This is an optimization exercise on Yosys and OpenROAD, whose aim is small area, a short achievable clock period and few clock cycles, not a production implementation.
RTL that was checked went through simulation tests only; none was proved equivalent to the original.
The series may have gaps, and a smaller design here may also do less where the tests do not look.
No functional check of the RTL was part of runs 4 to 7 and 10.

[flow/run.sh]
#!/bin/bash
# synth_recipe.tcl (not shown) runs the flow's synth.tcl, then flattens the netlist and writes it again
# the make line also repeats each setting of config.mk as NAME=value (left out here)
make -C /OpenROAD-flow-scripts/flow DESIGN_CONFIG=/design/flow/config.mk WORK_HOME=/design/flow/orfs CLKGATE_MAP_FILE= SYNTH_SCRIPT=/design/flow/synth_recipe.tcl finish
[flow/constraint.sdc]
create_clock -name core_clock -period 10.0 [get_ports {CLK}]
set_input_delay 2.0000 -clock core_clock [delete_from_list [all_inputs] [get_ports {CLK}]]
set_output_delay 2.0000 -clock core_clock [all_outputs]
set_load 0.01 [all_outputs]
[flow/config.mk]
export PLATFORM = sky130hd
export DESIGN_NAME = conv_top
export DESIGN_NICKNAME = conv_top
export VERILOG_FILES = /design/flow/design.v
export SDC_FILE = /design/flow/constraint.sdc
export NUM_CORES = 4
export LEC_CHECK = 0
export CAP_MARGIN = 20
export CORE_MARGIN = 2
export CORE_UTILIZATION = 40
export SLEW_MARGIN = 20
[flow/design.v]
`timescale 1ns / 1ps
module conv_top
  #(
    parameter integer C_S00_AXIS_TDATA_WIDTH = 32
  )
  (
    input wire CLK,
    input wire RESETN,
    output wire S_AXIS_TREADY,
    input wire [C_S00_AXIS_TDATA_WIDTH-1 : 0] S_AXIS_TDATA,
    input wire [(C_S00_AXIS_TDATA_WIDTH/8)-1 : 0] S_AXIS_TKEEP,
    input wire S_AXIS_TUSER,
    input wire S_AXIS_TLAST,
    input wire S_AXIS_TVALID,
    input wire M_AXIS_TREADY,
    output wire M_AXIS_TUSER,
    output wire [C_S00_AXIS_TDATA_WIDTH-1 : 0] M_AXIS_TDATA,
    output wire [(C_S00_AXIS_TDATA_WIDTH/8)-1 : 0] M_AXIS_TKEEP,
    output wire M_AXIS_TLAST,
    output wire M_AXIS_TVALID,
    input wire [31:0] PADDR,
    input wire PSEL,
    input wire PENABLE,
    input wire PWRITE,
    input wire [31:0] PWDATA,
    output wire PSLVERR,
    output wire PREADY,
    output wire [31:0] PRDATA,
    output wire [13:0] MEM_ADDR,
    output wire [31:0] MEM_WDATA,
    output wire MEM_EN,
    output wire MEM_WE,
    input wire [31:0] MEM_RDATA
  );
  assign PREADY  = 1'b1;
  assign PSLVERR = 1'b0;
  assign M_AXIS_TUSER = 1'b0;
  assign M_AXIS_TKEEP = 4'hF;
  wire       cmd_wr;
  wire [4:0] ic, oc;
  wire       fl8;
  wire       f_done, b_done, r_done, t_done;
  wire       prdata0;
  assign PRDATA = {31'd0, prdata0};
  conv_apb u_conv_apb (
    .clk(CLK), .rstn(RESETN),
    .paddr(PADDR[15:0]), .psel(PSEL), .penable(PENABLE), .pwrite(PWRITE), .pwdata(PWDATA),
    .prdata0(prdata0),
    .f_done(f_done), .b_done(b_done), .r_done(r_done), .t_done(t_done),
    .cmd_wr(cmd_wr), .ic(ic), .oc(oc), .fl8(fl8)
  );
  conv_module u_conv_module (
    .clk(CLK), .rstn(RESETN),
    .cmd_wr(cmd_wr), .cmd(PWDATA[2:0]), .ic(ic), .oc(oc), .fl8(fl8),
    .f_done(f_done), .b_done(b_done), .r_done(r_done), .t_done(t_done),
    .s_tready(S_AXIS_TREADY), .s_tdata(S_AXIS_TDATA), .s_tlast(S_AXIS_TLAST), .s_tvalid(S_AXIS_TVALID),
    .m_tdata(M_AXIS_TDATA), .m_tlast(M_AXIS_TLAST), .m_tvalid(M_AXIS_TVALID),
    .mem_addr(MEM_ADDR), .mem_wdata(MEM_WDATA), .mem_en(MEM_EN), .mem_we(MEM_WE), .mem_rdata(MEM_RDATA)
  );
endmodule
module conv_module (
  input  wire        clk,
  input  wire        rstn,
  input  wire        cmd_wr,
  input  wire [2:0]  cmd,
  input  wire [4:0]  ic,
  input  wire [4:0]  oc,
  input  wire        fl8,
  output reg         f_done,
  output reg         b_done,
  output reg         r_done,
  output reg         t_done,
  output reg         s_tready,
  input  wire [31:0] s_tdata,
  input  wire        s_tlast,
  input  wire        s_tvalid,
  output wire [31:0] m_tdata,
  output reg         m_tlast,
  output reg         m_tvalid,
  output wire [13:0] mem_addr,
  output wire [31:0] mem_wdata,
  output reg         mem_en,
  output reg         mem_we,
  input  wire [31:0] mem_rdata
);
  localparam P_IDLE = 3'd0, P_FEAT = 3'd1, P_BIAS = 3'd2, P_WLD = 3'd3,
             P_SEND = 3'd4, P_COMP = 3'd5, P_PRE = 3'd6;
  localparam OP_NONE = 3'd0, OP_A = 3'd1, OP_W = 3'd2, OP_B = 3'd3,
             OP_BIAS = 3'd4, OP_SEND = 3'd5;
  reg  [2:0]  ph;
  reg  [10:0] ma;
  reg  [63:0] rs;           
  reg         wsel;
  assign mem_addr  = {3'b000, ma};
  assign mem_wdata = wsel ? rs[63:32] : rs[31:0];
  assign m_tdata   = rs[31:0];
  wire take = s_tvalid & s_tready;
  reg  [9:0]  cnt;
  reg  [1:0]  nrep;
  reg  [23:0] lrep;
  reg         wl_last;
  reg  [23:0] trip;
  always @(*) begin
    case (nrep)
      2'd0:    trip = s_tdata[23:0];
      2'd1:    trip = {s_tdata[15:0], lrep[23:16]};
      2'd2:    trip = {s_tdata[7:0], lrep[23:8]};
      default: trip = lrep;
    endcase
  end
  reg  [3:0]  o, i;
  reg  [2:0]  r;
  reg  [1:0]  kr, q;
  reg  [2:0]  sidx;
  reg  [9:0]  wbase;
  reg  [5:0]  wi3;
  reg  [8:0]  rptr;
  reg         have_res, dummy;
  wire [1:0]  qlast    = fl8 ? 2'd3 : 2'd2;
  wire [2:0]  flm1     = fl8 ? 3'd7 : 3'd3;
  wire        r_last   = (r == flm1);
  wire [1:0]  kr_first = (r == 3'd0) ? 2'd1 : 2'd0;
  wire [1:0]  kr_last  = r_last ? 2'd1 : 2'd2;
  wire [2:0]  y        = r + {1'b0, kr} - 3'd1;
  wire [7:0]  fa0      = fl8 ? {i, y, 1'b0} : {2'b00, i, y[1:0]};
  wire [7:0]  fa1      = {i, y, 1'b1};
  wire [9:0]  waddr    = wbase + {4'd0, wi3} + {8'd0, kr};
  wire [3:0]  o_next   = r_last ? o + 4'd1 : o;
  wire        i_last   = ({1'b0, i} == ic - 5'd1);
  wire        o_last   = ({1'b0, o} == oc - 5'd1);
  reg  [2:0]  op1, op2;
  reg  [1:0]  bs1, bs2;
  reg         last1, last2;
  reg         d1a, d2a, d3a, d4a;
  reg  [1:0]  d1q, d2q, d3q, d4q;
  reg         d1f, d2f, d3f, d4f;
  reg         s2_rot, s2_first;
  reg  [31:0] fa, fb;       
  reg  [23:0] wt;           
  reg  [7:0]  bias;
  always @(posedge clk or negedge rstn) begin
    if (!rstn) begin
      ph <= P_IDLE;
      f_done <= 1'b0; b_done <= 1'b0; r_done <= 1'b0; t_done <= 1'b0;
      s_tready <= 1'b0;
      m_tvalid <= 1'b0;
      mem_en <= 1'b0; mem_we <= 1'b0;
      op1 <= OP_NONE; op2 <= OP_NONE;
      d1a <= 1'b0; d2a <= 1'b0; d3a <= 1'b0; d4a <= 1'b0;
      s2_rot <= 1'b0;
    end else begin
      mem_en <= 1'b0;
      mem_we <= 1'b0;
      op1 <= OP_NONE;
      op2 <= op1;
      m_tvalid <= (op2 == OP_SEND);
      if (m_tvalid && m_tlast) t_done <= 1'b1;
      d1a <= (ph == P_COMP);
      d2a <= d1a; d3a <= d2a; d4a <= d3a;
      s2_rot <= d4a & (fl8 | ~d4q[1]);
      if (cmd_wr) begin
        case (cmd)
          3'd1: begin ph <= P_FEAT; s_tready <= 1'b1; end
          3'd2: begin ph <= P_BIAS; s_tready <= 1'b1; end
          3'd3: begin ph <= P_WLD;  s_tready <= 1'b1; end
          3'd4: begin ph <= P_SEND; end
          default: begin
            ph <= P_IDLE; s_tready <= 1'b0;
            f_done <= 1'b0; b_done <= 1'b0; r_done <= 1'b0; t_done <= 1'b0;
          end
        endcase
      end else begin
        case (ph)
          P_FEAT, P_BIAS: begin
            if (take) begin
              mem_en <= 1'b1; mem_we <= 1'b1;
              if (s_tlast) begin
                s_tready <= 1'b0;
                ph <= P_IDLE;
                if (ph == P_FEAT) f_done <= 1'b1; else b_done <= 1'b1;
              end
            end
          end
          P_WLD: begin
            if (take) begin
              mem_en <= 1'b1; mem_we <= 1'b1;
              s_tready <= (nrep != 2'd2) & ~s_tlast;
              if (s_tlast && nrep != 2'd2) ph <= P_PRE;
            end else if (nrep == 2'd3) begin
              mem_en <= 1'b1; mem_we <= 1'b1;
              s_tready <= ~wl_last;
              if (wl_last) ph <= P_PRE;
            end
          end
          P_PRE: begin
            mem_en <= 1'b1;
            op1 <= OP_BIAS;
            ph <= P_COMP;
          end
          P_COMP: begin
            if (q == 2'd0) begin
              mem_en <= 1'b1; op1 <= OP_A;
            end else if (q == 2'd1) begin
              mem_en <= 1'b1; op1 <= OP_W;
            end else if (q == 2'd2 && fl8) begin
              mem_en <= 1'b1; op1 <= OP_B;
            end else begin
              if (sidx == 3'd1) begin
                mem_en <= 1'b1; op1 <= OP_BIAS;
              end else if (have_res && (sidx == 3'd2 || (sidx == 3'd3 && fl8))) begin
                mem_en <= 1'b1; mem_we <= 1'b1;
              end
            end
            if (q == qlast && dummy && sidx == (fl8 ? 3'd3 : 3'd2)) begin
              ph <= P_IDLE;
              r_done <= 1'b1;
            end
          end
          P_SEND: begin
            if (cnt != rptr) begin
              mem_en <= 1'b1; op1 <= OP_SEND;
            end
          end
          default: ;
        endcase
      end
    end
  end
  reg  signed [7:0] x0, x1, x2, x3;
  always @(*) begin
    case (d4q)
      2'd0: begin x0 = 8'd0;     x1 = fa[7:0];   x2 = fa[15:8];  x3 = fa[23:16]; end
      2'd1: begin x0 = fa[15:8]; x1 = fa[23:16]; x2 = fa[31:24]; x3 = fl8 ? fb[7:0] : 8'd0; end
      2'd2: begin x0 = fa[31:24]; x1 = fb[7:0];  x2 = fb[15:8];  x3 = fb[23:16]; end
      default: begin x0 = fb[15:8]; x1 = fb[23:16]; x2 = fb[31:24]; x3 = 8'd0; end
    endcase
  end
  wire signed [7:0] w0 = wt[7:0];
  wire signed [7:0] w1 = wt[15:8];
  wire signed [7:0] w2 = wt[23:16];
  wire signed [16:0] sum0 = w0 * x0 + w1 * x1 + w2 * x2;
  wire signed [16:0] sum1 = w0 * x1 + w1 * x2 + w2 * x3;
  reg  signed [16:0] s0, s1;
  reg  signed [22:0] p0a, p0b, p1a, p1b, p2a, p2b, p3a, p3b;
  wire signed [22:0] bias64 = {{9{bias[7]}}, bias, 6'd0};
  wire signed [22:0] base_a = s2_first ? bias64 : p0a;
  wire signed [22:0] base_b = s2_first ? bias64 : p0b;
  wire signed [22:0] new_a  = base_a + {{6{s0[16]}}, s0};
  wire signed [22:0] new_b  = base_b + {{6{s1[16]}}, s1};
  function [7:0] sat;
    input [22:0] v;
    begin
      if (v[22])              sat = 8'd0;
      else if (|v[21:13])     sat = 8'h7F;
      else                    sat = {1'b0, v[12:6]};
    end
  endfunction
  always @(posedge clk) begin
    d1q <= q; d2q <= d1q; d3q <= d2q; d4q <= d3q;
    d1f <= (sidx == 3'd0); d2f <= d1f; d3f <= d2f; d4f <= d3f;
    s2_first <= d4f;
    bs2 <= bs1;
    last2 <= last1;
    s0 <= sum0;
    s1 <= sum1;
    case (op2)
      OP_A:    fa <= mem_rdata;
      OP_W:    wt <= mem_rdata[23:0];
      OP_B:    fb <= mem_rdata;
      OP_BIAS: begin
        case (bs2)
          2'd0: bias <= mem_rdata[7:0];
          2'd1: bias <= mem_rdata[15:8];
          2'd2: bias <= mem_rdata[23:16];
          default: bias <= mem_rdata[31:24];
        endcase
      end
      OP_SEND: begin
        rs[31:0] <= mem_rdata;
        m_tlast <= last2;
      end
      default: ;
    endcase
    if (s2_rot) begin
      p0a <= p1a; p0b <= p1b;
      p1a <= fl8 ? p2a : new_a;
      p1b <= fl8 ? p2b : new_b;
      p2a <= p3a; p2b <= p3b;
      p3a <= new_a; p3b <= new_b;
      if (s2_first) rs <= {sat(p0b), sat(p0a), rs[63:16]};
    end
    if (cmd_wr) begin
      cnt <= 10'd0;
      nrep <= 2'd0;
      wl_last <= 1'b0;
    end else begin
      case (ph)
        P_FEAT, P_BIAS: begin
          if (take) begin
            ma <= (ph == P_FEAT) ? {3'b000, cnt[7:0]} : {9'b001000000, cnt[1:0]};
            wsel <= 1'b0;
            rs[31:0] <= s_tdata;
            cnt <= cnt + 10'd1;
          end
        end
        P_WLD: begin
          if (take) begin
            ma <= {1'b1, cnt};
            wsel <= 1'b0;
            rs[31:0] <= {s_tdata[31:24], trip};
            cnt <= cnt + 10'd1;
            lrep <= s_tdata[31:8];
            nrep <= nrep + 2'd1;
            if (s_tlast) wl_last <= 1'b1;
          end else if (nrep == 2'd3) begin
            ma <= {1'b1, cnt};
            rs[23:0] <= lrep;
            cnt <= cnt + 10'd1;
            nrep <= 2'd0;
          end
        end
        P_PRE: begin
          ma <= {3'b001, 8'd0};
          bs1 <= 2'd0;
          o <= 4'd0; r <= 3'd0; i <= 4'd0; kr <= 2'd1; q <= 2'd0;
          sidx <= 3'd0; wbase <= 10'd0; wi3 <= 6'd0; rptr <= 9'd0;
          have_res <= 1'b0; dummy <= 1'b0;
        end
        P_COMP: begin
          if (q == 2'd0) ma <= {3'b000, fa0};
          else if (q == 2'd1) ma <= {1'b1, waddr};
          else if (q == 2'd2 && fl8) ma <= {3'b000, fa1};
          else if (sidx == 3'd1) begin
            ma <= {9'b001000000, o_next[3:2]};
            bs1 <= o_next[1:0];
          end else begin
            ma <= {3'b010, rptr[7:0]};
            wsel <= ~fl8 | (sidx == 3'd3);
            if (have_res && (sidx == 3'd2 || (sidx == 3'd3 && fl8))) rptr <= rptr + 9'd1;
          end
          if (q == qlast) begin
            q <= 2'd0;
            if (dummy) begin
              if (sidx != 3'd4) sidx <= sidx + 3'd1;
            end else if (kr != kr_last) begin
              kr <= kr + 2'd1;
              if (sidx != 3'd4) sidx <= sidx + 3'd1;
            end else if (!i_last) begin
              i <= i + 4'd1;
              wi3 <= wi3 + 6'd3;
              kr <= kr_first;
              if (sidx != 3'd4) sidx <= sidx + 3'd1;
            end else begin
              i <= 4'd0;
              wi3 <= 6'd0;
              have_res <= 1'b1;
              sidx <= 3'd0;
              if (!r_last) begin
                r <= r + 3'd1;
                kr <= 2'd0;
              end else begin
                r <= 3'd0;
                kr <= 2'd1;
                if (!o_last) begin
                  o <= o + 4'd1;
                  wbase <= wbase + {3'd0, ic, 1'b0} + {5'd0, ic};
                end else begin
                  dummy <= 1'b1;
                end
              end
            end
          end else begin
            q <= q + 2'd1;
          end
        end
        P_SEND: begin
          if (cnt[8:0] != rptr) begin
            ma <= {3'b010, cnt[7:0]};
            last1 <= (cnt[8:0] == rptr - 9'd1);
            cnt <= cnt + 10'd1;
          end
        end
        default: ;
      endcase
    end
  end
endmodule
module conv_apb (
  input  wire        clk,
  input  wire        rstn,
  input  wire [15:0] paddr,
  input  wire        psel,
  input  wire        penable,
  input  wire        pwrite,
  input  wire [31:0] pwdata,
  output reg         prdata0,
  input  wire        f_done,
  input  wire        b_done,
  input  wire        r_done,
  input  wire        t_done,
  output wire        cmd_wr,      
  output reg  [4:0]  ic,
  output reg  [4:0]  oc,
  output reg         fl8
);
  wire hi0  = (paddr[15:6] == 10'd0);
  wire wr   = psel & penable & pwrite & hi0;
  assign cmd_wr = wr & (paddr[5:2] == 4'h0);
  always @(posedge clk) begin
    if (wr && paddr[5:2] == 4'h1) ic  <= pwdata[4:0];
    if (wr && paddr[5:2] == 4'h2) oc  <= pwdata[4:0];
    if (wr && paddr[5:2] == 4'h3) fl8 <= pwdata[3];
  end
  reg st;
  always @(*) begin
    case (paddr[5:2])
      4'h8: st = f_done;
      4'h9: st = b_done;
      4'hA: st = r_done;
      4'hB: st = t_done;
      default: st = 1'b0;
    endcase
  end
  always @(posedge clk or negedge rstn) begin
    if (!rstn) prdata0 <= 1'b0;
    else       prdata0 <= psel & ~penable & ~pwrite & hi0 & st;
  end
endmodule
Run 1, metal 2:
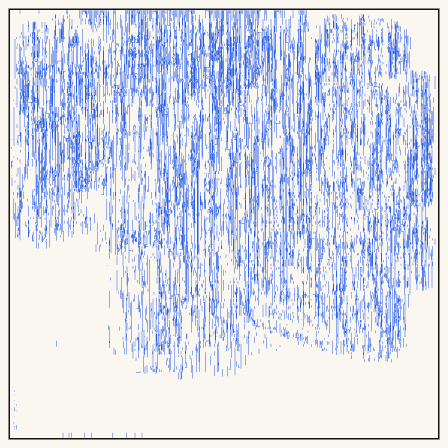
main direction: vertical
nets with wire on the layer: 4127
share of all routed wire: 48%
longest straight run: 119 um
drt total wl: 108000 um
DR vias: 29000
GR Util met2: 32.8%

Run 1, sizing map:
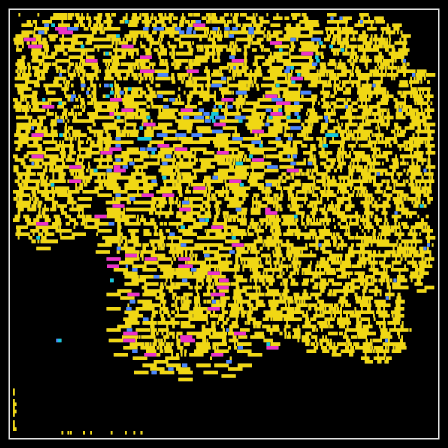
[magenta] x6 and larger | cells: 71
[yellow] x1 and smaller | cells: 3998
[cyan] x3 and x4 | cells: 56
[blue] x2 | cells: 134
Syn-to-layout area delta: 11.4%
Post-Layout Inst Area: 47000 um^2
Non-clk bufs: 215

==> run notes, run 1 <==
- Cell depth of the worst flop-to-flop path: 27
- Final min period: about 8 ns
- RR Endpoint: u_conv_module.s0[16]
- Logic inverters: about 650
- Critical Path Stages: 27
- Worst-path clk slew: ~0.06 ns
- Postcts setup bufs: 0
- Hold Path Depth: 0
- Run status: timing/DRC/antenna clean
- CP delay by family, top: adder cells
- Placed insts: approximately 5500
- Grt total ovfl: 0
- Area share of xor/xnor cells in the synthesized design: 4.97%
- Root Buffer: clkbuf_16
- Fillcell total: a little under 10000
- Slew headroom: between 20% and 30%
- Reg-to-Reg Start: u_conv_module.d4q[1]
- Die area: around 110000 um^2
- Initial DRC Count: between 1500 and 2000
- Post-synth EDFFs: about 400
- Largest net degree at the start of global routing: slightly above 90
- Global route hottest layer: met2
- Register area: 14600 um^2
- Clock buffers created by TritonCTS: 56
- Fin util: 44.7%
- Num ports: between 200 and 300
- Complex-gate fraction of the synthesized area: about a tenth
- Worst reg2reg setup slack: approximately 2 ns
- Met3 Use GR: ~2.2%
- H-tree Lvls: 2
- Met2 Wirelength: approximately 52000 um
Testbench counts for the RTL of run 1, summed over its fixed seeds: cycles 11,340.
Run 1, the metal 1 layer:
Supply wires on this layer in gray.
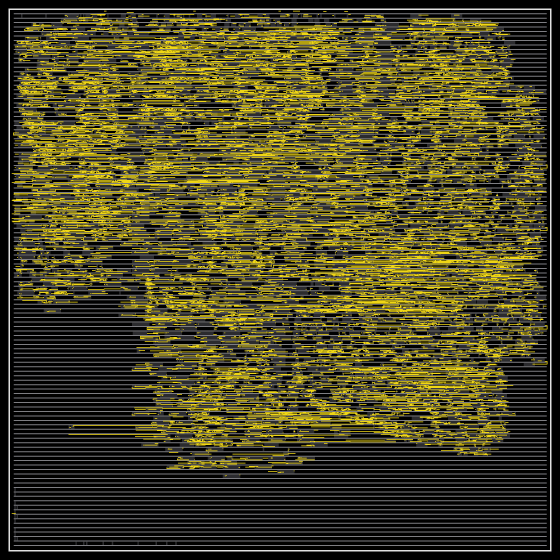
nets with wire on the layer: 4654
main direction: horizontal
longest straight run: 84.2 um
wire length on this layer: 48.6 mm
GR Layer Usage met1: 28.2%

Run 1, close-up of the layout:
Scale bar: 10 um. Region (70, 234) to (95, 259) um. Cells in gray, sequential cells in the stronger gray; small squares are vias.
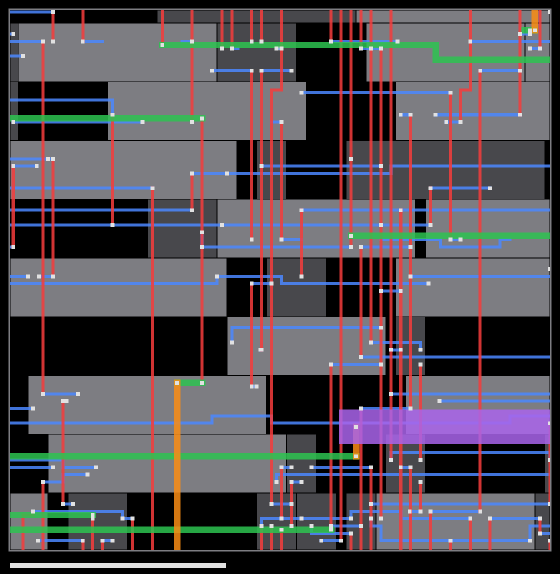

==> run 2: a larger rewrite; changed files in full <==
==> flow/design.v <==
`timescale 1ns / 1ps
module conv_top
  #(
    parameter integer C_S00_AXIS_TDATA_WIDTH = 32
  )
  (
    input wire CLK,
    input wire RESETN,
    output wire S_AXIS_TREADY,
    input wire [C_S00_AXIS_TDATA_WIDTH-1 : 0] S_AXIS_TDATA,
    input wire [(C_S00_AXIS_TDATA_WIDTH/8)-1 : 0] S_AXIS_TKEEP,
    input wire S_AXIS_TUSER,
    input wire S_AXIS_TLAST,
    input wire S_AXIS_TVALID,
    input wire M_AXIS_TREADY,
    output wire M_AXIS_TUSER,
    output wire [C_S00_AXIS_TDATA_WIDTH-1 : 0] M_AXIS_TDATA,
    output wire [(C_S00_AXIS_TDATA_WIDTH/8)-1 : 0] M_AXIS_TKEEP,
    output wire M_AXIS_TLAST,
    output wire M_AXIS_TVALID,
    input wire [31:0] PADDR,
    input wire PSEL,
    input wire PENABLE,
    input wire PWRITE,
    input wire [31:0] PWDATA,
    output wire PSLVERR,
    output wire PREADY,
    output wire [31:0] PRDATA,
    output wire [13:0] MEM_ADDR,
    output wire [31:0] MEM_WDATA,
    output wire MEM_EN,
    output wire MEM_WE,
    input wire [31:0] MEM_RDATA
  );
  assign PREADY  = 1'b1;
  assign PSLVERR = 1'b0;
  assign M_AXIS_TUSER = 1'b0;
  assign M_AXIS_TKEEP = 4'hF;
  wire       cmd_wr;
  wire [4:0] ic, oc;
  wire       fl8;
  wire       f_done, b_done, r_done, t_done;
  wire       prdata0;
  assign PRDATA = {31'd0, prdata0};
  conv_apb u_conv_apb (
    .clk(CLK), .rstn(RESETN),
    .paddr(PADDR[15:0]), .psel(PSEL), .penable(PENABLE), .pwrite(PWRITE), .pwdata(PWDATA),
    .prdata0(prdata0),
    .f_done(f_done), .b_done(b_done), .r_done(r_done), .t_done(t_done),
    .cmd_wr(cmd_wr), .ic(ic), .oc(oc), .fl8(fl8)
  );
  conv_module u_conv_module (
    .clk(CLK), .rstn(RESETN),
    .cmd_wr(cmd_wr), .cmd(PWDATA[2:0]), .ic(ic), .oc(oc), .fl8(fl8),
    .f_done(f_done), .b_done(b_done), .r_done(r_done), .t_done(t_done),
    .s_tready(S_AXIS_TREADY), .s_tdata(S_AXIS_TDATA), .s_tlast(S_AXIS_TLAST), .s_tvalid(S_AXIS_TVALID),
    .m_tdata(M_AXIS_TDATA), .m_tlast(M_AXIS_TLAST), .m_tvalid(M_AXIS_TVALID),
    .mem_addr(MEM_ADDR), .mem_wdata(MEM_WDATA), .mem_en(MEM_EN), .mem_we(MEM_WE), .mem_rdata(MEM_RDATA)
  );
endmodule
module conv_module (
  input  wire        clk,
  input  wire        rstn,
  input  wire        cmd_wr,
  input  wire [2:0]  cmd,
  input  wire [4:0]  ic,
  input  wire [4:0]  oc,
  input  wire        fl8,
  output reg         f_done,
  output reg         b_done,
  output reg         r_done,
  output reg         t_done,
  output reg         s_tready,
  input  wire [31:0] s_tdata,
  input  wire        s_tlast,
  input  wire        s_tvalid,
  output wire [31:0] m_tdata,
  output reg         m_tlast,
  output reg         m_tvalid,
  output wire [13:0] mem_addr,
  output wire [31:0] mem_wdata,
  output reg         mem_en,
  output reg         mem_we,
  input  wire [31:0] mem_rdata
);
  localparam P_IDLE = 3'd0, P_FEAT = 3'd1, P_BIAS = 3'd2, P_WLD = 3'd3,
             P_SEND = 3'd4, P_COMP = 3'd5;
  localparam OP_NONE = 3'd0, OP_A = 3'd1, OP_W = 3'd2, OP_B = 3'd3,
             OP_BW = 3'd4, OP_SEND = 3'd5;
  reg  [2:0]  ph;
  reg  [10:0] ma;
  reg  [63:0] rs;           
  reg         wsel;
  assign mem_addr  = {3'b000, ma};
  assign mem_wdata = wsel ? rs[63:32] : rs[31:0];
  assign m_tdata   = rs[31:0];
  wire take = s_tvalid & s_tready;
  reg  [9:0]  cnt;
  reg  [31:0] fa, fb;       
  reg  [23:0] wt;           
  reg  [7:0]  bias;         
  reg  [1:0]  nrep;         
  reg         wl_last;
  reg  [1:0]  bst;          
  reg  [23:0] trip;
  always @(*) begin
    case (nrep)
      2'd0:    trip = s_tdata[23:0];
      2'd1:    trip = {s_tdata[15:0], fa[31:24]};
      2'd2:    trip = {s_tdata[7:0], fa[31:16]};
      default: trip = fa[31:8];
    endcase
  end
  reg  [3:0]  o, i;
  reg  [2:0]  r;
  reg  [1:0]  kr, q;
  reg  [2:0]  sidx;
  reg  [9:0]  wbase;
  reg  [5:0]  wi3;          
  reg  [8:0]  rptr;
  reg         have_res, dummy;
  wire [6:0]  ic3      = {1'b0, ic, 1'b0} + {2'b00, ic};
  wire        wr_step  = have_res & ((sidx == 3'd2) | (fl8 & (sidx == 3'd3)));
  wire [1:0]  qlast    = fl8 ? 2'd3 : ((have_res & (sidx == 3'd2)) ? 2'd2 : 2'd1);
  wire [2:0]  flm1     = fl8 ? 3'd7 : 3'd3;
  wire        r_last   = (r == flm1);
  wire [1:0]  kr_first = (r == 3'd0) ? 2'd1 : 2'd0;
  wire [1:0]  kr_last  = r_last ? 2'd1 : 2'd2;
  wire [2:0]  y        = r + {1'b0, kr} - 3'd1;
  wire [7:0]  fa0      = fl8 ? {i, y, 1'b0} : {2'b00, i, y[1:0]};
  wire [7:0]  fa1      = {i, y, 1'b1};
  wire [9:0]  waddr    = wbase + {4'd0, wi3} + {8'd0, kr};
  wire        i_last   = ({1'b0, i} == ic - 5'd1);
  wire        o_last   = ({1'b0, o} == oc - 5'd1);
  wire        wch_end  = ({1'b0, wi3} == ic3 - 7'd1);
  reg  [2:0]  op1, op2;
  reg         last1, last2;
  reg         d1a, d2a, d3a, d4a;
  reg  [1:0]  d1q, d2q, d3q, d4q;
  reg         d1f, d2f, d3f, d4f;
  reg         s2_rot, s2_first;
  wire        wl_wr    = take | ((nrep == 2'd3) & (bst == 2'd0));
  wire [1:0]  nrep_nx  = take ? nrep + 2'd1 : 2'd0;
  wire        bst_nx   = wch_end & (o[1:0] == 2'd3);
  wire        wlast_nx = wl_last | (take & s_tlast);
  wire        wl_go    = (bst == 2'd0) &
                         (wl_wr ? (wlast_nx & (nrep_nx != 2'd3) & ~bst_nx) : wl_last);
  always @(posedge clk or negedge rstn) begin
    if (!rstn) begin
      ph <= P_IDLE;
      f_done <= 1'b0; b_done <= 1'b0; r_done <= 1'b0; t_done <= 1'b0;
      s_tready <= 1'b0;
      m_tvalid <= 1'b0;
      mem_en <= 1'b0; mem_we <= 1'b0;
      op1 <= OP_NONE; op2 <= OP_NONE;
      d1a <= 1'b0; d2a <= 1'b0; d3a <= 1'b0; d4a <= 1'b0;
      s2_rot <= 1'b0;
    end else begin
      mem_en <= 1'b0;
      mem_we <= 1'b0;
      op1 <= OP_NONE;
      op2 <= op1;
      m_tvalid <= (op2 == OP_SEND);
      if (m_tvalid && m_tlast) t_done <= 1'b1;
      d1a <= (ph == P_COMP) & (fl8 | (q != 2'd2));
      d2a <= d1a; d3a <= d2a; d4a <= d3a;
      s2_rot <= d4a;
      if (cmd_wr) begin
        case (cmd)
          3'd1: begin ph <= P_FEAT; s_tready <= 1'b1; end
          3'd2: begin ph <= P_BIAS; s_tready <= 1'b1; end
          3'd3: begin ph <= P_WLD;  s_tready <= 1'b1; end
          3'd4: begin ph <= P_SEND; end
          default: begin
            ph <= P_IDLE; s_tready <= 1'b0;
            f_done <= 1'b0; b_done <= 1'b0; r_done <= 1'b0; t_done <= 1'b0;
          end
        endcase
      end else begin
        case (ph)
          P_FEAT, P_BIAS: begin
            if (take) begin
              mem_en <= 1'b1; mem_we <= 1'b1;
              if (s_tlast) begin
                s_tready <= 1'b0;
                ph <= P_IDLE;
                if (ph == P_FEAT) f_done <= 1'b1; else b_done <= 1'b1;
              end
            end
          end
          P_WLD: begin
            if (bst == 2'd1) begin
              mem_en <= 1'b1; op1 <= OP_BW;
            end else if (bst == 2'd2) begin
              if (op2 == OP_BW) s_tready <= (nrep != 2'd3) & ~wl_last;
            end else if (wl_wr) begin
              mem_en <= 1'b1; mem_we <= 1'b1;
              s_tready <= (nrep_nx != 2'd3) & ~bst_nx & ~wlast_nx;
            end
            if (wl_go) ph <= P_COMP;
          end
          P_COMP: begin
            if (q == 2'd0) begin
              mem_en <= 1'b1; op1 <= OP_A;
            end else if (q == 2'd1) begin
              mem_en <= 1'b1; op1 <= OP_W;
            end else if (q == 2'd2 && fl8) begin
              mem_en <= 1'b1; op1 <= OP_B;
            end else if (wr_step) begin
              mem_en <= 1'b1; mem_we <= 1'b1;
            end
            if (q == qlast && dummy && sidx == (fl8 ? 3'd3 : 3'd2)) begin
              ph <= P_IDLE;
              r_done <= 1'b1;
            end
          end
          P_SEND: begin
            if (cnt[8:0] != rptr) begin
              mem_en <= 1'b1; op1 <= OP_SEND;
            end
          end
          default: ;
        endcase
      end
    end
  end
  reg  [7:0] x0, x1, x2, x3;
  always @(*) begin
    case (d4q)
      2'd0: begin x0 = 8'd0;      x1 = fa[7:0];   x2 = fa[15:8];  x3 = fa[23:16]; end
      2'd1: begin x0 = fa[15:8];  x1 = fa[23:16]; x2 = fa[31:24]; x3 = fb[7:0];   end
      2'd2: begin x0 = fa[31:24]; x1 = fb[7:0];   x2 = fb[15:8];  x3 = fb[23:16]; end
      default: begin x0 = fb[15:8]; x1 = fb[23:16]; x2 = fb[31:24]; x3 = 8'd0; end
    endcase
  end
  wire [16:0] ra0, rb0, ra1, rb1;
  csa3 u_m0 (.x0(x0), .x1(x1), .x2(x2), .w0(wt[7:0]), .w1(wt[15:8]), .w2(wt[23:16]), .ra(ra0), .rb(rb0));
  csa3 u_m1 (.x0(x1), .x1(x2), .x2(x3), .w0(wt[7:0]), .w1(wt[15:8]), .w2(wt[23:16]), .ra(ra1), .rb(rb1));
  reg  [16:0] sa0, sb0, sa1, sb1;
  reg  [22:0] p0a, p0b, p1a, p1b, p2a, p2b, p3a, p3b;
  wire [22:0] bias64 = {{9{bias[7]}}, bias, 6'd0};
  wire [22:0] base_a = s2_first ? bias64 : p0a;
  wire [22:0] base_b = s2_first ? bias64 : p0b;
  wire [22:0] new_a  = base_a + {6'h3F, sa0} + {6'h00, sb0};
  wire [22:0] new_b  = base_b + {6'h3F, sa1} + {6'h00, sb1};
  function [7:0] sat;
    input [22:0] v;
    begin
      if (v[22])              sat = 8'd0;
      else if (|v[21:13])     sat = 8'h7F;
      else                    sat = {1'b0, v[12:6]};
    end
  endfunction
  always @(posedge clk) begin
    d1q <= fl8 ? q : {q[0], q[0]}; d2q <= d1q; d3q <= d2q; d4q <= d3q;
    d1f <= (sidx == 3'd0); d2f <= d1f; d3f <= d2f; d4f <= d3f;
    s2_first <= d4f;
    last2 <= last1;
    sa0 <= ra0; sb0 <= rb0;
    sa1 <= ra1; sb1 <= rb1;
    case (op2)
      OP_A:    fa <= mem_rdata;
      OP_W:    begin wt <= mem_rdata[23:0]; bias <= mem_rdata[31:24]; end
      OP_B:    fb <= mem_rdata;
      OP_BW:   fb <= mem_rdata;
      OP_SEND: begin
        rs[31:0] <= mem_rdata;
        m_tlast <= last2;
      end
      default: ;
    endcase
    if (!fl8 && d4a && d4q == 2'd0) fb <= fa;
    if (s2_rot) begin
      p0a <= p1a; p0b <= p1b;
      p1a <= fl8 ? p2a : new_a;
      p1b <= fl8 ? p2b : new_b;
      p2a <= p3a; p2b <= p3b;
      p3a <= new_a; p3b <= new_b;
      if (s2_first) rs <= {sat(p0b), sat(p0a), rs[63:16]};
    end
    if (cmd_wr) begin
      cnt <= 10'd0;
      nrep <= 2'd0;
      wl_last <= 1'b0;
      bst <= 2'd0;
      o <= 4'd0;
      wi3 <= 6'd0;
    end else begin
      case (ph)
        P_FEAT, P_BIAS: begin
          if (take) begin
            ma <= (ph == P_FEAT) ? {3'b000, cnt[7:0]} : {9'b001000000, cnt[1:0]};
            wsel <= 1'b0;
            rs[31:0] <= s_tdata;
            cnt <= cnt + 10'd1;
            if (ph == P_BIAS && cnt[1:0] == 2'd0) fb <= s_tdata;
          end
        end
        P_WLD: begin
          if (bst == 2'd1) begin
            ma <= {9'b001000000, o[3:2]};
            bst <= 2'd2;
          end else if (bst == 2'd2) begin
            if (op2 == OP_BW) bst <= 2'd0;
          end else if (wl_wr) begin
            ma <= {1'b1, cnt};
            wsel <= 1'b0;
            case (o[1:0])
              2'd0: rs[31:24] <= fb[7:0];
              2'd1: rs[31:24] <= fb[15:8];
              2'd2: rs[31:24] <= fb[23:16];
              default: rs[31:24] <= fb[31:24];
            endcase
            rs[23:0] <= trip;
            cnt <= cnt + 10'd1;
            nrep <= nrep_nx;
            if (take) fa[31:8] <= s_tdata[31:8];
            if (take && s_tlast) wl_last <= 1'b1;
            if (wch_end) begin
              wi3 <= 6'd0;
              o <= o + 4'd1;
              if (bst_nx) bst <= 2'd1;
            end else begin
              wi3 <= wi3 + 6'd1;
            end
          end
          if (wl_go) begin
            o <= 4'd0; r <= 3'd0; i <= 4'd0; kr <= 2'd1; q <= 2'd0;
            sidx <= 3'd0; wbase <= 10'd0; wi3 <= 6'd0; rptr <= 9'd0;
            have_res <= 1'b0; dummy <= 1'b0;
          end
        end
        P_COMP: begin
          if (q == 2'd0) ma <= {3'b000, fa0};
          else if (q == 2'd1) ma <= {1'b1, waddr};
          else if (q == 2'd2 && fl8) ma <= {3'b000, fa1};
          else begin
            ma <= {3'b010, rptr[7:0]};
            wsel <= ~fl8 | (sidx == 3'd3);
            if (wr_step) rptr <= rptr + 9'd1;
          end
          if (q == qlast) begin
            q <= 2'd0;
            if (dummy) begin
              if (sidx != 3'd4) sidx <= sidx + 3'd1;
            end else if (kr != kr_last) begin
              kr <= kr + 2'd1;
              if (sidx != 3'd4) sidx <= sidx + 3'd1;
            end else if (!i_last) begin
              i <= i + 4'd1;
              wi3 <= wi3 + 6'd3;
              kr <= kr_first;
              if (sidx != 3'd4) sidx <= sidx + 3'd1;
            end else begin
              i <= 4'd0;
              wi3 <= 6'd0;
              have_res <= 1'b1;
              sidx <= 3'd0;
              if (!r_last) begin
                r <= r + 3'd1;
                kr <= 2'd0;
              end else begin
                r <= 3'd0;
                kr <= 2'd1;
                if (!o_last) begin
                  o <= o + 4'd1;
                  wbase <= wbase + {3'd0, ic3};
                end else begin
                  dummy <= 1'b1;
                end
              end
            end
          end else begin
            q <= q + 2'd1;
          end
        end
        P_SEND: begin
          if (cnt[8:0] != rptr) begin
            ma <= {3'b010, cnt[7:0]};
            last1 <= (cnt[8:0] == rptr - 9'd1);
            cnt <= cnt + 10'd1;
          end
        end
        default: ;
      endcase
    end
  end
endmodule
module csa3 (
  input  wire [7:0] x0, x1, x2, w0, w1, w2,
  output wire [16:0] ra, rb    
);
  wire t1, t2;
  assign {t2, t1} = (x0[0] & w0[6]) + (x0[1] & w0[5]) + (x0[2] & w0[4]);
  wire t3, t4;
  assign {t4, t3} = {~(x0[0] & w0[7])} + (x0[1] & w0[6]) + (x0[2] & w0[5]);
  wire t5, t6;
  assign {t6, t5} = (x0[3] & w0[4]) + (x0[4] & w0[3]) + (x0[5] & w0[2]);
  wire t7, t8;
  assign {t8, t7} = (x0[6] & w0[1]) + {~(x0[7] & w0[0])} + {~(x1[0] & w1[7])};
  wire t9, t10;
  assign {t10, t9} = {~(x0[1] & w0[7])} + (x0[2] & w0[6]) + (x0[3] & w0[5]);
  wire t11, t12;
  assign {t12, t11} = (x0[4] & w0[4]) + (x0[5] & w0[3]) + (x0[6] & w0[2]);
  wire t13, t14;
  assign {t14, t13} = {~(x0[7] & w0[1])} + {~(x1[1] & w1[7])} + (x1[2] & w1[6]);
  wire t15, t16;
  assign {t16, t15} = {~(x0[2] & w0[7])} + (x0[3] & w0[6]) + (x0[4] & w0[5]);
  wire t17, t18;
  assign {t18, t17} = (x0[5] & w0[4]) + (x0[6] & w0[3]);
  wire t19, t20;
  assign {t20, t19} = (x0[0] & w0[4]) + (x0[1] & w0[3]) + (x0[2] & w0[2]);
  wire t21, t22;
  assign {t22, t21} = (x0[0] & w0[5]) + (x0[1] & w0[4]) + (x0[2] & w0[3]);
  wire t23, t24;
  assign {t24, t23} = (x0[3] & w0[2]) + (x0[4] & w0[1]) + (x0[5] & w0[0]);
  wire t25, t26;
  assign {t26, t25} = (x1[0] & w1[5]) + (x1[1] & w1[4]) + (x1[2] & w1[3]);
  wire t27, t28;
  assign {t28, t27} = (x0[3] & w0[3]) + (x0[4] & w0[2]) + (x0[5] & w0[1]);
  wire t29, t30;
  assign {t30, t29} = (x0[6] & w0[0]) + (x1[0] & w1[6]) + (x1[1] & w1[5]);
  wire t31, t32;
  assign {t32, t31} = (x1[2] & w1[4]) + (x1[3] & w1[3]) + (x1[4] & w1[2]);
  wire t33, t34;
  assign {t34, t33} = (x1[5] & w1[1]) + (x1[6] & w1[0]) + (x2[0] & w2[6]);
  wire t35, t36;
  assign {t36, t35} = (x2[1] & w2[5]) + (x2[2] & w2[4]);
  wire t37, t38;
  assign {t38, t37} = (x1[1] & w1[6]) + (x1[2] & w1[5]) + (x1[3] & w1[4]);
  wire t39, t40;
  assign {t40, t39} = (x1[4] & w1[3]) + (x1[5] & w1[2]) + (x1[6] & w1[1]);
  wire t41, t42;
  assign {t42, t41} = {~(x1[7] & w1[0])} + {~(x2[0] & w2[7])} + (x2[1] & w2[6]);
  wire t43, t44;
  assign {t44, t43} = (x2[2] & w2[5]) + (x2[3] & w2[4]) + (x2[4] & w2[3]);
  wire t45, t46;
  assign {t46, t45} = (x2[5] & w2[2]) + (x2[6] & w2[1]) + {~(x2[7] & w2[0])};
  wire t47, t48;
  assign {t48, t47} = t2 + t3;
  wire t49, t50;
  assign {t50, t49} = (x1[3] & w1[5]) + (x1[4] & w1[4]) + (x1[5] & w1[3]);
  wire t51, t52;
  assign {t52, t51} = (x1[6] & w1[2]) + {~(x1[7] & w1[1])} + {~(x2[1] & w2[7])};
  wire t53, t54;
  assign {t54, t53} = (x2[2] & w2[6]) + (x2[3] & w2[5]) + (x2[4] & w2[4]);
  wire t55, t56;
  assign {t56, t55} = (x2[5] & w2[3]) + (x2[6] & w2[2]) + {~(x2[7] & w2[1])};
  wire t57, t58;
  assign {t58, t57} = 1'b1 + t4 + t6;
  wire t59, t60;
  assign {t60, t59} = t8 + t9 + t11;
  wire t61, t62;
  assign {t62, t61} = {~(x0[7] & w0[2])} + {~(x1[2] & w1[7])} + (x1[3] & w1[6]);
  wire t63, t64;
  assign {t64, t63} = (x1[4] & w1[5]) + (x1[5] & w1[4]) + (x1[6] & w1[3]);
  wire t65, t66;
  assign {t66, t65} = {~(x1[7] & w1[2])} + {~(x2[2] & w2[7])} + (x2[3] & w2[6]);
  wire t67, t68;
  assign {t68, t67} = (x2[4] & w2[5]) + (x2[5] & w2[4]) + (x2[6] & w2[3]);
  wire t69, t70;
  assign {t70, t69} = {~(x2[7] & w2[2])} + 1'b1 + t10;
  wire t71, t72;
  assign {t72, t71} = t12 + t14 + t15;
  wire t73, t74;
  assign {t74, t73} = {~(x0[3] & w0[7])} + (x0[4] & w0[6]) + (x0[5] & w0[5]);
  wire t75, t76;
  assign {t76, t75} = (x0[6] & w0[4]) + {~(x0[7] & w0[3])} + {~(x1[3] & w1[7])};
  wire t77, t78;
  assign {t78, t77} = (x1[4] & w1[6]) + (x1[5] & w1[5]) + (x1[6] & w1[4]);
  wire t79, t80;
  assign {t80, t79} = {~(x1[7] & w1[3])} + {~(x2[3] & w2[7])} + (x2[4] & w2[6]);
  wire t81, t82;
  assign {t82, t81} = (x2[5] & w2[5]) + (x2[6] & w2[4]) + {~(x2[7] & w2[3])};
  wire t83, t84;
  assign {t84, t83} = {~(x0[4] & w0[7])} + (x0[5] & w0[6]) + (x0[6] & w0[5]);
  wire t85, t86;
  assign {t86, t85} = {~(x0[7] & w0[4])} + {~(x1[4] & w1[7])} + (x1[5] & w1[6]);
  wire t87, t88;
  assign {t88, t87} = (x0[0] & w0[3]) + (x0[1] & w0[2]) + (x0[2] & w0[1]);
  wire t89, t90;
  assign {t90, t89} = (x0[3] & w0[0]) + (x1[0] & w1[3]);
  wire t91, t92;
  assign {t92, t91} = (x0[3] & w0[1]) + (x0[4] & w0[0]) + (x1[0] & w1[4]);
  wire t93, t94;
  assign {t94, t93} = (x1[1] & w1[3]) + (x1[2] & w1[2]) + (x1[3] & w1[1]);
  wire t95, t96;
  assign {t96, t95} = (x1[4] & w1[0]) + (x2[0] & w2[4]) + (x2[1] & w2[3]);
  wire t97, t98;
  assign {t98, t97} = (x1[3] & w1[2]) + (x1[4] & w1[1]) + (x1[5] & w1[0]);
  wire t99, t100;
  assign {t100, t99} = (x2[0] & w2[5]) + (x2[1] & w2[4]) + (x2[2] & w2[3]);
  wire t101, t102;
  assign {t102, t101} = (x2[3] & w2[2]) + (x2[4] & w2[1]) + (x2[5] & w2[0]);
  wire t103, t104;
  assign {t104, t103} = t20 + t21;
  wire t105, t106;
  assign {t106, t105} = (x2[3] & w2[3]) + (x2[4] & w2[2]) + (x2[5] & w2[1]);
  wire t107, t108;
  assign {t108, t107} = (x2[6] & w2[0]) + t1 + t22;
  wire t109, t110;
  assign {t110, t109} = t24 + t26 + t27;
  wire t111, t112;
  assign {t112, t111} = t29 + t31 + t33;
  wire t113, t114;
  assign {t114, t113} = t5 + t7 + t28;
  wire t115, t116;
  assign {t116, t115} = t30 + t32 + t34;
  wire t117, t118;
  assign {t118, t117} = t36 + t37 + t39;
  wire t119, t120;
  assign {t120, t119} = t41 + t43 + t45;
  wire t121, t122;
  assign {t122, t121} = t13 + t38 + t40;
  wire t123, t124;
  assign {t124, t123} = t42 + t44 + t46;
  wire t125, t126;
  assign {t126, t125} = t48 + t49 + t51;
  wire t127, t128;
  assign {t128, t127} = t53 + t55 + t57;
  wire t129, t130;
  assign {t130, t129} = t17 + t50 + t52;
  wire t131, t132;
  assign {t132, t131} = t54 + t56 + t58;
  wire t133, t134;
  assign {t134, t133} = t60 + t61 + t63;
  wire t135, t136;
  assign {t136, t135} = t65 + t67 + t69;
  wire t137, t138;
  assign {t138, t137} = t16 + t18 + t62;
  wire t139, t140;
  assign {t140, t139} = t64 + t66 + t68;
  wire t141, t142;
  assign {t142, t141} = t70 + t72 + t73;
  wire t143, t144;
  assign {t144, t143} = t75 + t77 + t79;
  wire t145, t146;
  assign {t146, t145} = (x1[6] & w1[5]) + {~(x1[7] & w1[4])} + {~(x2[4] & w2[7])};
  wire t147, t148;
  assign {t148, t147} = (x2[5] & w2[6]) + (x2[6] & w2[5]) + {~(x2[7] & w2[4])};
  wire t149, t150;
  assign {t150, t149} = t74 + t76 + t78;
  wire t151, t152;
  assign {t152, t151} = t80 + t82 + t83;
  wire t153, t154;
  assign {t154, t153} = {~(x0[5] & w0[7])} + (x0[6] & w0[6]) + {~(x0[7] & w0[5])};
  wire t155, t156;
  assign {t156, t155} = {~(x1[5] & w1[7])} + (x1[6] & w1[6]) + {~(x1[7] & w1[5])};
  wire t157, t158;
  assign {t158, t157} = {~(x2[5] & w2[7])} + (x2[6] & w2[6]) + {~(x2[7] & w2[5])};
  wire t159, t160;
  assign {t160, t159} = (x0[0] & w0[2]) + (x0[1] & w0[1]) + (x0[2] & w0[0]);
  wire t161, t162;
  assign {t162, t161} = (x1[0] & w1[2]) + (x1[1] & w1[1]);
  wire t163, t164;
  assign {t164, t163} = (x1[1] & w1[2]) + (x1[2] & w1[1]) + (x1[3] & w1[0]);
  wire t165, t166;
  assign {t166, t165} = (x2[0] & w2[3]) + (x2[1] & w2[2]) + (x2[2] & w2[1]);
  wire t167, t168;
  assign {t168, t167} = (x2[3] & w2[0]) + t87;
  wire t169, t170;
  assign {t170, t169} = (x2[2] & w2[2]) + (x2[3] & w2[1]) + (x2[4] & w2[0]);
  wire t171, t172;
  assign {t172, t171} = t19 + t88 + t90;
  wire t173, t174;
  assign {t174, t173} = t91 + t93 + t95;
  wire t175, t176;
  assign {t176, t175} = t23 + t25 + t92;
  wire t177, t178;
  assign {t178, t177} = t94 + t96 + t97;
  wire t179, t180;
  assign {t180, t179} = t99 + t101 + t103;
  wire t181, t182;
  assign {t182, t181} = t35 + t98 + t100;
  wire t183, t184;
  assign {t184, t183} = t102 + t104 + t105;
  wire t185, t186;
  assign {t186, t185} = t107 + t109 + t111;
  wire t187, t188;
  assign {t188, t187} = t47 + t106 + t108;
  wire t189, t190;
  assign {t190, t189} = t110 + t112 + t113;
  wire t191, t192;
  assign {t192, t191} = t115 + t117 + t119;
  wire t193, t194;
  assign {t194, t193} = t59 + t114 + t116;
  wire t195, t196;
  assign {t196, t195} = t118 + t120 + t121;
  wire t197, t198;
  assign {t198, t197} = t123 + t125 + t127;
  wire t199, t200;
  assign {t200, t199} = t71 + t122 + t124;
  wire t201, t202;
  assign {t202, t201} = t126 + t128 + t129;
  wire t203, t204;
  assign {t204, t203} = t131 + t133 + t135;
  wire t205, t206;
  assign {t206, t205} = t81 + t130 + t132;
  wire t207, t208;
  assign {t208, t207} = t134 + t136 + t137;
  wire t209, t210;
  assign {t210, t209} = t139 + t141 + t143;
  wire t211, t212;
  assign {t212, t211} = t85 + t138 + t140;
  wire t213, t214;
  assign {t214, t213} = t142 + t144 + t145;
  wire t215, t216;
  assign {t216, t215} = t147 + t149 + t151;
  wire t217, t218;
  assign {t218, t217} = t84 + t86 + t146;
  wire t219, t220;
  assign {t220, t219} = t148 + t150 + t152;
  wire t221, t222;
  assign {t222, t221} = t153 + t155 + t157;
  wire t223, t224;
  assign {t224, t223} = {~(x0[6] & w0[7])} + {~(x0[7] & w0[6])} + {~(x1[6] & w1[7])};
  wire t225, t226;
  assign {t226, t225} = {~(x1[7] & w1[6])} + {~(x2[6] & w2[7])} + {~(x2[7] & w2[6])};
  wire t227, t228;
  assign {t228, t227} = t154 + t156 + t158;
  wire t229, t230;
  assign {t230, t229} = (x0[0] & w0[1]) + (x0[1] & w0[0]) + (x1[0] & w1[1]);
  wire t231, t232;
  assign {t232, t231} = (x1[2] & w1[0]) + (x2[0] & w2[2]) + (x2[1] & w2[1]);
  wire t233, t234;
  assign {t234, t233} = (x2[2] & w2[0]) + t159;
  wire t235, t236;
  assign {t236, t235} = t89 + t160 + t162;
  wire t237, t238;
  assign {t238, t237} = t163 + t165 + t167;
  wire t239, t240;
  assign {t240, t239} = t164 + t166 + t168;
  wire t241, t242;
  assign {t242, t241} = t169 + t171 + t173;
  wire t243, t244;
  assign {t244, t243} = t170 + t172 + t174;
  wire t245, t246;
  assign {t246, t245} = t175 + t177 + t179;
  wire t247, t248;
  assign {t248, t247} = t176 + t178 + t180;
  wire t249, t250;
  assign {t250, t249} = t181 + t183 + t185;
  wire t251, t252;
  assign {t252, t251} = t182 + t184 + t186;
  wire t253, t254;
  assign {t254, t253} = t187 + t189 + t191;
  wire t255, t256;
  assign {t256, t255} = t188 + t190 + t192;
  wire t257, t258;
  assign {t258, t257} = t193 + t195 + t197;
  wire t259, t260;
  assign {t260, t259} = t194 + t196 + t198;
  wire t261, t262;
  assign {t262, t261} = t199 + t201 + t203;
  wire t263, t264;
  assign {t264, t263} = t200 + t202 + t204;
  wire t265, t266;
  assign {t266, t265} = t205 + t207 + t209;
  wire t267, t268;
  assign {t268, t267} = t206 + t208 + t210;
  wire t269, t270;
  assign {t270, t269} = t211 + t213 + t215;
  wire t271, t272;
  assign {t272, t271} = t212 + t214 + t216;
  wire t273, t274;
  assign {t274, t273} = t217 + t219 + t221;
  wire t275, t276;
  assign {t276, t275} = t218 + t220 + t222;
  wire t277, t278;
  assign {t278, t277} = t223 + t225 + t227;
  wire t279, t280;
  assign {t280, t279} = (x0[7] & w0[7]) + (x1[7] & w1[7]) + (x2[7] & w2[7]);
  wire t281, t282;
  assign {t282, t281} = t224 + t226 + t228;
  wire t283, t284;
  assign {t284, t283} = (x1[1] & w1[0]) + (x2[0] & w2[1]);
  wire t285, t286;
  assign {t286, t285} = t161 + t230 + t231;
  wire t287, t288;
  assign {t288, t287} = t232 + t234 + t235;
  wire t289, t290;
  assign {t290, t289} = t236 + t238 + t239;
  wire t291, t292;
  assign {t292, t291} = t240 + t242 + t243;
  wire t293, t294;
  assign {t294, t293} = t244 + t246 + t247;
  wire t295, t296;
  assign {t296, t295} = t248 + t250 + t251;
  wire t297, t298;
  assign {t298, t297} = t252 + t254 + t255;
  wire t299, t300;
  assign {t300, t299} = t256 + t258 + t259;
  wire t301, t302;
  assign {t302, t301} = t260 + t262 + t263;
  wire t303, t304;
  assign {t304, t303} = t264 + t266 + t267;
  wire t305, t306;
  assign {t306, t305} = t268 + t270 + t271;
  wire t307, t308;
  assign {t308, t307} = t272 + t274 + t275;
  wire t309, t310;
  assign {t310, t309} = t276 + t278 + t279;
  wire t311, t312;
  assign {t312, t311} = 1'b1 + t280;
  wire t313, t314;
  assign {t314, t313} = (x0[0] & w0[0]) + (x1[0] & w1[0]);
  wire t315, t316;
  assign {t316, t315} = (x2[1] & w2[0]) + t229 + t283;
  wire t317, t318;
  assign {t318, t317} = t233 + t284 + t285;
  wire t319, t320;
  assign {t320, t319} = t237 + t286 + t287;
  wire t321, t322;
  assign {t322, t321} = t241 + t288 + t289;
  wire t323, t324;
  assign {t324, t323} = t245 + t290 + t291;
  wire t325, t326;
  assign {t326, t325} = t249 + t292 + t293;
  wire t327, t328;
  assign {t328, t327} = t253 + t294 + t295;
  wire t329, t330;
  assign {t330, t329} = t257 + t296 + t297;
  wire t331, t332;
  assign {t332, t331} = t261 + t298 + t299;
  wire t333, t334;
  assign {t334, t333} = t265 + t300 + t301;
  wire t335, t336;
  assign {t336, t335} = t269 + t302 + t303;
  wire t337, t338;
  assign {t338, t337} = t273 + t304 + t305;
  wire t339, t340;
  assign {t340, t339} = t277 + t306 + t307;
  wire t341, t342;
  assign {t342, t341} = t281 + t308 + t309;
  wire t343, t344;
  assign {t344, t343} = t282 + t310 + t311;
  assign ra = {t312, t342, t340, t338, t336, t334, t332, t330, t328, t326, t324, t322, t320, t318, t316, t314, (x2[0] & w2[0])};
  assign rb = {t344, t343, t341, t339, t337, t335, t333, t331, t329, t327, t325, t323, t321, t319, t317, t315, t313};
endmodule
module conv_apb (
  input  wire        clk,
  input  wire        rstn,
  input  wire [15:0] paddr,
  input  wire        psel,
  input  wire        penable,
  input  wire        pwrite,
  input  wire [31:0] pwdata,
  output reg         prdata0,
  input  wire        f_done,
  input  wire        b_done,
  input  wire        r_done,
  input  wire        t_done,
  output wire        cmd_wr,      
  output reg  [4:0]  ic,
  output reg  [4:0]  oc,
  output reg         fl8
);
  wire hi0  = (paddr[15:6] == 10'd0);
  wire wr   = psel & penable & pwrite & hi0;
  assign cmd_wr = wr & (paddr[5:2] == 4'h0);
  always @(posedge clk) begin
    if (wr && paddr[5:2] == 4'h1) ic  <= pwdata[4:0];
    if (wr && paddr[5:2] == 4'h2) oc  <= pwdata[4:0];
    if (wr && paddr[5:2] == 4'h3) fl8 <= pwdata[3];
  end
  reg st;
  always @(*) begin
    case (paddr[5:2])
      4'h8: st = f_done;
      4'h9: st = b_done;
      4'hA: st = r_done;
      4'hB: st = t_done;
      default: st = 1'b0;
    endcase
  end
  always @(posedge clk or negedge rstn) begin
    if (!rstn) prdata0 <= 1'b0;
    else       prdata0 <= psel & ~penable & ~pwrite & hi0 & st;
  end
endmodule
==> flow/config.mk <==
export PLATFORM = sky130hd
export DESIGN_NAME = conv_top
export DESIGN_NICKNAME = conv_top
export VERILOG_FILES = /design/flow/design.v
export SDC_FILE = /design/flow/constraint.sdc
export NUM_CORES = 4
export LEC_CHECK = 0
export CAP_MARGIN = 20
export CORE_MARGIN = 2
export CORE_UTILIZATION = 40
export SETUP_SLACK_MARGIN = 5
export SLEW_MARGIN = 20
Run 2, close-up of the layout:
Scale bar: 10 um. Region (64, 218) to (89, 243) um. Cells in gray, sequential cells in the stronger gray; small squares are vias.
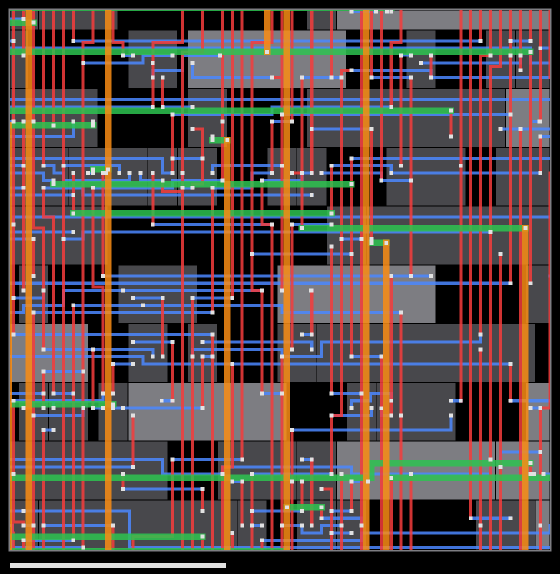
[blue] M1
[orange] M4
[red] M2
[green] M3
most frequent: a21oi_1 (8), nand2_1 (7), nor2_1 (5)
sequential cells in the window: 4
netlist names of flops here include: u_conv_module.fb (2)
cells with their middle in the window: 42

Run 2, sizing map:
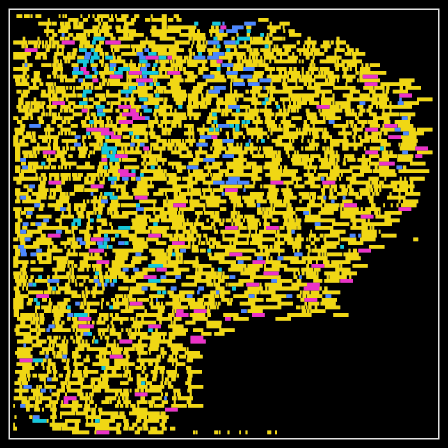
Post-Layout Inst Area: 42400 um^2
min setup slack post-route: 5.04 ns
Syn-to-layout area delta: 15.0%
Non-clk bufs: 267

Run 2, the metal 1 layer:
Supply wires on this layer in gray.
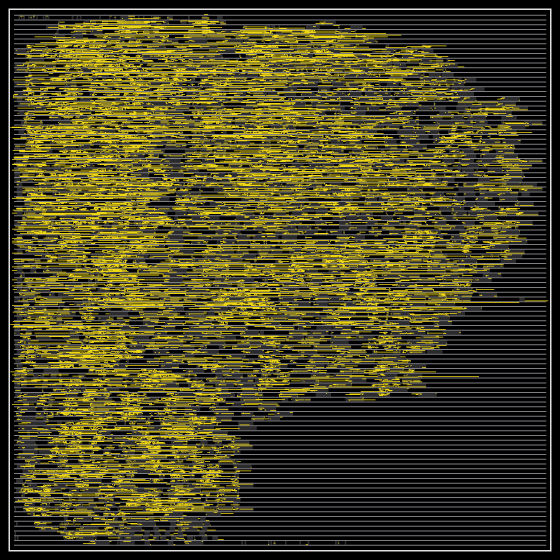
main direction: horizontal
wire length on this layer: 46.4 mm
longest straight run: 86.5 um

Run 2, metal 2:
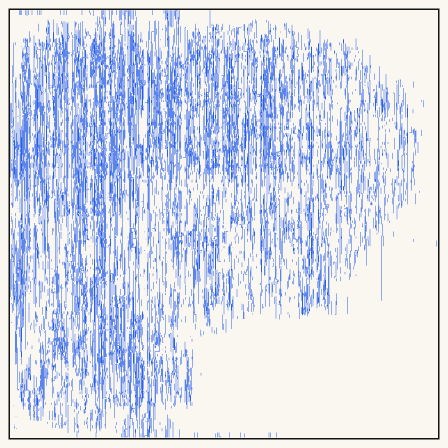
drt total wl: 108000 um
GR Util met2: 36.0%

==> run notes, run 2 <==
- Run status: timing/DRC/antenna clean
- Critical Path Sink Type: flip-flop
- Reg-to-Reg Start: u_conv_module.d4q[1]
- GR Layer Usage met1: 31.4%
- Die area: 94600 um^2
- Fillcell total: around 8500
- Initial DRC Count: 2372
- Root Buffer: clkbuf_16
- Hold Path Depth: 0
- CP delay by family, top: adder cells
- Num ports: approximately 260
- Postcts setup bufs: 35
- Netlist Area Pre-Place: between 30000 and 40000 um^2
- Most frequent cells in the layout: nand2_1 (416), fa_1 (329), edfxtp_1 (312)
- RSZ-0062 raised after global routing: yes
- Fraction of the yosys area taken by sequential cells: between 30% and 40%
- Post-synth EDFFs: 312
- Final min period: 4.96 ns
- Buffering overhead: around 6.1%
- Cell depth of the worst flop-to-flop path: 14
- DR vias: approximately 27000
- Clock buffers created by TritonCTS: 60
- Slew headroom: a little under a third
- Met3 Use GR: 3.70%
- Critical Path Stages: 14
- H-tree Lvls: 2
- Worst reg2reg setup slack: between 5 and 6 ns
- Logic inverters: around 310
- Largest net degree at the start of global routing: slightly above 90
- Grt total ovfl: 0
- Met2 Wirelength: slightly below 50000 um
- Global route hottest layer: met2
- Fin util: roughly 46%
- CTS Hold Bufs: 0
- Area share of xor/xnor cells in the synthesized design: under 10%
- Final worst clock skew: 0.0936 ns
- Worst-path clk slew: around 0.060 ns
- Placed insts: between 4000 and 5000
- Complex-gate fraction of the synthesized area: between 10% and 20%
- Largest Register: u_conv_module.rs
- RR Endpoint: u_conv_module.sb0[10]
- Post-CTS sizing: 77
- Required @ worst endpoint: about 11 ns
- CP max FO: 7
- DR WL met3: between 7000 and 8000 um
- Crit path cell chain: buf_12 > buf_6 > mux2_4 > a22o_4 > and2_4 > fa_1 > inv_2 > fa_2 > fa_2 > fa_2 > fa_2 > fa_2 > fa_1 > inv_2
- CP startpoint kind: flip-flop
- Register area: 13900 um^2
Testbench counts for the RTL of run 2, summed over its fixed seeds: cycles 10,494.
==> run 2 -> run 3 <==
--- a/flow/config.mk
+++ b/flow/config.mk
@@ -9,4 +9,3 @@
 export CORE_MARGIN = 2
 export CORE_UTILIZATION = 40
-export SETUP_SLACK_MARGIN = 5
 export SLEW_MARGIN = 20
Run 3, metal 2:
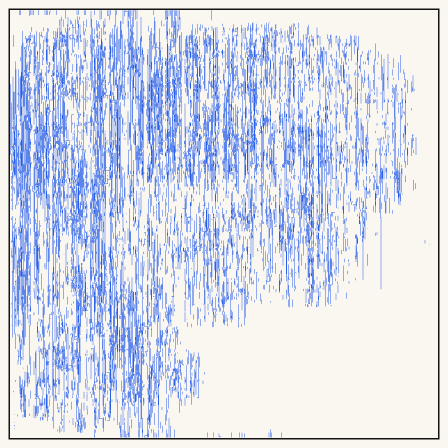
DR vias: 26500
GR Util met2: 34.7%
drt total wl: 105000 um

Run 3, close-up of the layout:
Scale bar: 10 um. Region (64, 218) to (89, 243) um. Cells in gray, sequential cells in the stronger gray; small squares are vias.
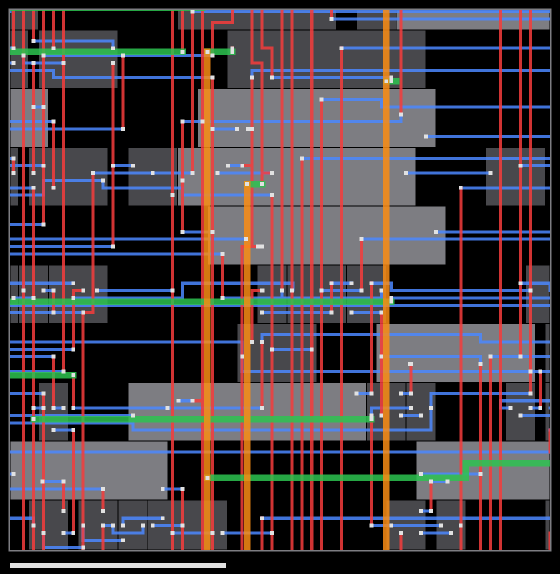
[orange] M4
[red] M2
[blue] M1
[green] M3
netlist names of flops here include: u_conv_module.fb (3), u_conv_module.wt (3)
most frequent: nand2_1 (5), mux2i_1 (4), edfxtp_1 (4)
cells with their middle in the window: 29
sequential cells in the window: 7

Run 3, the metal 1 layer:
Supply wires on this layer in gray.
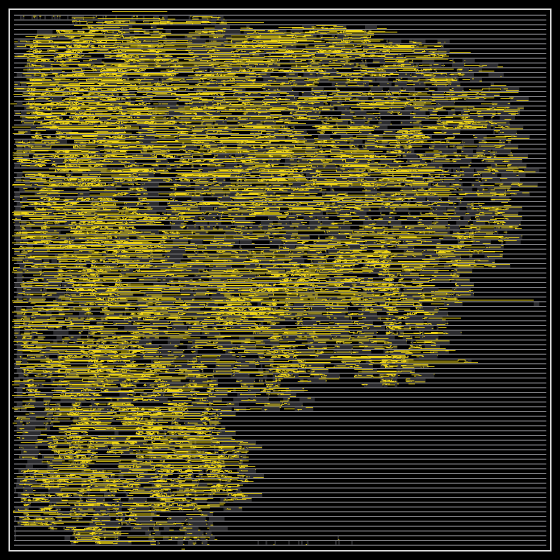
nets with wire on the layer: 3815
main direction: horizontal
wire length on this layer: 45.9 mm

Run 3, sizing map:
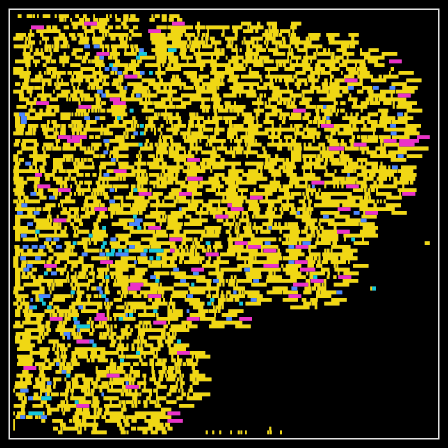
[blue] x2 | cells: 112
[magenta] x6 and larger | cells: 80
[cyan] x3 and x4 | cells: 58
[yellow] x1 and smaller | cells: 3420
Syn-to-layout area delta: 12.6%
Post-Layout Inst Area: 41500 um^2
Non-clk bufs: 210
min setup slack post-route: 3.98 ns

==> run notes, run 3 <==
- Register area: 13900 um^2
- CP delay by family, top: adder cells
- H-tree Lvls: 3
- Placed insts: between 4000 and 5000
- Complex-gate fraction of the synthesized area: approximately 11%
- CP max FO: 43
- Buffering overhead: under 10%
- Hold Path Depth: 0
- Post-CTS sizing: 0
- Largest net degree at the start of global routing: 91
- Required @ worst endpoint: ~10 ns
- Initial DRC Count: approximately 2500
- CTS Hold Bufs: 0
- Num ports: 263
- Reg-to-Reg Start: u_conv_module.d4q[1]
- GR Layer Usage met1: roughly a third
- Final worst clock skew: 0.0666 ns
- Worst-path clk slew: 0.07 ns
- Logic inverters: 308
- Grt total ovfl: 0
- Met2 Wirelength: between 40000 and 50000 um
- Fillcell total: about 8500
- Met3 Use GR: approximately 4%
- Run status: timing/DRC/antenna clean
- Global route hottest layer: met2
- RSZ-0062 raised after global routing: no
- Cell depth of the worst flop-to-flop path: 13
- Crit path cell chain: buf_4 > mux2_2 > a22oi_1 > nor2b_1 > fa_1 > inv_1 > fa_1 > fa_1 > fa_1 > fa_1 > fa_1 > fa_1 > inv_1
- DR WL met3: just under 8000 um
- Area share of xor/xnor cells in the synthesized design: between 2 and 3%
==> run 3 -> run 4 <==
--- a/flow/design.v
+++ b/flow/design.v
@@ -97,5 +97,5 @@
   wire take = s_tvalid & s_tready;
   reg  [9:0]  cnt;
-  reg  [31:0] fa, fb;       
+  reg  [31:0] sw;           
   reg  [23:0] wt;           
   reg  [7:0]  bias;         
@@ -107,7 +107,7 @@
     case (nrep)
       2'd0:    trip = s_tdata[23:0];
-      2'd1:    trip = {s_tdata[15:0], fa[31:24]};
-      2'd2:    trip = {s_tdata[7:0], fa[31:16]};
-      default: trip = fa[31:8];
+      2'd1:    trip = {s_tdata[15:0], sw[31:24]};
+      2'd2:    trip = {s_tdata[7:0], sw[31:16]};
+      default: trip = sw[31:8];
     endcase
   end
@@ -122,5 +122,5 @@
   wire [6:0]  ic3      = {1'b0, ic, 1'b0} + {2'b00, ic};
   wire        wr_step  = have_res & ((sidx == 3'd2) | (fl8 & (sidx == 3'd3)));
-  wire [1:0]  qlast    = fl8 ? 2'd3 : ((have_res & (sidx == 3'd2)) ? 2'd2 : 2'd1);
+  wire [1:0]  qlast    = (fl8 | (have_res & (sidx == 3'd2))) ? 2'd3 : 2'd1;
   wire [2:0]  flm1     = fl8 ? 3'd7 : 3'd3;
   wire        r_last   = (r == flm1);
@@ -137,5 +137,5 @@
   reg         last1, last2;
   reg         d1a, d2a, d3a, d4a;
-  reg  [1:0]  d1q, d2q, d3q, d4q;
+  reg  [1:0]  d1q, d2q, d3q;
   reg         d1f, d2f, d3f, d4f;
   reg         s2_rot, s2_first;
@@ -163,5 +163,5 @@
       m_tvalid <= (op2 == OP_SEND);
       if (m_tvalid && m_tlast) t_done <= 1'b1;
-      d1a <= (ph == P_COMP) & (fl8 | (q != 2'd2));
+      d1a <= (ph == P_COMP) & (fl8 | ~q[1]);
       d2a <= d1a; d3a <= d2a; d4a <= d3a;
       s2_rot <= d4a;
@@ -207,5 +207,5 @@
             end else if (q == 2'd2 && fl8) begin
               mem_en <= 1'b1; op1 <= OP_B;
-            end else if (wr_step) begin
+            end else if (wr_step && (fl8 || q == 2'd2)) begin
               mem_en <= 1'b1; mem_we <= 1'b1;
             end
@@ -226,11 +226,14 @@
   end
   reg  [7:0] x0, x1, x2, x3;
+  reg  [7:0] nx0, nx1, nx2, nx3;
   always @(*) begin
-    case (d4q)
-      2'd0: begin x0 = 8'd0;      x1 = fa[7:0];   x2 = fa[15:8];  x3 = fa[23:16]; end
-      2'd1: begin x0 = fa[15:8];  x1 = fa[23:16]; x2 = fa[31:24]; x3 = fb[7:0];   end
-      2'd2: begin x0 = fa[31:24]; x1 = fb[7:0];   x2 = fb[15:8];  x3 = fb[23:16]; end
-      default: begin x0 = fb[15:8]; x1 = fb[23:16]; x2 = fb[31:24]; x3 = 8'd0; end
-    endcase
+    if (d3q == 2'd0) begin
+      nx0 = 8'd0;  nx1 = sw[7:0];  nx2 = sw[15:8];  nx3 = sw[23:16];
+    end else begin
+      nx0 = x2;    nx1 = x3;
+      nx2 = d3q[0] ? sw[31:24] : sw[15:8];
+      nx3 = (d3q == 2'd2) ? sw[23:16] : ((d3q == 2'd1 && fl8) ? mem_rdata[7:0] : 8'd0);
+    end
+    if (!d3a) begin nx0 = 8'd0; nx1 = 8'd0; nx2 = 8'd0; nx3 = 8'd0; end
   end
   wire [16:0] ra0, rb0, ra1, rb1;
@@ -253,5 +256,6 @@
   endfunction
   always @(posedge clk) begin
-    d1q <= fl8 ? q : {q[0], q[0]}; d2q <= d1q; d3q <= d2q; d4q <= d3q;
+    d1q <= q; d2q <= d1q; d3q <= d2q;
+    x0 <= nx0; x1 <= nx1; x2 <= nx2; x3 <= nx3;
     d1f <= (sidx == 3'd0); d2f <= d1f; d3f <= d2f; d4f <= d3f;
     s2_first <= d4f;
@@ -260,8 +264,8 @@
     sa1 <= ra1; sb1 <= rb1;
     case (op2)
-      OP_A:    fa <= mem_rdata;
+      OP_A:    sw <= mem_rdata;
       OP_W:    begin wt <= mem_rdata[23:0]; bias <= mem_rdata[31:24]; end
-      OP_B:    fb <= mem_rdata;
-      OP_BW:   fb <= mem_rdata;
+      OP_B:    sw <= mem_rdata;
+      OP_BW:   rs[63:32] <= mem_rdata;
       OP_SEND: begin
         rs[31:0] <= mem_rdata;
@@ -270,13 +274,10 @@
       default: ;
     endcase
-    if (!fl8 && d4a && d4q == 2'd0) fb <= fa;
-    if (s2_rot) begin
-      p0a <= p1a; p0b <= p1b;
-      p1a <= fl8 ? p2a : new_a;
-      p1b <= fl8 ? p2b : new_b;
-      p2a <= p3a; p2b <= p3b;
-      p3a <= new_a; p3b <= new_b;
-      if (s2_first) rs <= {sat(p0b), sat(p0a), rs[63:16]};
-    end
+    p0a <= p1a; p0b <= p1b;
+    p1a <= fl8 ? p2a : new_a;
+    p1b <= fl8 ? p2b : new_b;
+    p2a <= p3a; p2b <= p3b;
+    p3a <= new_a; p3b <= new_b;
+    if (s2_rot && s2_first) rs <= {sat(p0b), sat(p0a), rs[63:16]};
     if (cmd_wr) begin
       cnt <= 10'd0;
@@ -294,5 +295,5 @@
             rs[31:0] <= s_tdata;
             cnt <= cnt + 10'd1;
-            if (ph == P_BIAS && cnt[1:0] == 2'd0) fb <= s_tdata;
+            if (ph == P_BIAS && cnt[1:0] == 2'd0) rs[63:32] <= s_tdata;
           end
         end
@@ -307,13 +308,13 @@
             wsel <= 1'b0;
             case (o[1:0])
-              2'd0: rs[31:24] <= fb[7:0];
-              2'd1: rs[31:24] <= fb[15:8];
-              2'd2: rs[31:24] <= fb[23:16];
-              default: rs[31:24] <= fb[31:24];
+              2'd0: rs[31:24] <= rs[39:32];
+              2'd1: rs[31:24] <= rs[47:40];
+              2'd2: rs[31:24] <= rs[55:48];
+              default: rs[31:24] <= rs[63:56];
             endcase
             rs[23:0] <= trip;
             cnt <= cnt + 10'd1;
             nrep <= nrep_nx;
-            if (take) fa[31:8] <= s_tdata[31:8];
+            if (take) sw[31:8] <= s_tdata[31:8];
             if (take && s_tlast) wl_last <= 1'b1;
             if (wch_end) begin
@@ -338,5 +339,5 @@
             ma <= {3'b010, rptr[7:0]};
             wsel <= ~fl8 | (sidx == 3'd3);
-            if (wr_step) rptr <= rptr + 9'd1;
+            if (wr_step && (fl8 || q == 2'd2)) rptr <= rptr + 9'd1;
           end
           if (q == qlast) begin
--- a/flow/config.mk
+++ b/flow/config.mk
@@ -9,3 +9,4 @@
 export CORE_MARGIN = 2
 export CORE_UTILIZATION = 40
+export SETUP_SLACK_MARGIN = 5
 export SLEW_MARGIN = 20
Run 4, the metal 1 layer:
Supply wires on this layer in gray.
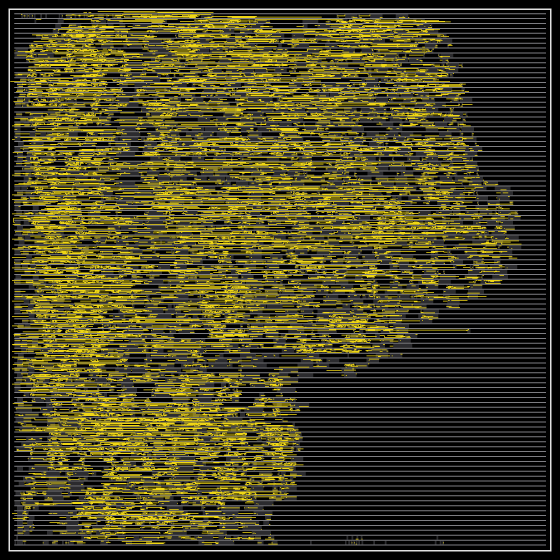
DR vias: 25500
GR Layer Usage met1: 31.4%
drt total wl: 99000 um

Run 4, sizing map:
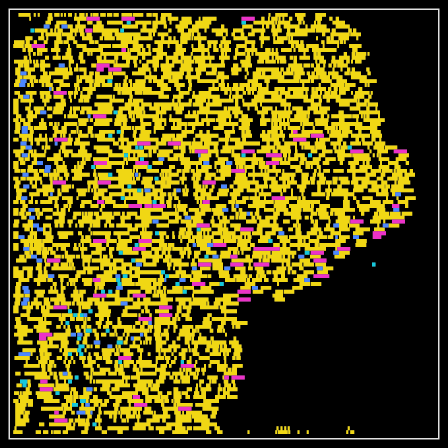
[magenta] x6 and larger | cells: 80
[yellow] x1 and smaller | cells: 3416
[blue] x2 | cells: 86
[cyan] x3 and x4 | cells: 65
Syn-to-layout area delta: 12.8%
Non-clk bufs: 214
Post-Layout Inst Area: 39100 um^2

Run 4, close-up of the layout:
Scale bar: 10 um. Region (62, 211) to (87, 236) um. Cells in gray, sequential cells in the stronger gray; small squares are vias.
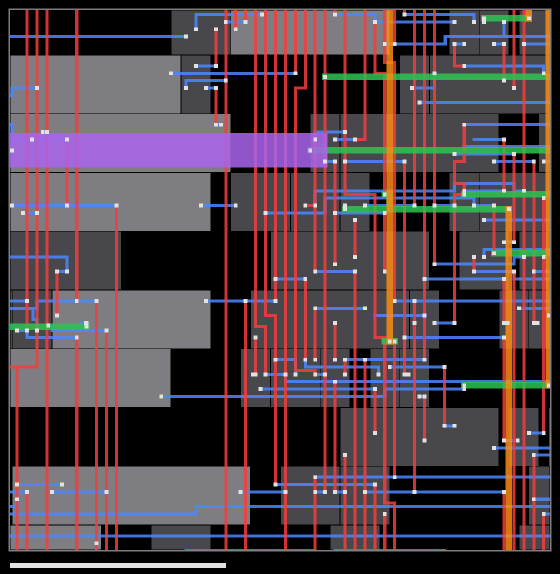

Run 4, metal 2:
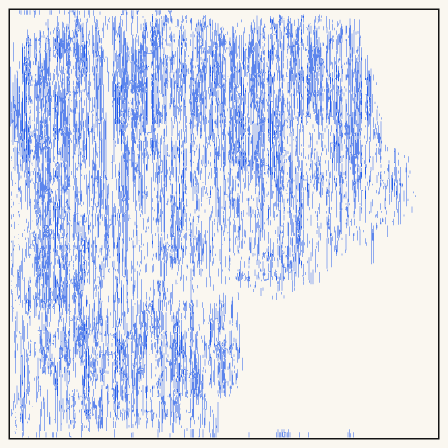
main direction: vertical
longest straight run: 81.3 um
share of all routed wire: 46%
wire length on this layer: 45.8 mm
nets with wire on the layer: 3393
GR Util met2: 35.7%

==> run notes, run 4 <==
- Post-synth EDFFs: 100
- Crit path cell chain: buf_4 > nor2b_1 > nand2_1 > inv_1 > nand3_1 > o21ai_0 > o21ai_0 > nor2_1
- Netlist Area Pre-Place: about 35000 um^2
- Area share of xor/xnor cells in the synthesized design: 2.69%
- Num ports: between 200 and 300
- RR Endpoint: u_conv_module.wbase[9]
- Post-CTS sizing: 1
- Fin util: 45.3%
- Cell depth of the worst flop-to-flop path: 8
- Min setup slack post-route: 5.29 ns
- Hold Path Depth: 0
- Buffering overhead: around 5.2%
- Reg-to-Reg Start: u_conv_module.ph[0]
- Final worst clock skew: 0.0477 ns
- Fraction of the yosys area taken by sequential cells: 33.9%
- Most frequent cells in the layout: dfxtp_1 (409), fa_1 (359), nand2_1 (352)
- Grt total ovfl: 0
- Required @ worst endpoint: about 10 ns
- CP max FO: 24
- H-tree Lvls: 2
- Placed insts: 4691
- Largest net degree at the start of global routing: 65
- Initial DRC Count: about 2000
- Met3 Use GR: under 10%
- Clock buffers created by TritonCTS: between 50 and 60
- Final min period: between 4 and 5 ns
- Run status: timing/DRC/antenna clean
- Worst reg2reg setup slack: ~5.3 ns
- Global route hottest layer: met2
- Critical Path Sink Type: flip-flop
## Run 5: large edit since run 4, in outline
flow/design.v: 781 -> 751 lines; modules unchanged: 2
  conv_module: edited, 329 -> 330 lines
  csa3: edited, 351 -> 320 lines
==> module conv_module as of run 5 <==
module conv_module (
  input  wire        clk,
  input  wire        rstn,
  input  wire        cmd_wr,
  input  wire [2:0]  cmd,
  input  wire [4:0]  ic,
  input  wire [4:0]  oc,
  input  wire        fl8,
  output reg         f_done,
  output reg         b_done,
  output reg         r_done,
  output reg         t_done,
  output reg         s_tready,
  input  wire [31:0] s_tdata,
  input  wire        s_tlast,
  input  wire        s_tvalid,
  output wire [31:0] m_tdata,
  output reg         m_tlast,
  output reg         m_tvalid,
  output wire [13:0] mem_addr,
  output wire [31:0] mem_wdata,
  output reg         mem_en,
  output reg         mem_we,
  input  wire [31:0] mem_rdata
);
  localparam P_IDLE = 3'd0, P_FEAT = 3'd1, P_BIAS = 3'd2, P_WLD = 3'd3,
             P_SEND = 3'd4, P_COMP = 3'd5;
  localparam OP_NONE = 3'd0, OP_A = 3'd1, OP_W = 3'd2, OP_B = 3'd3,
             OP_BW = 3'd4, OP_SEND = 3'd5;
  reg  [2:0]  ph;
  reg  [10:0] ma;
  reg  [63:0] rs;           
  assign mem_addr  = {3'b000, ma};
  assign mem_wdata = rs[31:0];
  assign m_tdata   = rs[31:0];
  wire take = s_tvalid & s_tready;
  reg  [9:0]  cnt;
  reg  [31:0] sw;           
  reg  [23:0] wt;           
  reg  [7:0]  bias;         
  reg  [1:0]  nrep;         
  reg         wl_last;
  reg  [1:0]  bst;          
  reg  [23:0] trip;
  always @(*) begin
    case (nrep)
      2'd0:    trip = s_tdata[23:0];
      2'd1:    trip = {s_tdata[15:0], sw[31:24]};
      2'd2:    trip = {s_tdata[7:0], sw[31:16]};
      default: trip = sw[31:8];
    endcase
  end
  reg  [3:0]  o, i;
  reg  [2:0]  r;
  reg  [1:0]  kr, q;
  reg  [2:0]  sidx;
  reg  [9:0]  wbase;
  reg  [5:0]  wi3;          
  reg  [8:0]  rptr;
  reg         have_res, dummy;
  reg         q_end, kl_r, il_r, rl_r, r0_r, ol_r;
  reg  [6:0]  ic3;         
  wire        wr_step  = have_res & ((sidx == 3'd2) | (fl8 & (sidx == 3'd3)));
  wire [1:0]  qlast    = (fl8 | (have_res & (sidx == 3'd2))) ? 2'd3 : 2'd1;
  wire        r_last   = (r == (fl8 ? 3'd7 : 3'd3));
  wire [2:0]  y        = r + {1'b0, kr} - 3'd1;
  wire [7:0]  fa0      = fl8 ? {i, y, 1'b0} : {2'b00, i, y[1:0]};
  wire [7:0]  fa1      = {i, y, 1'b1};
  wire [9:0]  waddr    = wbase + {4'd0, wi3} + {8'd0, kr};
  wire        wch_end  = ({1'b0, wi3} == ic3 - 7'd1);
  wire        fin      = q_end & dummy & (sidx == (fl8 ? 3'd3 : 3'd2));
  reg  [2:0]  op1, op2;
  reg         last1, last2;
  reg         d1a, d2a, d3a, d4a;
  reg  [1:0]  d1q, d2q, d3q;
  reg         d1f, d2f, d3f, d4f;
  wire        wl_wr    = take | ((nrep == 2'd3) & (bst == 2'd0));
  wire [1:0]  nrep_nx  = take ? nrep + 2'd1 : 2'd0;
  wire        bst_nx   = wch_end & (o[1:0] == 2'd3);
  wire        wlast_nx = wl_last | (take & s_tlast);
  wire        wl_go    = (bst == 2'd0) &
                         (wl_wr ? (wlast_nx & (nrep_nx != 2'd3) & ~bst_nx) : wl_last);
  always @(posedge clk or negedge rstn) begin
    if (!rstn) begin
      ph <= P_IDLE;
      f_done <= 1'b0; b_done <= 1'b0; r_done <= 1'b0; t_done <= 1'b0;
      s_tready <= 1'b0;
      m_tvalid <= 1'b0;
      mem_en <= 1'b0; mem_we <= 1'b0;
      op1 <= OP_NONE; op2 <= OP_NONE;
      d1a <= 1'b0; d2a <= 1'b0; d3a <= 1'b0; d4a <= 1'b0;
    end else begin
      mem_en <= 1'b0;
      mem_we <= 1'b0;
      op1 <= OP_NONE;
      op2 <= op1;
      m_tvalid <= (op2 == OP_SEND);
      if (m_tvalid && m_tlast) t_done <= 1'b1;
      d1a <= (ph == P_COMP) & (fl8 | ~q[1]);
      d2a <= d1a; d3a <= d2a; d4a <= d3a;
      case (ph)
        P_FEAT, P_BIAS: begin
          if (take) begin
            mem_en <= 1'b1; mem_we <= 1'b1;
            if (s_tlast) begin
              s_tready <= 1'b0;
              ph <= P_IDLE;
              if (ph == P_FEAT) f_done <= 1'b1; else b_done <= 1'b1;
            end
          end
        end
        P_WLD: begin
          if (bst == 2'd1) begin
            mem_en <= 1'b1; op1 <= OP_BW;
          end else if (bst == 2'd2) begin
            if (op2 == OP_BW) s_tready <= (nrep != 2'd3) & ~wl_last;
          end else if (wl_wr) begin
            mem_en <= 1'b1; mem_we <= 1'b1;
            s_tready <= (nrep_nx != 2'd3) & ~bst_nx & ~wlast_nx;
          end
          if (wl_go) ph <= P_COMP;
        end
        P_COMP: begin
          if (q == 2'd0) begin
            mem_en <= 1'b1; op1 <= OP_A;
          end else if (q == 2'd1) begin
            mem_en <= 1'b1; op1 <= OP_W;
          end else if (q == 2'd2 && fl8) begin
            mem_en <= 1'b1; op1 <= OP_B;
          end else if (wr_step && (fl8 || q == 2'd2)) begin
            mem_en <= 1'b1; mem_we <= 1'b1;
          end
          if (fin) begin
            ph <= P_IDLE;
            r_done <= 1'b1;
          end
        end
        P_SEND: begin
          if (cnt[8:0] != rptr) begin
            mem_en <= 1'b1; op1 <= OP_SEND;
          end
        end
        default: ;
      endcase
      if (cmd_wr) begin
        case (cmd)
          3'd1: begin ph <= P_FEAT; s_tready <= 1'b1; end
          3'd2: begin ph <= P_BIAS; s_tready <= 1'b1; end
          3'd3: begin ph <= P_WLD;  s_tready <= 1'b1; end
          3'd4: begin ph <= P_SEND; end
          default: begin
            ph <= P_IDLE; s_tready <= 1'b0;
            f_done <= 1'b0; b_done <= 1'b0; r_done <= 1'b0; t_done <= 1'b0;
          end
        endcase
      end
    end
  end
  reg  [7:0] x0, x1, x2, x3;
  reg  [7:0] nx0, nx1, nx2, nx3;
  always @(*) begin
    if (d3q == 2'd0) begin
      nx0 = 8'd0;  nx1 = sw[7:0];  nx2 = sw[15:8];  nx3 = sw[23:16];
    end else begin
      nx0 = x2;    nx1 = x3;
      nx2 = d3q[0] ? sw[31:24] : sw[15:8];
      nx3 = (d3q == 2'd2) ? sw[23:16] : ((d3q == 2'd1 && fl8) ? mem_rdata[7:0] : 8'd0);
    end
    if (!d3a) begin nx0 = 8'd0; nx1 = 8'd0; nx2 = 8'd0; nx3 = 8'd0; end
  end
  wire [22:0] ra0, rb0, rc0, ra1, rb1, rc1;
  csa3 u_m0 (.x0(x0), .x1(x1), .x2(x2), .w0(wt[7:0]), .w1(wt[15:8]), .w2(wt[23:16]),
             .ra(ra0), .rb(rb0), .rc(rc0));
  csa3 u_m1 (.x0(x1), .x1(x2), .x2(x3), .w0(wt[7:0]), .w1(wt[15:8]), .w2(wt[23:16]),
             .ra(ra1), .rb(rb1), .rc(rc1));
  reg  [16:0] sa0, sa1;
  reg  [15:0] sb0, sc0, sb1, sc1;
  reg  [22:0] p0a, p0b, p1a, p1b, p2a, p2b, p3a, p3b;
  wire [22:0] bias64 = {{9{bias[7]}}, bias, 6'd0};
  wire [22:0] rin_a  = fl8 ? p1a : p3a;
  wire [22:0] rin_b  = fl8 ? p1b : p3b;
  wire [22:0] new_a  = p0a + {6'h3F, sa0} + {7'd0, sb0} + {7'd0, sc0};
  wire [22:0] new_b  = p0b + {6'h3F, sa1} + {7'd0, sb1} + {7'd0, sc1};
  function [7:0] sat;
    input [22:0] v;
    begin
      if (v[22])              sat = 8'd0;
      else if (|v[21:13])     sat = 8'h7F;
      else                    sat = {1'b0, v[12:6]};
    end
  endfunction
  always @(posedge clk) begin
    d1q <= q; d2q <= d1q; d3q <= d2q;
    d1f <= (sidx == 3'd0); d2f <= d1f; d3f <= d2f; d4f <= d3f;
    x0 <= nx0; x1 <= nx1; x2 <= nx2; x3 <= nx3;
    last2 <= last1;
    sa0 <= ra0[16:0]; sb0 <= rb0[15:0]; sc0 <= rc0[15:0];
    sa1 <= ra1[16:0]; sb1 <= rb1[15:0]; sc1 <= rc1[15:0];
    ic3 <= {1'b0, ic, 1'b0} + {2'b00, ic};
    case (op2)
      OP_A:    sw <= mem_rdata;
      OP_W:    begin wt <= mem_rdata[23:0]; bias <= mem_rdata[31:24]; end
      OP_B:    sw <= mem_rdata;
      OP_BW:   rs[63:32] <= mem_rdata;
      OP_SEND: begin
        rs[31:0] <= mem_rdata;
        m_tlast <= last2;
      end
      default: ;
    endcase
    p0a <= d4f ? bias64 : rin_a;
    p0b <= d4f ? bias64 : rin_b;
    p1a <= p2a; p1b <= p2b;
    p2a <= p3a; p2b <= p3b;
    p3a <= new_a; p3b <= new_b;
    if (d4a && d4f) begin
      if (fl8) rs <= {sat(rin_b), sat(rin_a), rs[63:16]};
      else     rs[31:0] <= {sat(rin_b), sat(rin_a), rs[31:16]};
    end
    if (ph == P_COMP && fl8 && sidx == 3'd3 && q == 2'd0) rs[31:0] <= rs[63:32];
    q_end <= (ph == P_COMP) & ~q_end & ((q + 2'd1) == qlast);
    kl_r  <= (kr == (r_last ? 2'd1 : 2'd2));
    il_r  <= ({1'b0, i} == ic - 5'd1);
    rl_r  <= r_last;
    r0_r  <= (r == 3'd0);
    ol_r  <= ({1'b0, o} == oc - 5'd1);
    case (ph)
      P_IDLE: begin
        cnt <= 10'd0;
        nrep <= 2'd0;
        wl_last <= 1'b0;
        bst <= 2'd0;
        o <= 4'd0;
        wi3 <= 6'd0;
      end
      P_FEAT, P_BIAS: begin
        if (take) begin
          ma <= (ph == P_FEAT) ? {3'b000, cnt[7:0]} : {9'b001000000, cnt[1:0]};
          rs[31:0] <= s_tdata;
          cnt <= cnt + 10'd1;
          if (ph == P_BIAS && cnt[1:0] == 2'd0) rs[63:32] <= s_tdata;
        end
      end
      P_WLD: begin
        if (bst == 2'd1) begin
          ma <= {9'b001000000, o[3:2]};
          bst <= 2'd2;
        end else if (bst == 2'd2) begin
          if (op2 == OP_BW) bst <= 2'd0;
        end else if (wl_wr) begin
          ma <= {1'b1, cnt};
          case (o[1:0])
            2'd0: rs[31:24] <= rs[39:32];
            2'd1: rs[31:24] <= rs[47:40];
            2'd2: rs[31:24] <= rs[55:48];
            default: rs[31:24] <= rs[63:56];
          endcase
          rs[23:0] <= trip;
          cnt <= cnt + 10'd1;
          nrep <= nrep_nx;
          if (take) sw[31:8] <= s_tdata[31:8];
          if (take && s_tlast) wl_last <= 1'b1;
          if (wch_end) begin
            wi3 <= 6'd0;
            o <= o + 4'd1;
            if (bst_nx) bst <= 2'd1;
          end else begin
            wi3 <= wi3 + 6'd1;
          end
        end
        if (wl_go) begin
          o <= 4'd0; r <= 3'd0; i <= 4'd0; kr <= 2'd1; q <= 2'd0; q_end <= 1'b0;
          sidx <= 3'd0; wbase <= 10'd0; wi3 <= 6'd0; rptr <= 9'd0;
          have_res <= 1'b0; dummy <= 1'b0;
        end
      end
      P_COMP: begin
        if (q == 2'd0) ma <= {3'b000, fa0};
        else if (q == 2'd1) ma <= {1'b1, waddr};
        else if (q == 2'd2 && fl8) ma <= {3'b000, fa1};
        else begin
          ma <= {3'b010, rptr[7:0]};
          if (wr_step && (fl8 || q == 2'd2)) rptr <= rptr + 9'd1;
        end
        if (q_end) begin
          q <= 2'd0;
          if (dummy) begin
            if (sidx != 3'd4) sidx <= sidx + 3'd1;
          end else if (!kl_r) begin
            kr <= kr + 2'd1;
            if (sidx != 3'd4) sidx <= sidx + 3'd1;
          end else if (!il_r) begin
            i <= i + 4'd1;
            wi3 <= wi3 + 6'd3;
            kr <= r0_r ? 2'd1 : 2'd0;
            if (sidx != 3'd4) sidx <= sidx + 3'd1;
          end else begin
            i <= 4'd0;
            wi3 <= 6'd0;
            have_res <= 1'b1;
            sidx <= 3'd0;
            if (!rl_r) begin
              r <= r + 3'd1;
              kr <= 2'd0;
            end else begin
              r <= 3'd0;
              kr <= 2'd1;
              if (!ol_r) begin
                o <= o + 4'd1;
                wbase <= wbase + {3'd0, ic3};
              end else begin
                dummy <= 1'b1;
              end
            end
          end
        end else begin
          q <= q + 2'd1;
        end
      end
      P_SEND: begin
        if (cnt[8:0] != rptr) begin
          ma <= {3'b010, cnt[7:0]};
          last1 <= (cnt[8:0] == rptr - 9'd1);
          cnt <= cnt + 10'd1;
        end
      end
      default: ;
    endcase
  end
endmodule
Run 5, sizing map:
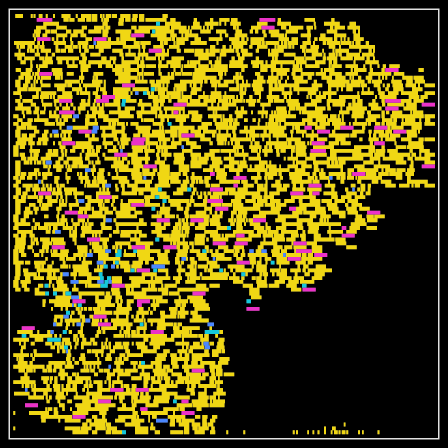
Non-clk bufs: 207
Syn-to-layout area delta: 12.7%
Post-Layout Inst Area: 40000 um^2

Run 5, metal 2:
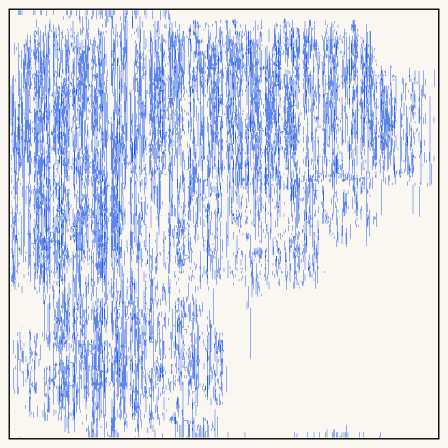
share of all routed wire: 47%
main direction: vertical

Run 5, the metal 1 layer:
Supply wires on this layer in gray.
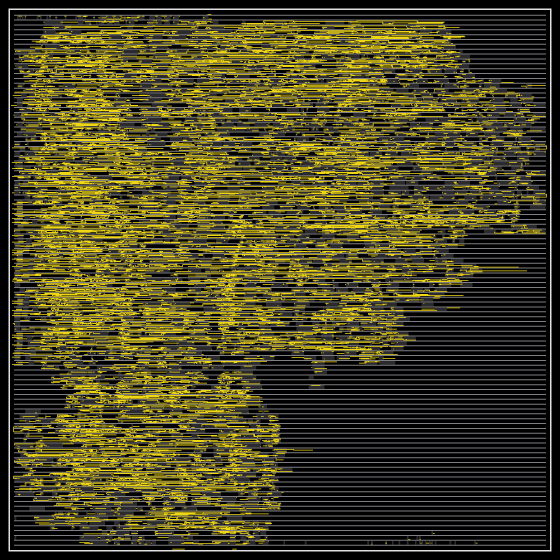
GR Layer Usage met1: 31.2%
drt total wl: 103000 um
DR vias: 25600

Run 5, close-up of the layout:
Scale bar: 10 um. Region (63, 214) to (88, 239) um. Cells in gray, sequential cells in the stronger gray; small squares are vias.
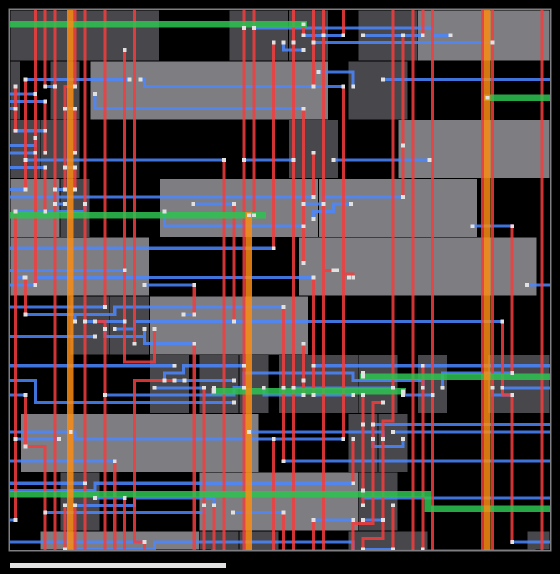
[orange] M4
[red] M2
[blue] M1
[green] M3
sequential cells in the window: 10
netlist names of flops here include: u_conv_module.p1a (3), u_conv_module.p2a (2), u_conv_module.wt (2)
cells with their middle in the window: 33
most frequent: dfxtp_1 (7), o21ai_0 (5), nor2_1 (4)

==> run notes, run 5 <==
- Final min period: 4.24 ns
- Cell depth of the worst flop-to-flop path: 8
- CTS Hold Bufs: 0
- Required @ worst endpoint: between 10 and 15 ns
- Initial DRC Count: 2031
- Yosys top cell area share: between 20% and 30%
- Post-CTS sizing: 0
- GR Util met2: around 37%
- CP max FO: 16
- Worst-path clk slew: roughly 0.06 ns
- Run status: timing/DRC/antenna clean
- Largest Register: u_conv_module.rs
- Final worst clock skew: around 0.046 ns
- CP delay by family, top: adder cells
- Number of clock sinks: 572
- Clock buffers created by TritonCTS: between 60 and 70
- Crit share post-route: between 40% and 50%
- Min setup slack post-route: about 5.8 ns
- Critical Path Sink Type: flip-flop
- Crit path cell chain: nand2_1 > fa_1 > fa_1 > fa_1 > fa_1 > inv_1 > fa_1 > fa_1
- Post-synth EDFFs: around 120
- Register area: around 13000 um^2
- Num ports: about 260
- Global route hottest layer: met2
- Netlist Area Pre-Place: ~36000 um^2
- Hold Path Depth: 0
- Grt total ovfl: 0
- H-tree Lvls: 3
- RSZ-0062 raised after global routing: no
- Slew headroom: between 20% and 30%
- Area share of xor/xnor cells in the synthesized design: under 10%
- Met3 Use GR: under 10%
- Fraction of the yosys area taken by sequential cells: a little over a third
- DR WL met3: ~6400 um
- Largest net degree at the start of global routing: between 60 and 70
- Worst reg2reg setup slack: roughly 5.8 ns
- Complex-gate fraction of the synthesized area: ~10%
- Root Buffer: clkbuf_16
- Die area: approximately 91000 um^2
- Max reg flops: between 60 and 70
- Placed insts: between 4000 and 5000
==> run 5 -> run 6 <==
--- a/flow/design.v
+++ b/flow/design.v
@@ -240,6 +240,7 @@
   wire [22:0] rin_a  = fl8 ? p1a : p3a;
   wire [22:0] rin_b  = fl8 ? p1b : p3b;
-  wire [22:0] new_a  = p0a + {6'h3F, sa0} + {7'd0, sb0} + {7'd0, sc0};
-  wire [22:0] new_b  = p0b + {6'h3F, sa1} + {7'd0, sb1} + {7'd0, sc1};
+  wire [22:0] new_a, new_b;
+  acc4 u_acc_a (.p(p0a), .ra({6'h3F, sa0}), .rb({7'd0, sb0}), .rc({7'd0, sc0}), .s(new_a));
+  acc4 u_acc_b (.p(p0b), .ra({6'h3F, sa1}), .rb({7'd0, sb1}), .rc({7'd0, sc1}), .s(new_b));
   function [7:0] sat;
     input [22:0] v;
@@ -389,4 +390,14 @@
   end
 endmodule
+module acc4 (
+  input  wire [22:0] p, ra, rb, rc,
+  output wire [22:0] s
+);
+  wire [22:0] s1 = p ^ ra ^ rb;
+  wire [22:0] c1 = {(p[21:0] & ra[21:0]) | (p[21:0] & rb[21:0]) | (ra[21:0] & rb[21:0]), 1'b0};
+  wire [22:0] s2 = s1 ^ rc ^ c1;
+  wire [22:0] c2 = {(s1[21:0] & rc[21:0]) | (s1[21:0] & c1[21:0]) | (rc[21:0] & c1[21:0]), 1'b0};
+  assign s = s2 + c2;
+endmodule
 module csa3 (
   input  wire [7:0] x0, x1, x2, w0, w1, w2,
==> flow/flow/run.sh (new file) <==
#!/bin/bash
# The standard layout, with ORFS's timing repair aiming further below the
# fixed 10 ns clock (the clock and constraints are unchanged).
set -euo pipefail
bash standard.sh SETUP_SLACK_MARGIN=6.5 finish > flow_make.log 2>&1
==> flow/standard.sh (new file) <==
#!/bin/bash
# synth_recipe.tcl (not shown) runs the flow's synth.tcl, then flattens the netlist and writes it again
# the make line also repeats each setting of config.mk as NAME=value (left out here)
make -C /OpenROAD-flow-scripts/flow DESIGN_CONFIG=/design/flow/config.mk WORK_HOME=/design/flow/orfs CLKGATE_MAP_FILE= SYNTH_SCRIPT=/design/flow/synth_recipe.tcl "${@:-finish}"
removed: flow/run.sh
Run 6, close-up of the layout:
Scale bar: 10 um. Region (63, 214) to (88, 239) um. Cells in gray, sequential cells in the stronger gray; small squares are vias.
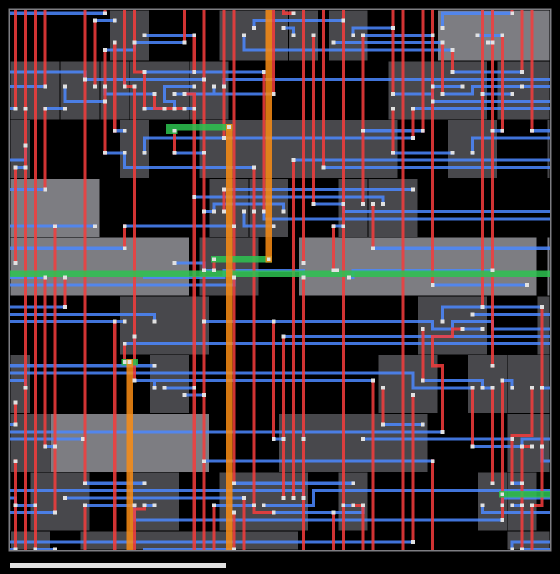
[green] M3
[red] M2
[blue] M1
[orange] M4
cells with their middle in the window: 38
sequential cells in the window: 3
most frequent: nor2_1 (4), nand2_1 (4), o21ai_0 (4)

Run 6, sizing map:
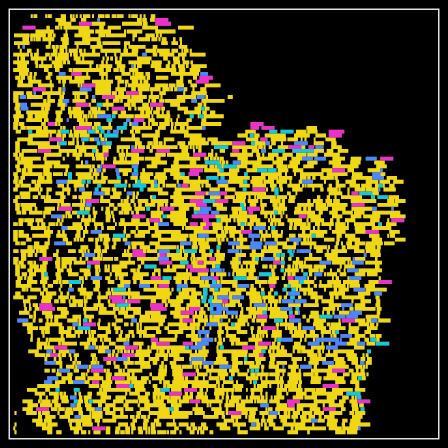
min setup slack post-route: 6.18 ns
Post-Layout Inst Area: 41600 um^2
Non-clk bufs: 295

Run 6, the metal 1 layer:
Supply wires on this layer in gray.
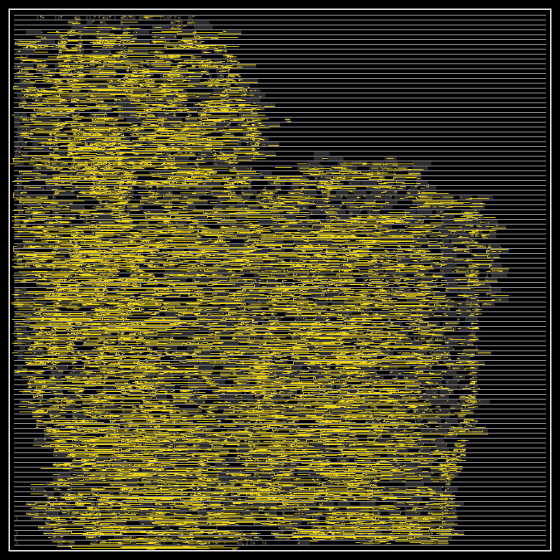
share of all routed wire: 43%
wire length on this layer: 46.2 mm
longest straight run: 129 um
main direction: horizontal
nets with wire on the layer: 3923
drt total wl: 108000 um
DR vias: 26100
GR Layer Usage met1: 32.3%

Run 6, metal 2:
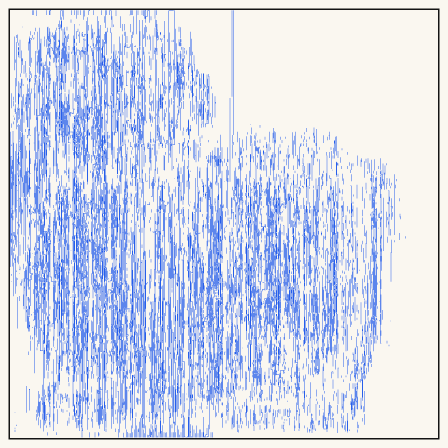
GR Util met2: 37.9%

==> run notes, run 6 <==
- Run status: timing/DRC/antenna clean
- Num ports: 263
- Postcts setup bufs: between 80 and 90
- Post-CTS sizing: roughly 220
- RR Endpoint: u_conv_module.p3b[21]
- Cell depth of the worst flop-to-flop path: 13
- Crit share post-route: between 30% and 40%
- Die area: 91300 um^2
- Most frequent cells in the layout: dfxtp_1 (386), inv_1 (315), fa_1 (300)
- Register area: around 13000 um^2
- Worst reg2reg setup slack: ~6.2 ns
- Critical Path Sink Type: flip-flop
- CP startpoint kind: flip-flop
- Fin util: between 40 and 50%
- Largest net degree at the start of global routing: 85
- Clock buffers created by TritonCTS: 67
- CTS Hold Bufs: 0
- Fillcell total: between 8000 and 9000
- CP max FO: 2
- Max reg flops: 64
- Met2 Wirelength: roughly 49000 um
- Final worst clock skew: 0.0288 ns
- Logic inverters: 340
- CP delay by family, top: compound AO/OA/AOI/OAI gates
- Root Buffer: clkbuf_16
==> run 6 -> run 7 <==
==> flow/flow/run.sh (replaced) <==
#!/bin/bash
# The standard layout, with ORFS's timing repair aiming further below the
# fixed 10 ns clock (the clock and constraints are unchanged).
set -euo pipefail
bash standard.sh SETUP_SLACK_MARGIN=7.0 finish > flow_make.log 2>&1
Run 7, the metal 1 layer:
Supply wires on this layer in gray.
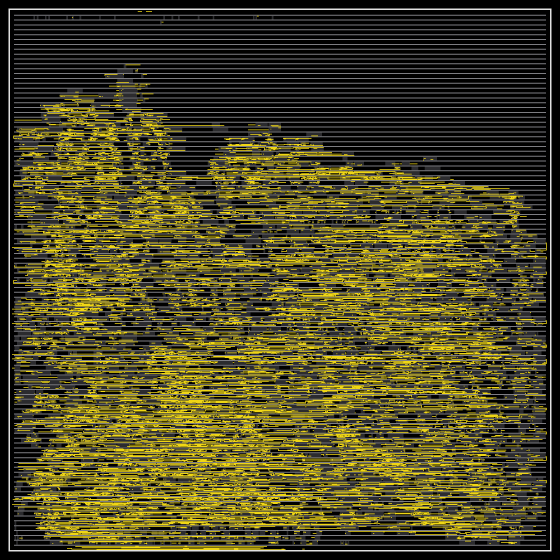
wire length on this layer: 45.7 mm
main direction: horizontal
nets with wire on the layer: 3978
share of all routed wire: 42%
longest straight run: 133 um
DR vias: 26400
drt total wl: 109000 um
GR Layer Usage met1: 31.8%

Run 7, close-up of the layout:
Scale bar: 10 um. Region (63, 214) to (88, 239) um. Cells in gray, sequential cells in the stronger gray; small squares are vias.
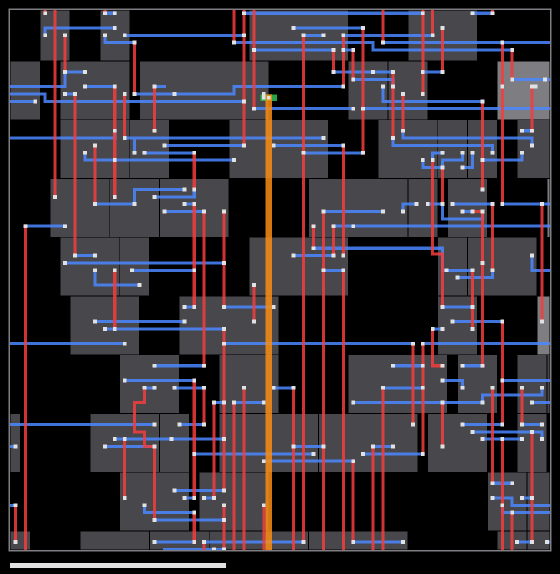
[blue] M1
[red] M2
[green] M3
[orange] M4
most frequent: ha_1 (8)
sequential cells in the window: 0
cells with their middle in the window: 43

Run 7, metal 2:
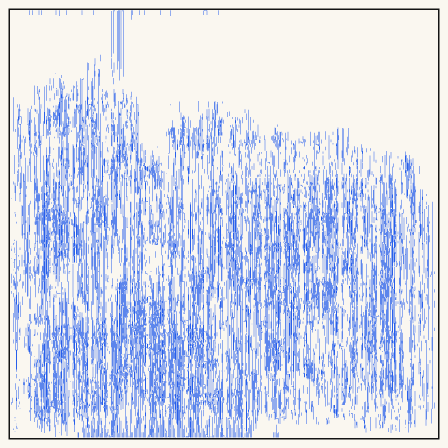
longest straight run: 146 um
wire length on this layer: 51.4 mm
share of all routed wire: 47%
main direction: vertical
nets with wire on the layer: 3638

Run 7, sizing map:
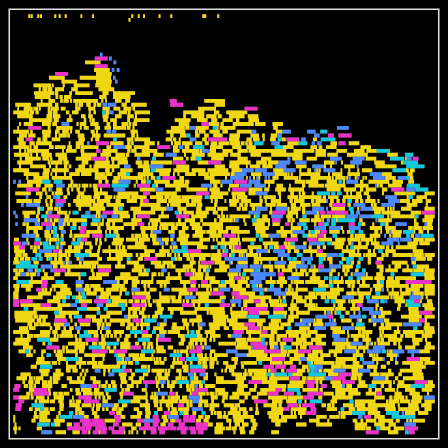
[cyan] x3 and x4 | cells: 256
[magenta] x6 and larger | cells: 240
[yellow] x1 and smaller | cells: 3030
[blue] x2 | cells: 295

==> run notes, run 7 <==
- Met3 Use GR: under 10%
- Hold Path Depth: 0
- Slew headroom: between 20 and 30%
- Met2 Wirelength: ~50000 um
- Worst-path clk slew: roughly 0.060 ns
- Initial DRC Count: around 2300
- Post-Layout Inst Area: around 43000 um^2
- Yosys top cell area share: between 20% and 30%
- GR Util met2: about two fifths
- Most frequent cells in the layout: dfxtp_1 (375), inv_1 (289), nand2_1 (269)
- Logic inverters: 341
- Cell depth of the worst flop-to-flop path: 10
- Run status: timing/DRC/antenna clean
- Area share of xor/xnor cells in the synthesized design: under 10%
- Register area: approximately 13000 um^2
- Final worst clock skew: ~0.028 ns
- Num ports: between 200 and 300
- Largest net degree at the start of global routing: 85
- Grt total ovfl: 0
- Die area: between 90000 and 100000 um^2
- CTS Hold Bufs: 0
- RR Endpoint: u_conv_module.p3b[21]
- Fraction of the yosys area taken by sequential cells: a little over a third
- Required @ worst endpoint: 10.54 ns
- CP delay by family, top: compound AO/OA/AOI/OAI gates
- Placed insts: 4688
- Worst reg2reg setup slack: ~6 ns
- CP max FO: 5
- Global route hottest layer: met2
- Netlist Area Pre-Place: 35600 um^2
- Reg-to-Reg Start: u_conv_module.p0b[10]
- Crit share post-route: 39.8%
==> run 7 -> run 8 <==
--- a/flow/design.v
+++ b/flow/design.v
@@ -93,5 +93,5 @@
   assign mem_addr  = {3'b000, ma};
   assign mem_wdata = rs[31:0];
-  assign m_tdata   = rs[31:0];
+  assign m_tdata   = sw;
   wire take = s_tvalid & s_tready;
   reg  [9:0]  cnt;
@@ -263,7 +263,7 @@
       OP_W:    begin wt <= mem_rdata[23:0]; bias <= mem_rdata[31:24]; end
       OP_B:    sw <= mem_rdata;
-      OP_BW:   rs[63:32] <= mem_rdata;
+      OP_BW:   {bias, wt} <= mem_rdata;
       OP_SEND: begin
-        rs[31:0] <= mem_rdata;
+        sw <= mem_rdata;
         m_tlast <= last2;
       end
@@ -298,7 +298,8 @@
         if (take) begin
           ma <= (ph == P_FEAT) ? {3'b000, cnt[7:0]} : {9'b001000000, cnt[1:0]};
-          rs[31:0] <= s_tdata;
+          rs[31:24] <= s_tdata[31:24];
+          rs[23:0] <= trip;         
           cnt <= cnt + 10'd1;
-          if (ph == P_BIAS && cnt[1:0] == 2'd0) rs[63:32] <= s_tdata;
+          if (ph == P_BIAS && cnt[1:0] == 2'd0) {bias, wt} <= s_tdata;
         end
       end
@@ -312,8 +313,8 @@
           ma <= {1'b1, cnt};
           case (o[1:0])
-            2'd0: rs[31:24] <= rs[39:32];
-            2'd1: rs[31:24] <= rs[47:40];
-            2'd2: rs[31:24] <= rs[55:48];
-            default: rs[31:24] <= rs[63:56];
+            2'd0: rs[31:24] <= wt[7:0];
+            2'd1: rs[31:24] <= wt[15:8];
+            2'd2: rs[31:24] <= wt[23:16];
+            default: rs[31:24] <= bias;
           endcase
           rs[23:0] <= trip;
==> flow/flow/run.sh (replaced) <==
#!/bin/bash
# The standard layout, with ORFS's timing repair aiming further below the
# fixed 10 ns clock (the clock and constraints are unchanged).
set -euo pipefail
bash standard.sh SETUP_SLACK_MARGIN=6.5 finish > flow_make.log 2>&1
Run 8, sizing map:
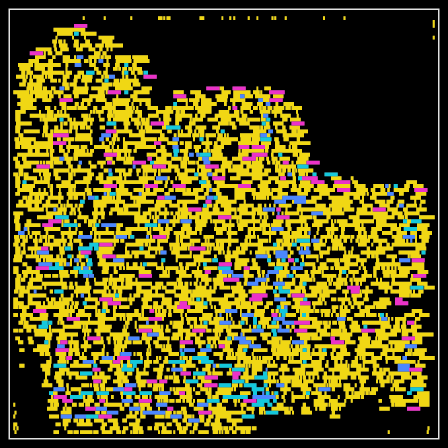
[yellow] x1 and smaller | cells: 3199
[blue] x2 | cells: 141
[cyan] x3 and x4 | cells: 157
[magenta] x6 and larger | cells: 121
Post-Layout Inst Area: 40700 um^2
Non-clk bufs: 275
min setup slack post-route: 6.25 ns
Syn-to-layout area delta: 17.7%

Run 8, the metal 1 layer:
Supply wires on this layer in gray.
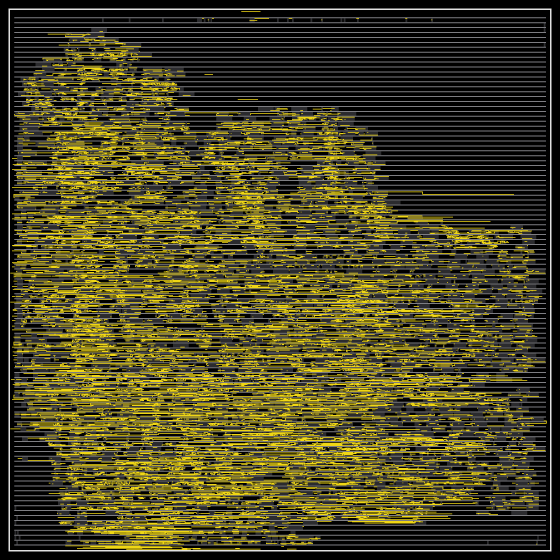
DR vias: 24900
drt total wl: 103000 um
GR Layer Usage met1: 30.6%

==> run notes, run 8 <==
- Post-synth EDFFs: 120
- Fraction of the yosys area taken by sequential cells: 36.7%
- Number of clock sinks: between 500 and 600
- Cell depth of the worst flop-to-flop path: 12
- Yosys top cell area share: 24.7%
- Largest net degree at the start of global routing: 93
- Grt total ovfl: 0
- Logic inverters: 342
- Crit share post-route: a little under two fifths
- Placed insts: around 4600
- Max reg flops: 60
- Run status: timing/DRC/antenna clean
- Critical Path Stages: 12
- Worst reg2reg setup slack: roughly 6.2 ns
- Most frequent cells in the layout: dfxtp_1 (357), inv_1 (331), fa_1 (327)
- Worst-path clk slew: 0.06 ns
- Netlist Area Pre-Place: between 30000 and 40000 um^2
- Met2 Wirelength: 48700 um
- RR Endpoint: u_conv_module.p3b[22]
- Register area: roughly 13000 um^2
- Area share of xor/xnor cells in the synthesized design: 2.79%
- Largest Register: u_conv_module.rs
Testbench counts for the RTL of run 8, summed over its fixed seeds: cycles 10,602.
Run 8, close-up of the layout:
Scale bar: 10 um. Region (62, 211) to (87, 236) um. Cells in gray, sequential cells in the stronger gray; small squares are vias.
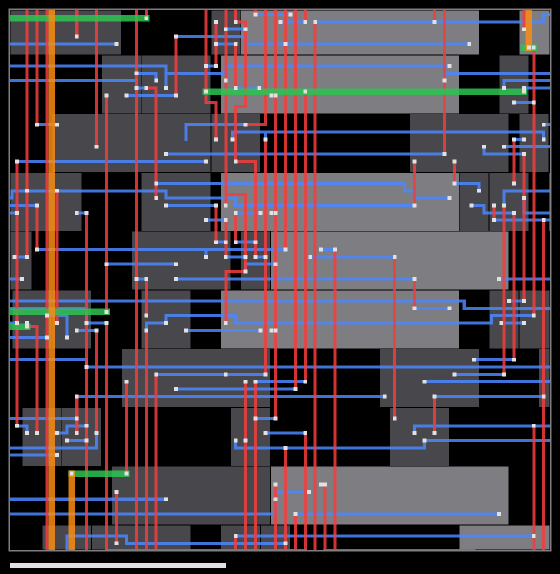
[blue] M1
[orange] M4
[red] M2
[green] M3
sequential cells in the window: 6
netlist names of flops here include: u_conv_module.i (4)
cells with their middle in the window: 33
most frequent: edfxtp_1 (6), o21ai_0 (5)

Run 8, metal 2:
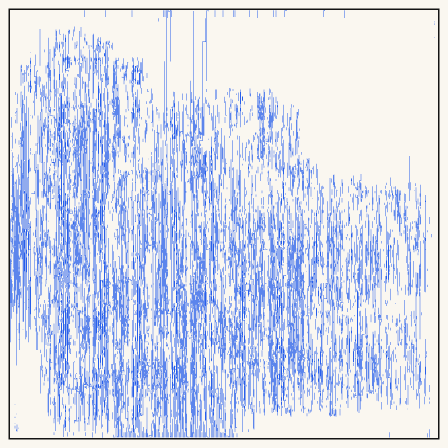
share of all routed wire: 47%
longest straight run: 115 um
GR Util met2: 38.5%

==> run 8 -> run 9 <==
==> flow/run.sh (new file) <==
#!/bin/bash
# synth_recipe.tcl (not shown) runs the flow's synth.tcl, then flattens the netlist and writes it again
# the make line also repeats each setting of config.mk as NAME=value (left out here)
make -C /OpenROAD-flow-scripts/flow DESIGN_CONFIG=/design/flow/config.mk WORK_HOME=/design/flow/orfs CLKGATE_MAP_FILE= SYNTH_SCRIPT=/design/flow/synth_recipe.tcl finish
removed: flow/flow/run.sh
removed: flow/standard.sh
Run 9, close-up of the layout:
Scale bar: 10 um. Region (62, 211) to (87, 236) um. Cells in gray, sequential cells in the stronger gray; small squares are vias.
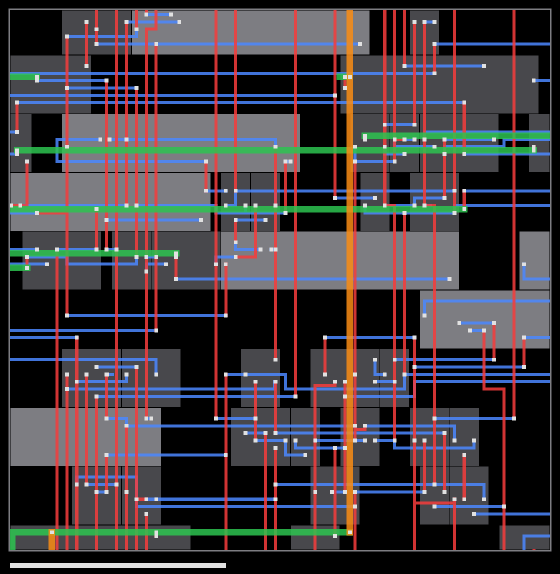

Run 9, the metal 1 layer:
Supply wires on this layer in gray.
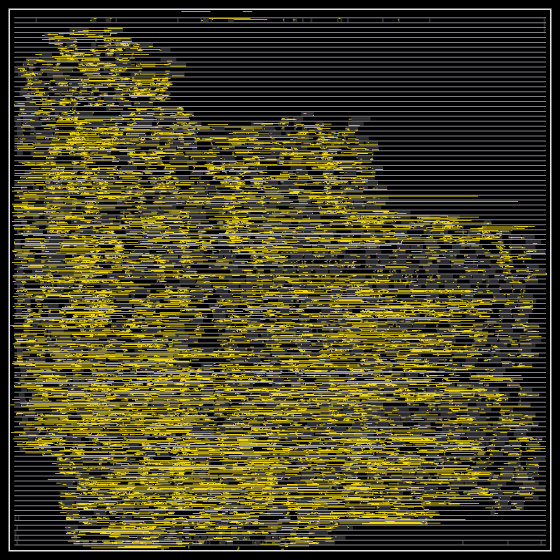
DR vias: 24800
drt total wl: 102000 um
GR Layer Usage met1: 30.8%

Run 9, sizing map:
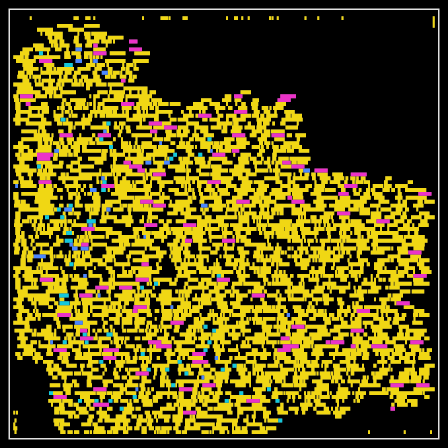
[magenta] x6 and larger | cells: 98
[blue] x2 | cells: 32
[yellow] x1 and smaller | cells: 3371
[cyan] x3 and x4 | cells: 56
Non-clk bufs: 215
Syn-to-layout area delta: 14.2%
Post-Layout Inst Area: 39500 um^2
min setup slack post-route: 5.60 ns

Run 9, metal 2:
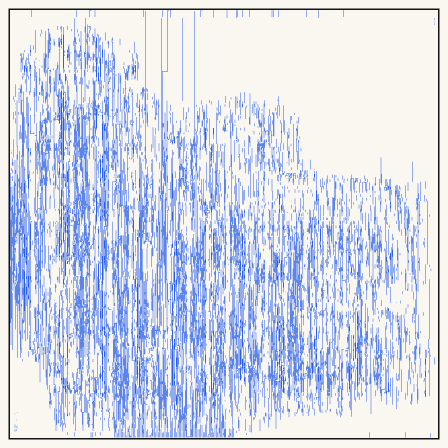
nets with wire on the layer: 3376
share of all routed wire: 47%
GR Util met2: 38.7%

==> run notes, run 9 <==
- Complex-gate fraction of the synthesized area: roughly 9.8%
- Met3 Use GR: around 4.7%
- Clock buffers created by TritonCTS: 67
- Slew headroom: between 20% and 30%
- Initial DRC Count: 2129
- Fin util: 46.2%
- Crit share post-route: a little over two fifths
- RR Endpoint: u_conv_module.p3b[21]
- Hold Path Depth: 0
- Fraction of the yosys area taken by sequential cells: around 37%
- Netlist Area Pre-Place: between 30000 and 40000 um^2
- Root Buffer: clkbuf_16
- DR WL met3: approximately 8000 um
- Area share of xor/xnor cells in the synthesized design: 2.79%
- Final min period: roughly 4.4 ns
- Number of clock sinks: approximately 570
- RSZ-0062 raised after global routing: no
- Fillcell total: 8144
- Crit path cell chain: clkdlybuf4s50_1 > and2_1 > nand3_1 > o2111ai_2 > and2_2 > a32oi_1 > a21boi_0
- Most frequent cells in the layout: dfxtp_1 (426), fa_1 (357), inv_1 (341)
- Largest net degree at the start of global routing: 65
- Placed insts: approximately 4600
- Worst-path clk slew: ~0.06 ns
- Required @ worst endpoint: 10.24 ns
- Critical Path Sink Type: flip-flop
- CP delay by family, top: compound AO/OA/AOI/OAI gates
- Register area: approximately 13000 um^2
- Num ports: 263
- CTS Hold Bufs: 0
- Cell depth of the worst flop-to-flop path: 14
- Most frequent cell after synthesis: dfxtp_1
- Critical Path Stages: 7
- Final worst clock skew: about 0.038 ns
- CP max FO: 8
- Grt total ovfl: 0
- Yosys top cell area share: about 25%
- Met2 Wirelength: a little under 50000 um
- Reg-to-Reg Start: u_conv_module.p0b[1]
- H-tree Lvls: 3
- Die area: a little under 90000 um^2
- Postcts setup bufs: 0
- Post-synth EDFFs: 120
- Run status: timing/DRC/antenna clean
- Global route hottest layer: met2
- Worst reg2reg setup slack: 5.75 ns
- Buffering overhead: about 5.2%
==> run 9 -> run 10 <==
--- a/flow/design.v
+++ b/flow/design.v
@@ -236,11 +236,18 @@
   reg  [16:0] sa0, sa1;
   reg  [15:0] sb0, sc0, sb1, sc1;
-  reg  [22:0] p0a, p0b, p1a, p1b, p2a, p2b, p3a, p3b;
+  reg  [22:0] p0a, p0b, p1a, p1b, p2a, p2b;
+  reg  [11:0] mla, mlb;
+  reg         mca, mcb;
+  reg  [10:0] mha, mhb, mka, mkb;
   wire [22:0] bias64 = {{9{bias[7]}}, bias, 6'd0};
-  wire [22:0] rin_a  = fl8 ? p1a : p3a;
-  wire [22:0] rin_b  = fl8 ? p1b : p3b;
-  wire [22:0] new_a, new_b;
-  acc4 u_acc_a (.p(p0a), .ra({6'h3F, sa0}), .rb({7'd0, sb0}), .rc({7'd0, sc0}), .s(new_a));
-  acc4 u_acc_b (.p(p0b), .ra({6'h3F, sa1}), .rb({7'd0, sb1}), .rc({7'd0, sc1}), .s(new_b));
+  wire [22:0] fin_a  = {mha + mka + {10'd0, mca}, mla};
+  wire [22:0] fin_b  = {mhb + mkb + {10'd0, mcb}, mlb};
+  wire [22:0] rin_a  = fl8 ? p1a : fin_a;
+  wire [22:0] rin_b  = fl8 ? p1b : fin_b;
+  wire [22:0] u1a, u2a, u1b, u2b;
+  csa4 u_acc_a (.p(p0a), .ra({6'h3F, sa0}), .rb({7'd0, sb0}), .rc({7'd0, sc0}), .s1(u1a), .s2(u2a));
+  csa4 u_acc_b (.p(p0b), .ra({6'h3F, sa1}), .rb({7'd0, sb1}), .rc({7'd0, sc1}), .s1(u1b), .s2(u2b));
+  wire [12:0] lo_a = {1'b0, u1a[11:0]} + {1'b0, u2a[11:0]};
+  wire [12:0] lo_b = {1'b0, u1b[11:0]} + {1'b0, u2b[11:0]};
   function [7:0] sat;
     input [22:0] v;
@@ -273,6 +280,7 @@
     p0b <= d4f ? bias64 : rin_b;
     p1a <= p2a; p1b <= p2b;
-    p2a <= p3a; p2b <= p3b;
-    p3a <= new_a; p3b <= new_b;
+    p2a <= fin_a; p2b <= fin_b;
+    mla <= lo_a[11:0]; mca <= lo_a[12]; mha <= u1a[22:12]; mka <= u2a[22:12];
+    mlb <= lo_b[11:0]; mcb <= lo_b[12]; mhb <= u1b[22:12]; mkb <= u2b[22:12];
     if (d4a && d4f) begin
       if (fl8) rs <= {sat(rin_b), sat(rin_a), rs[63:16]};
@@ -391,13 +399,12 @@
   end
 endmodule
-module acc4 (
+module csa4 (
   input  wire [22:0] p, ra, rb, rc,
-  output wire [22:0] s
+  output wire [22:0] s1, s2
 );
-  wire [22:0] s1 = p ^ ra ^ rb;
+  wire [22:0] t1 = p ^ ra ^ rb;
   wire [22:0] c1 = {(p[21:0] & ra[21:0]) | (p[21:0] & rb[21:0]) | (ra[21:0] & rb[21:0]), 1'b0};
-  wire [22:0] s2 = s1 ^ rc ^ c1;
-  wire [22:0] c2 = {(s1[21:0] & rc[21:0]) | (s1[21:0] & c1[21:0]) | (rc[21:0] & c1[21:0]), 1'b0};
-  assign s = s2 + c2;
+  assign s1 = t1 ^ rc ^ c1;
+  assign s2 = {(t1[21:0] & rc[21:0]) | (t1[21:0] & c1[21:0]) | (rc[21:0] & c1[21:0]), 1'b0};
 endmodule
 module csa3 (
==> flow/flow/run.sh (new file) <==
#!/bin/bash
# The standard layout, with ORFS's timing repair aiming further below the
# fixed 10 ns clock (the clock and constraints are unchanged).
set -euo pipefail
bash standard.sh SETUP_SLACK_MARGIN=6.5 finish > flow_make.log 2>&1
==> flow/standard.sh (new file) <==
#!/bin/bash
# synth_recipe.tcl (not shown) runs the flow's synth.tcl, then flattens the netlist and writes it again
# the make line also repeats each setting of config.mk as NAME=value (left out here)
make -C /OpenROAD-flow-scripts/flow DESIGN_CONFIG=/design/flow/config.mk WORK_HOME=/design/flow/orfs CLKGATE_MAP_FILE= SYNTH_SCRIPT=/design/flow/synth_recipe.tcl "${@:-finish}"
removed: flow/run.sh
Run 10, metal 2:
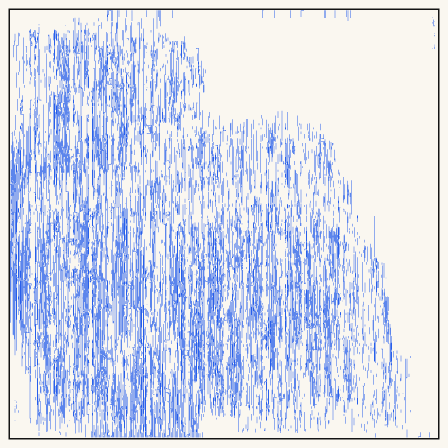
nets with wire on the layer: 3468
wire length on this layer: 47.7 mm
share of all routed wire: 46%
main direction: vertical

Run 10, close-up of the layout:
Scale bar: 10 um. Region (63, 213) to (88, 238) um. Cells in gray, sequential cells in the stronger gray; small squares are vias.
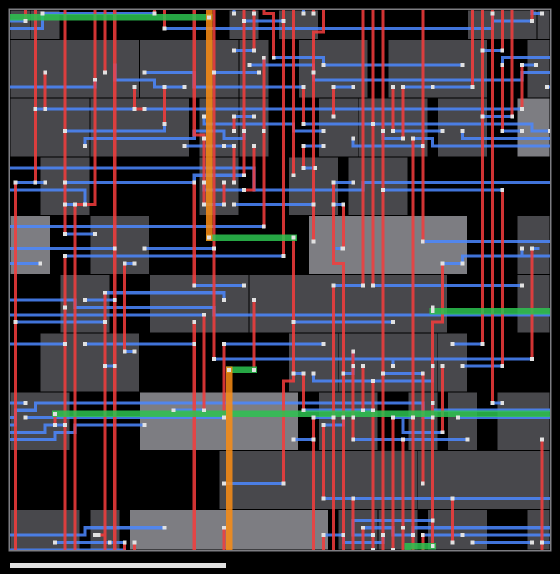
[green] M3
[orange] M4
[red] M2
[blue] M1
most frequent: ha_1 (8), inv_1 (4)
cells with their middle in the window: 41
sequential cells in the window: 3

==> run notes, run 10 <==
- Min setup slack post-route: between 6 and 7 ns
- Area share of xor/xnor cells in the synthesized design: 2.36%
- Fraction of the yosys area taken by sequential cells: between 30% and 40%
- Global route hottest layer: met2
- Crit share post-route: 34.9%
- Most frequent cells in the layout: dfxtp_1 (402), inv_1 (370), fa_1 (330)
- Largest Register: u_conv_module.rs
- Largest net degree at the start of global routing: 65
- Fillcell total: between 8000 and 9000
- Post-Layout Inst Area: 41200 um^2
- Number of clock sinks: around 600
- Crit path cell chain: buf_8 > and2_4 > fa_1 > inv_1 > fa_2 > fa_2 > fa_2 > inv_1 > fa_2 > fa_1
- Cell depth of the worst flop-to-flop path: 10
- CP delay by family, top: adder cells
- Logic inverters: 375
- Grt total ovfl: 0
- Non-clk bufs: 269
- DP Area: approximately 38000 um^2
- Run status: timing/DRC/antenna clean
- Buffering overhead: under 10%
- H-tree Lvls: 3
- Num ports: roughly 260
- Final worst clock skew: ~0.028 ns
- Most frequent cell after synthesis: dfxtp_1
- Hold Path Depth: 0
- Register area: 13300 um^2
- Met3 Use GR: 5.35%
- Met2 Wirelength: 47700 um
- Die area: slightly above 90000 um^2
- Worst-path clk slew: ~0.06 ns
- Slew headroom: a little over a quarter
- CP startpoint kind: flip-flop
- Critical Path Stages: 10
- Postcts setup bufs: 28
- CTS Hold Bufs: 0
- Post-CTS sizing: approximately 210
- Required @ worst endpoint: about 10 ns
- Clock buffers created by TritonCTS: 68
- GR Util met2: 37.2%
- Root Buffer: clkbuf_16
- Reg-to-Reg Start: u_conv_module.x1[4]
- Placed insts: 4631
- Post-synth EDFFs: 120
Run 10, the metal 1 layer:
Supply wires on this layer in gray.
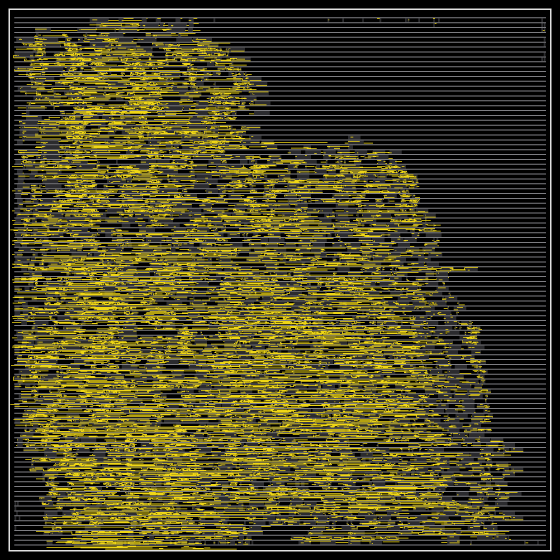
share of all routed wire: 43%
longest straight run: 150 um
nets with wire on the layer: 3868
wire length on this layer: 44.8 mm
main direction: horizontal
DR vias: 25300
GR Layer Usage met1: 31.6%
drt total wl: 104000 um

Run 10, sizing map:
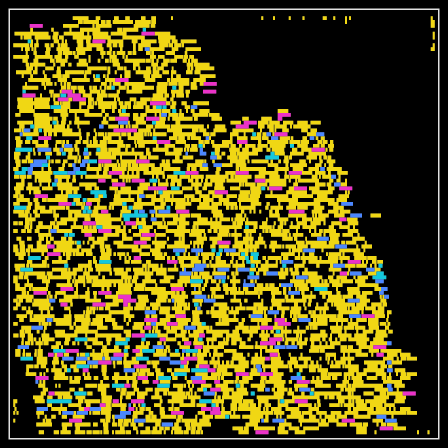
[cyan] x3 and x4 | cells: 129
[yellow] x1 and smaller | cells: 3267
[blue] x2 | cells: 130
[magenta] x6 and larger | cells: 127

## what the ideal ports hide
How much do the figures lean on ideal ports? The routed layouts below were timed once more, with nothing changed but the port constraints.
Step 1: set_driving_cell puts a clkbuf_16 on CLK and a buf_2 on each other input, an assumption about the parent block.
Step 2 adds t to the input delays and takes it off the output delays; t is the mean of the earliest and latest rising clock arrival at the registers after step 1. Input paths then give back, and output paths get back, about the clock's delay inside the block.
Three values: no drivers, after step 1, after step 2; two values: the first two.
| run | t (ns) | setup WS [ns] | latest minus earliest clock arrival (ns) |
|---|---|---|---|
| run 1 | 0.677 | 2.001 / 2.001 / 2.001 | 0.070 / 0.070 |
| run 2 | 0.727 | 5.035 / 5.035 / 4.679 | 0.095 / 0.094 |
| run 3 | 0.707 | 3.983 / 3.983 / 3.983 | 0.067 / 0.067 |
| run 4 | 0.684 | 5.290 / 5.290 / 4.745 | 0.049 / 0.050 |
| run 5 | 0.682 | 5.760 / 5.760 / 5.367 | 0.048 / 0.048 |
| run 6 | 0.677 | 6.178 / 6.178 / 5.938 | 0.032 / 0.032 |
| run 7 | 0.679 | 6.018 / 6.018 / 6.018 | 0.028 / 0.028 |
| run 8 | 0.674 | 6.246 / 6.246 / 5.905 | 0.040 / 0.040 |
| run 9 | 0.677 | 5.601 / 5.633 / 4.955 | 0.041 / 0.041 |
| run 10 | 0.679 | 6.512 / 6.475 / 5.887 | 0.031 / 0.032 |
After both steps setup and hold are still met in every run listed. The setup slack of run 9, which loses most, moves by +0.032 ns with the drivers and by -0.646 ns with both steps.
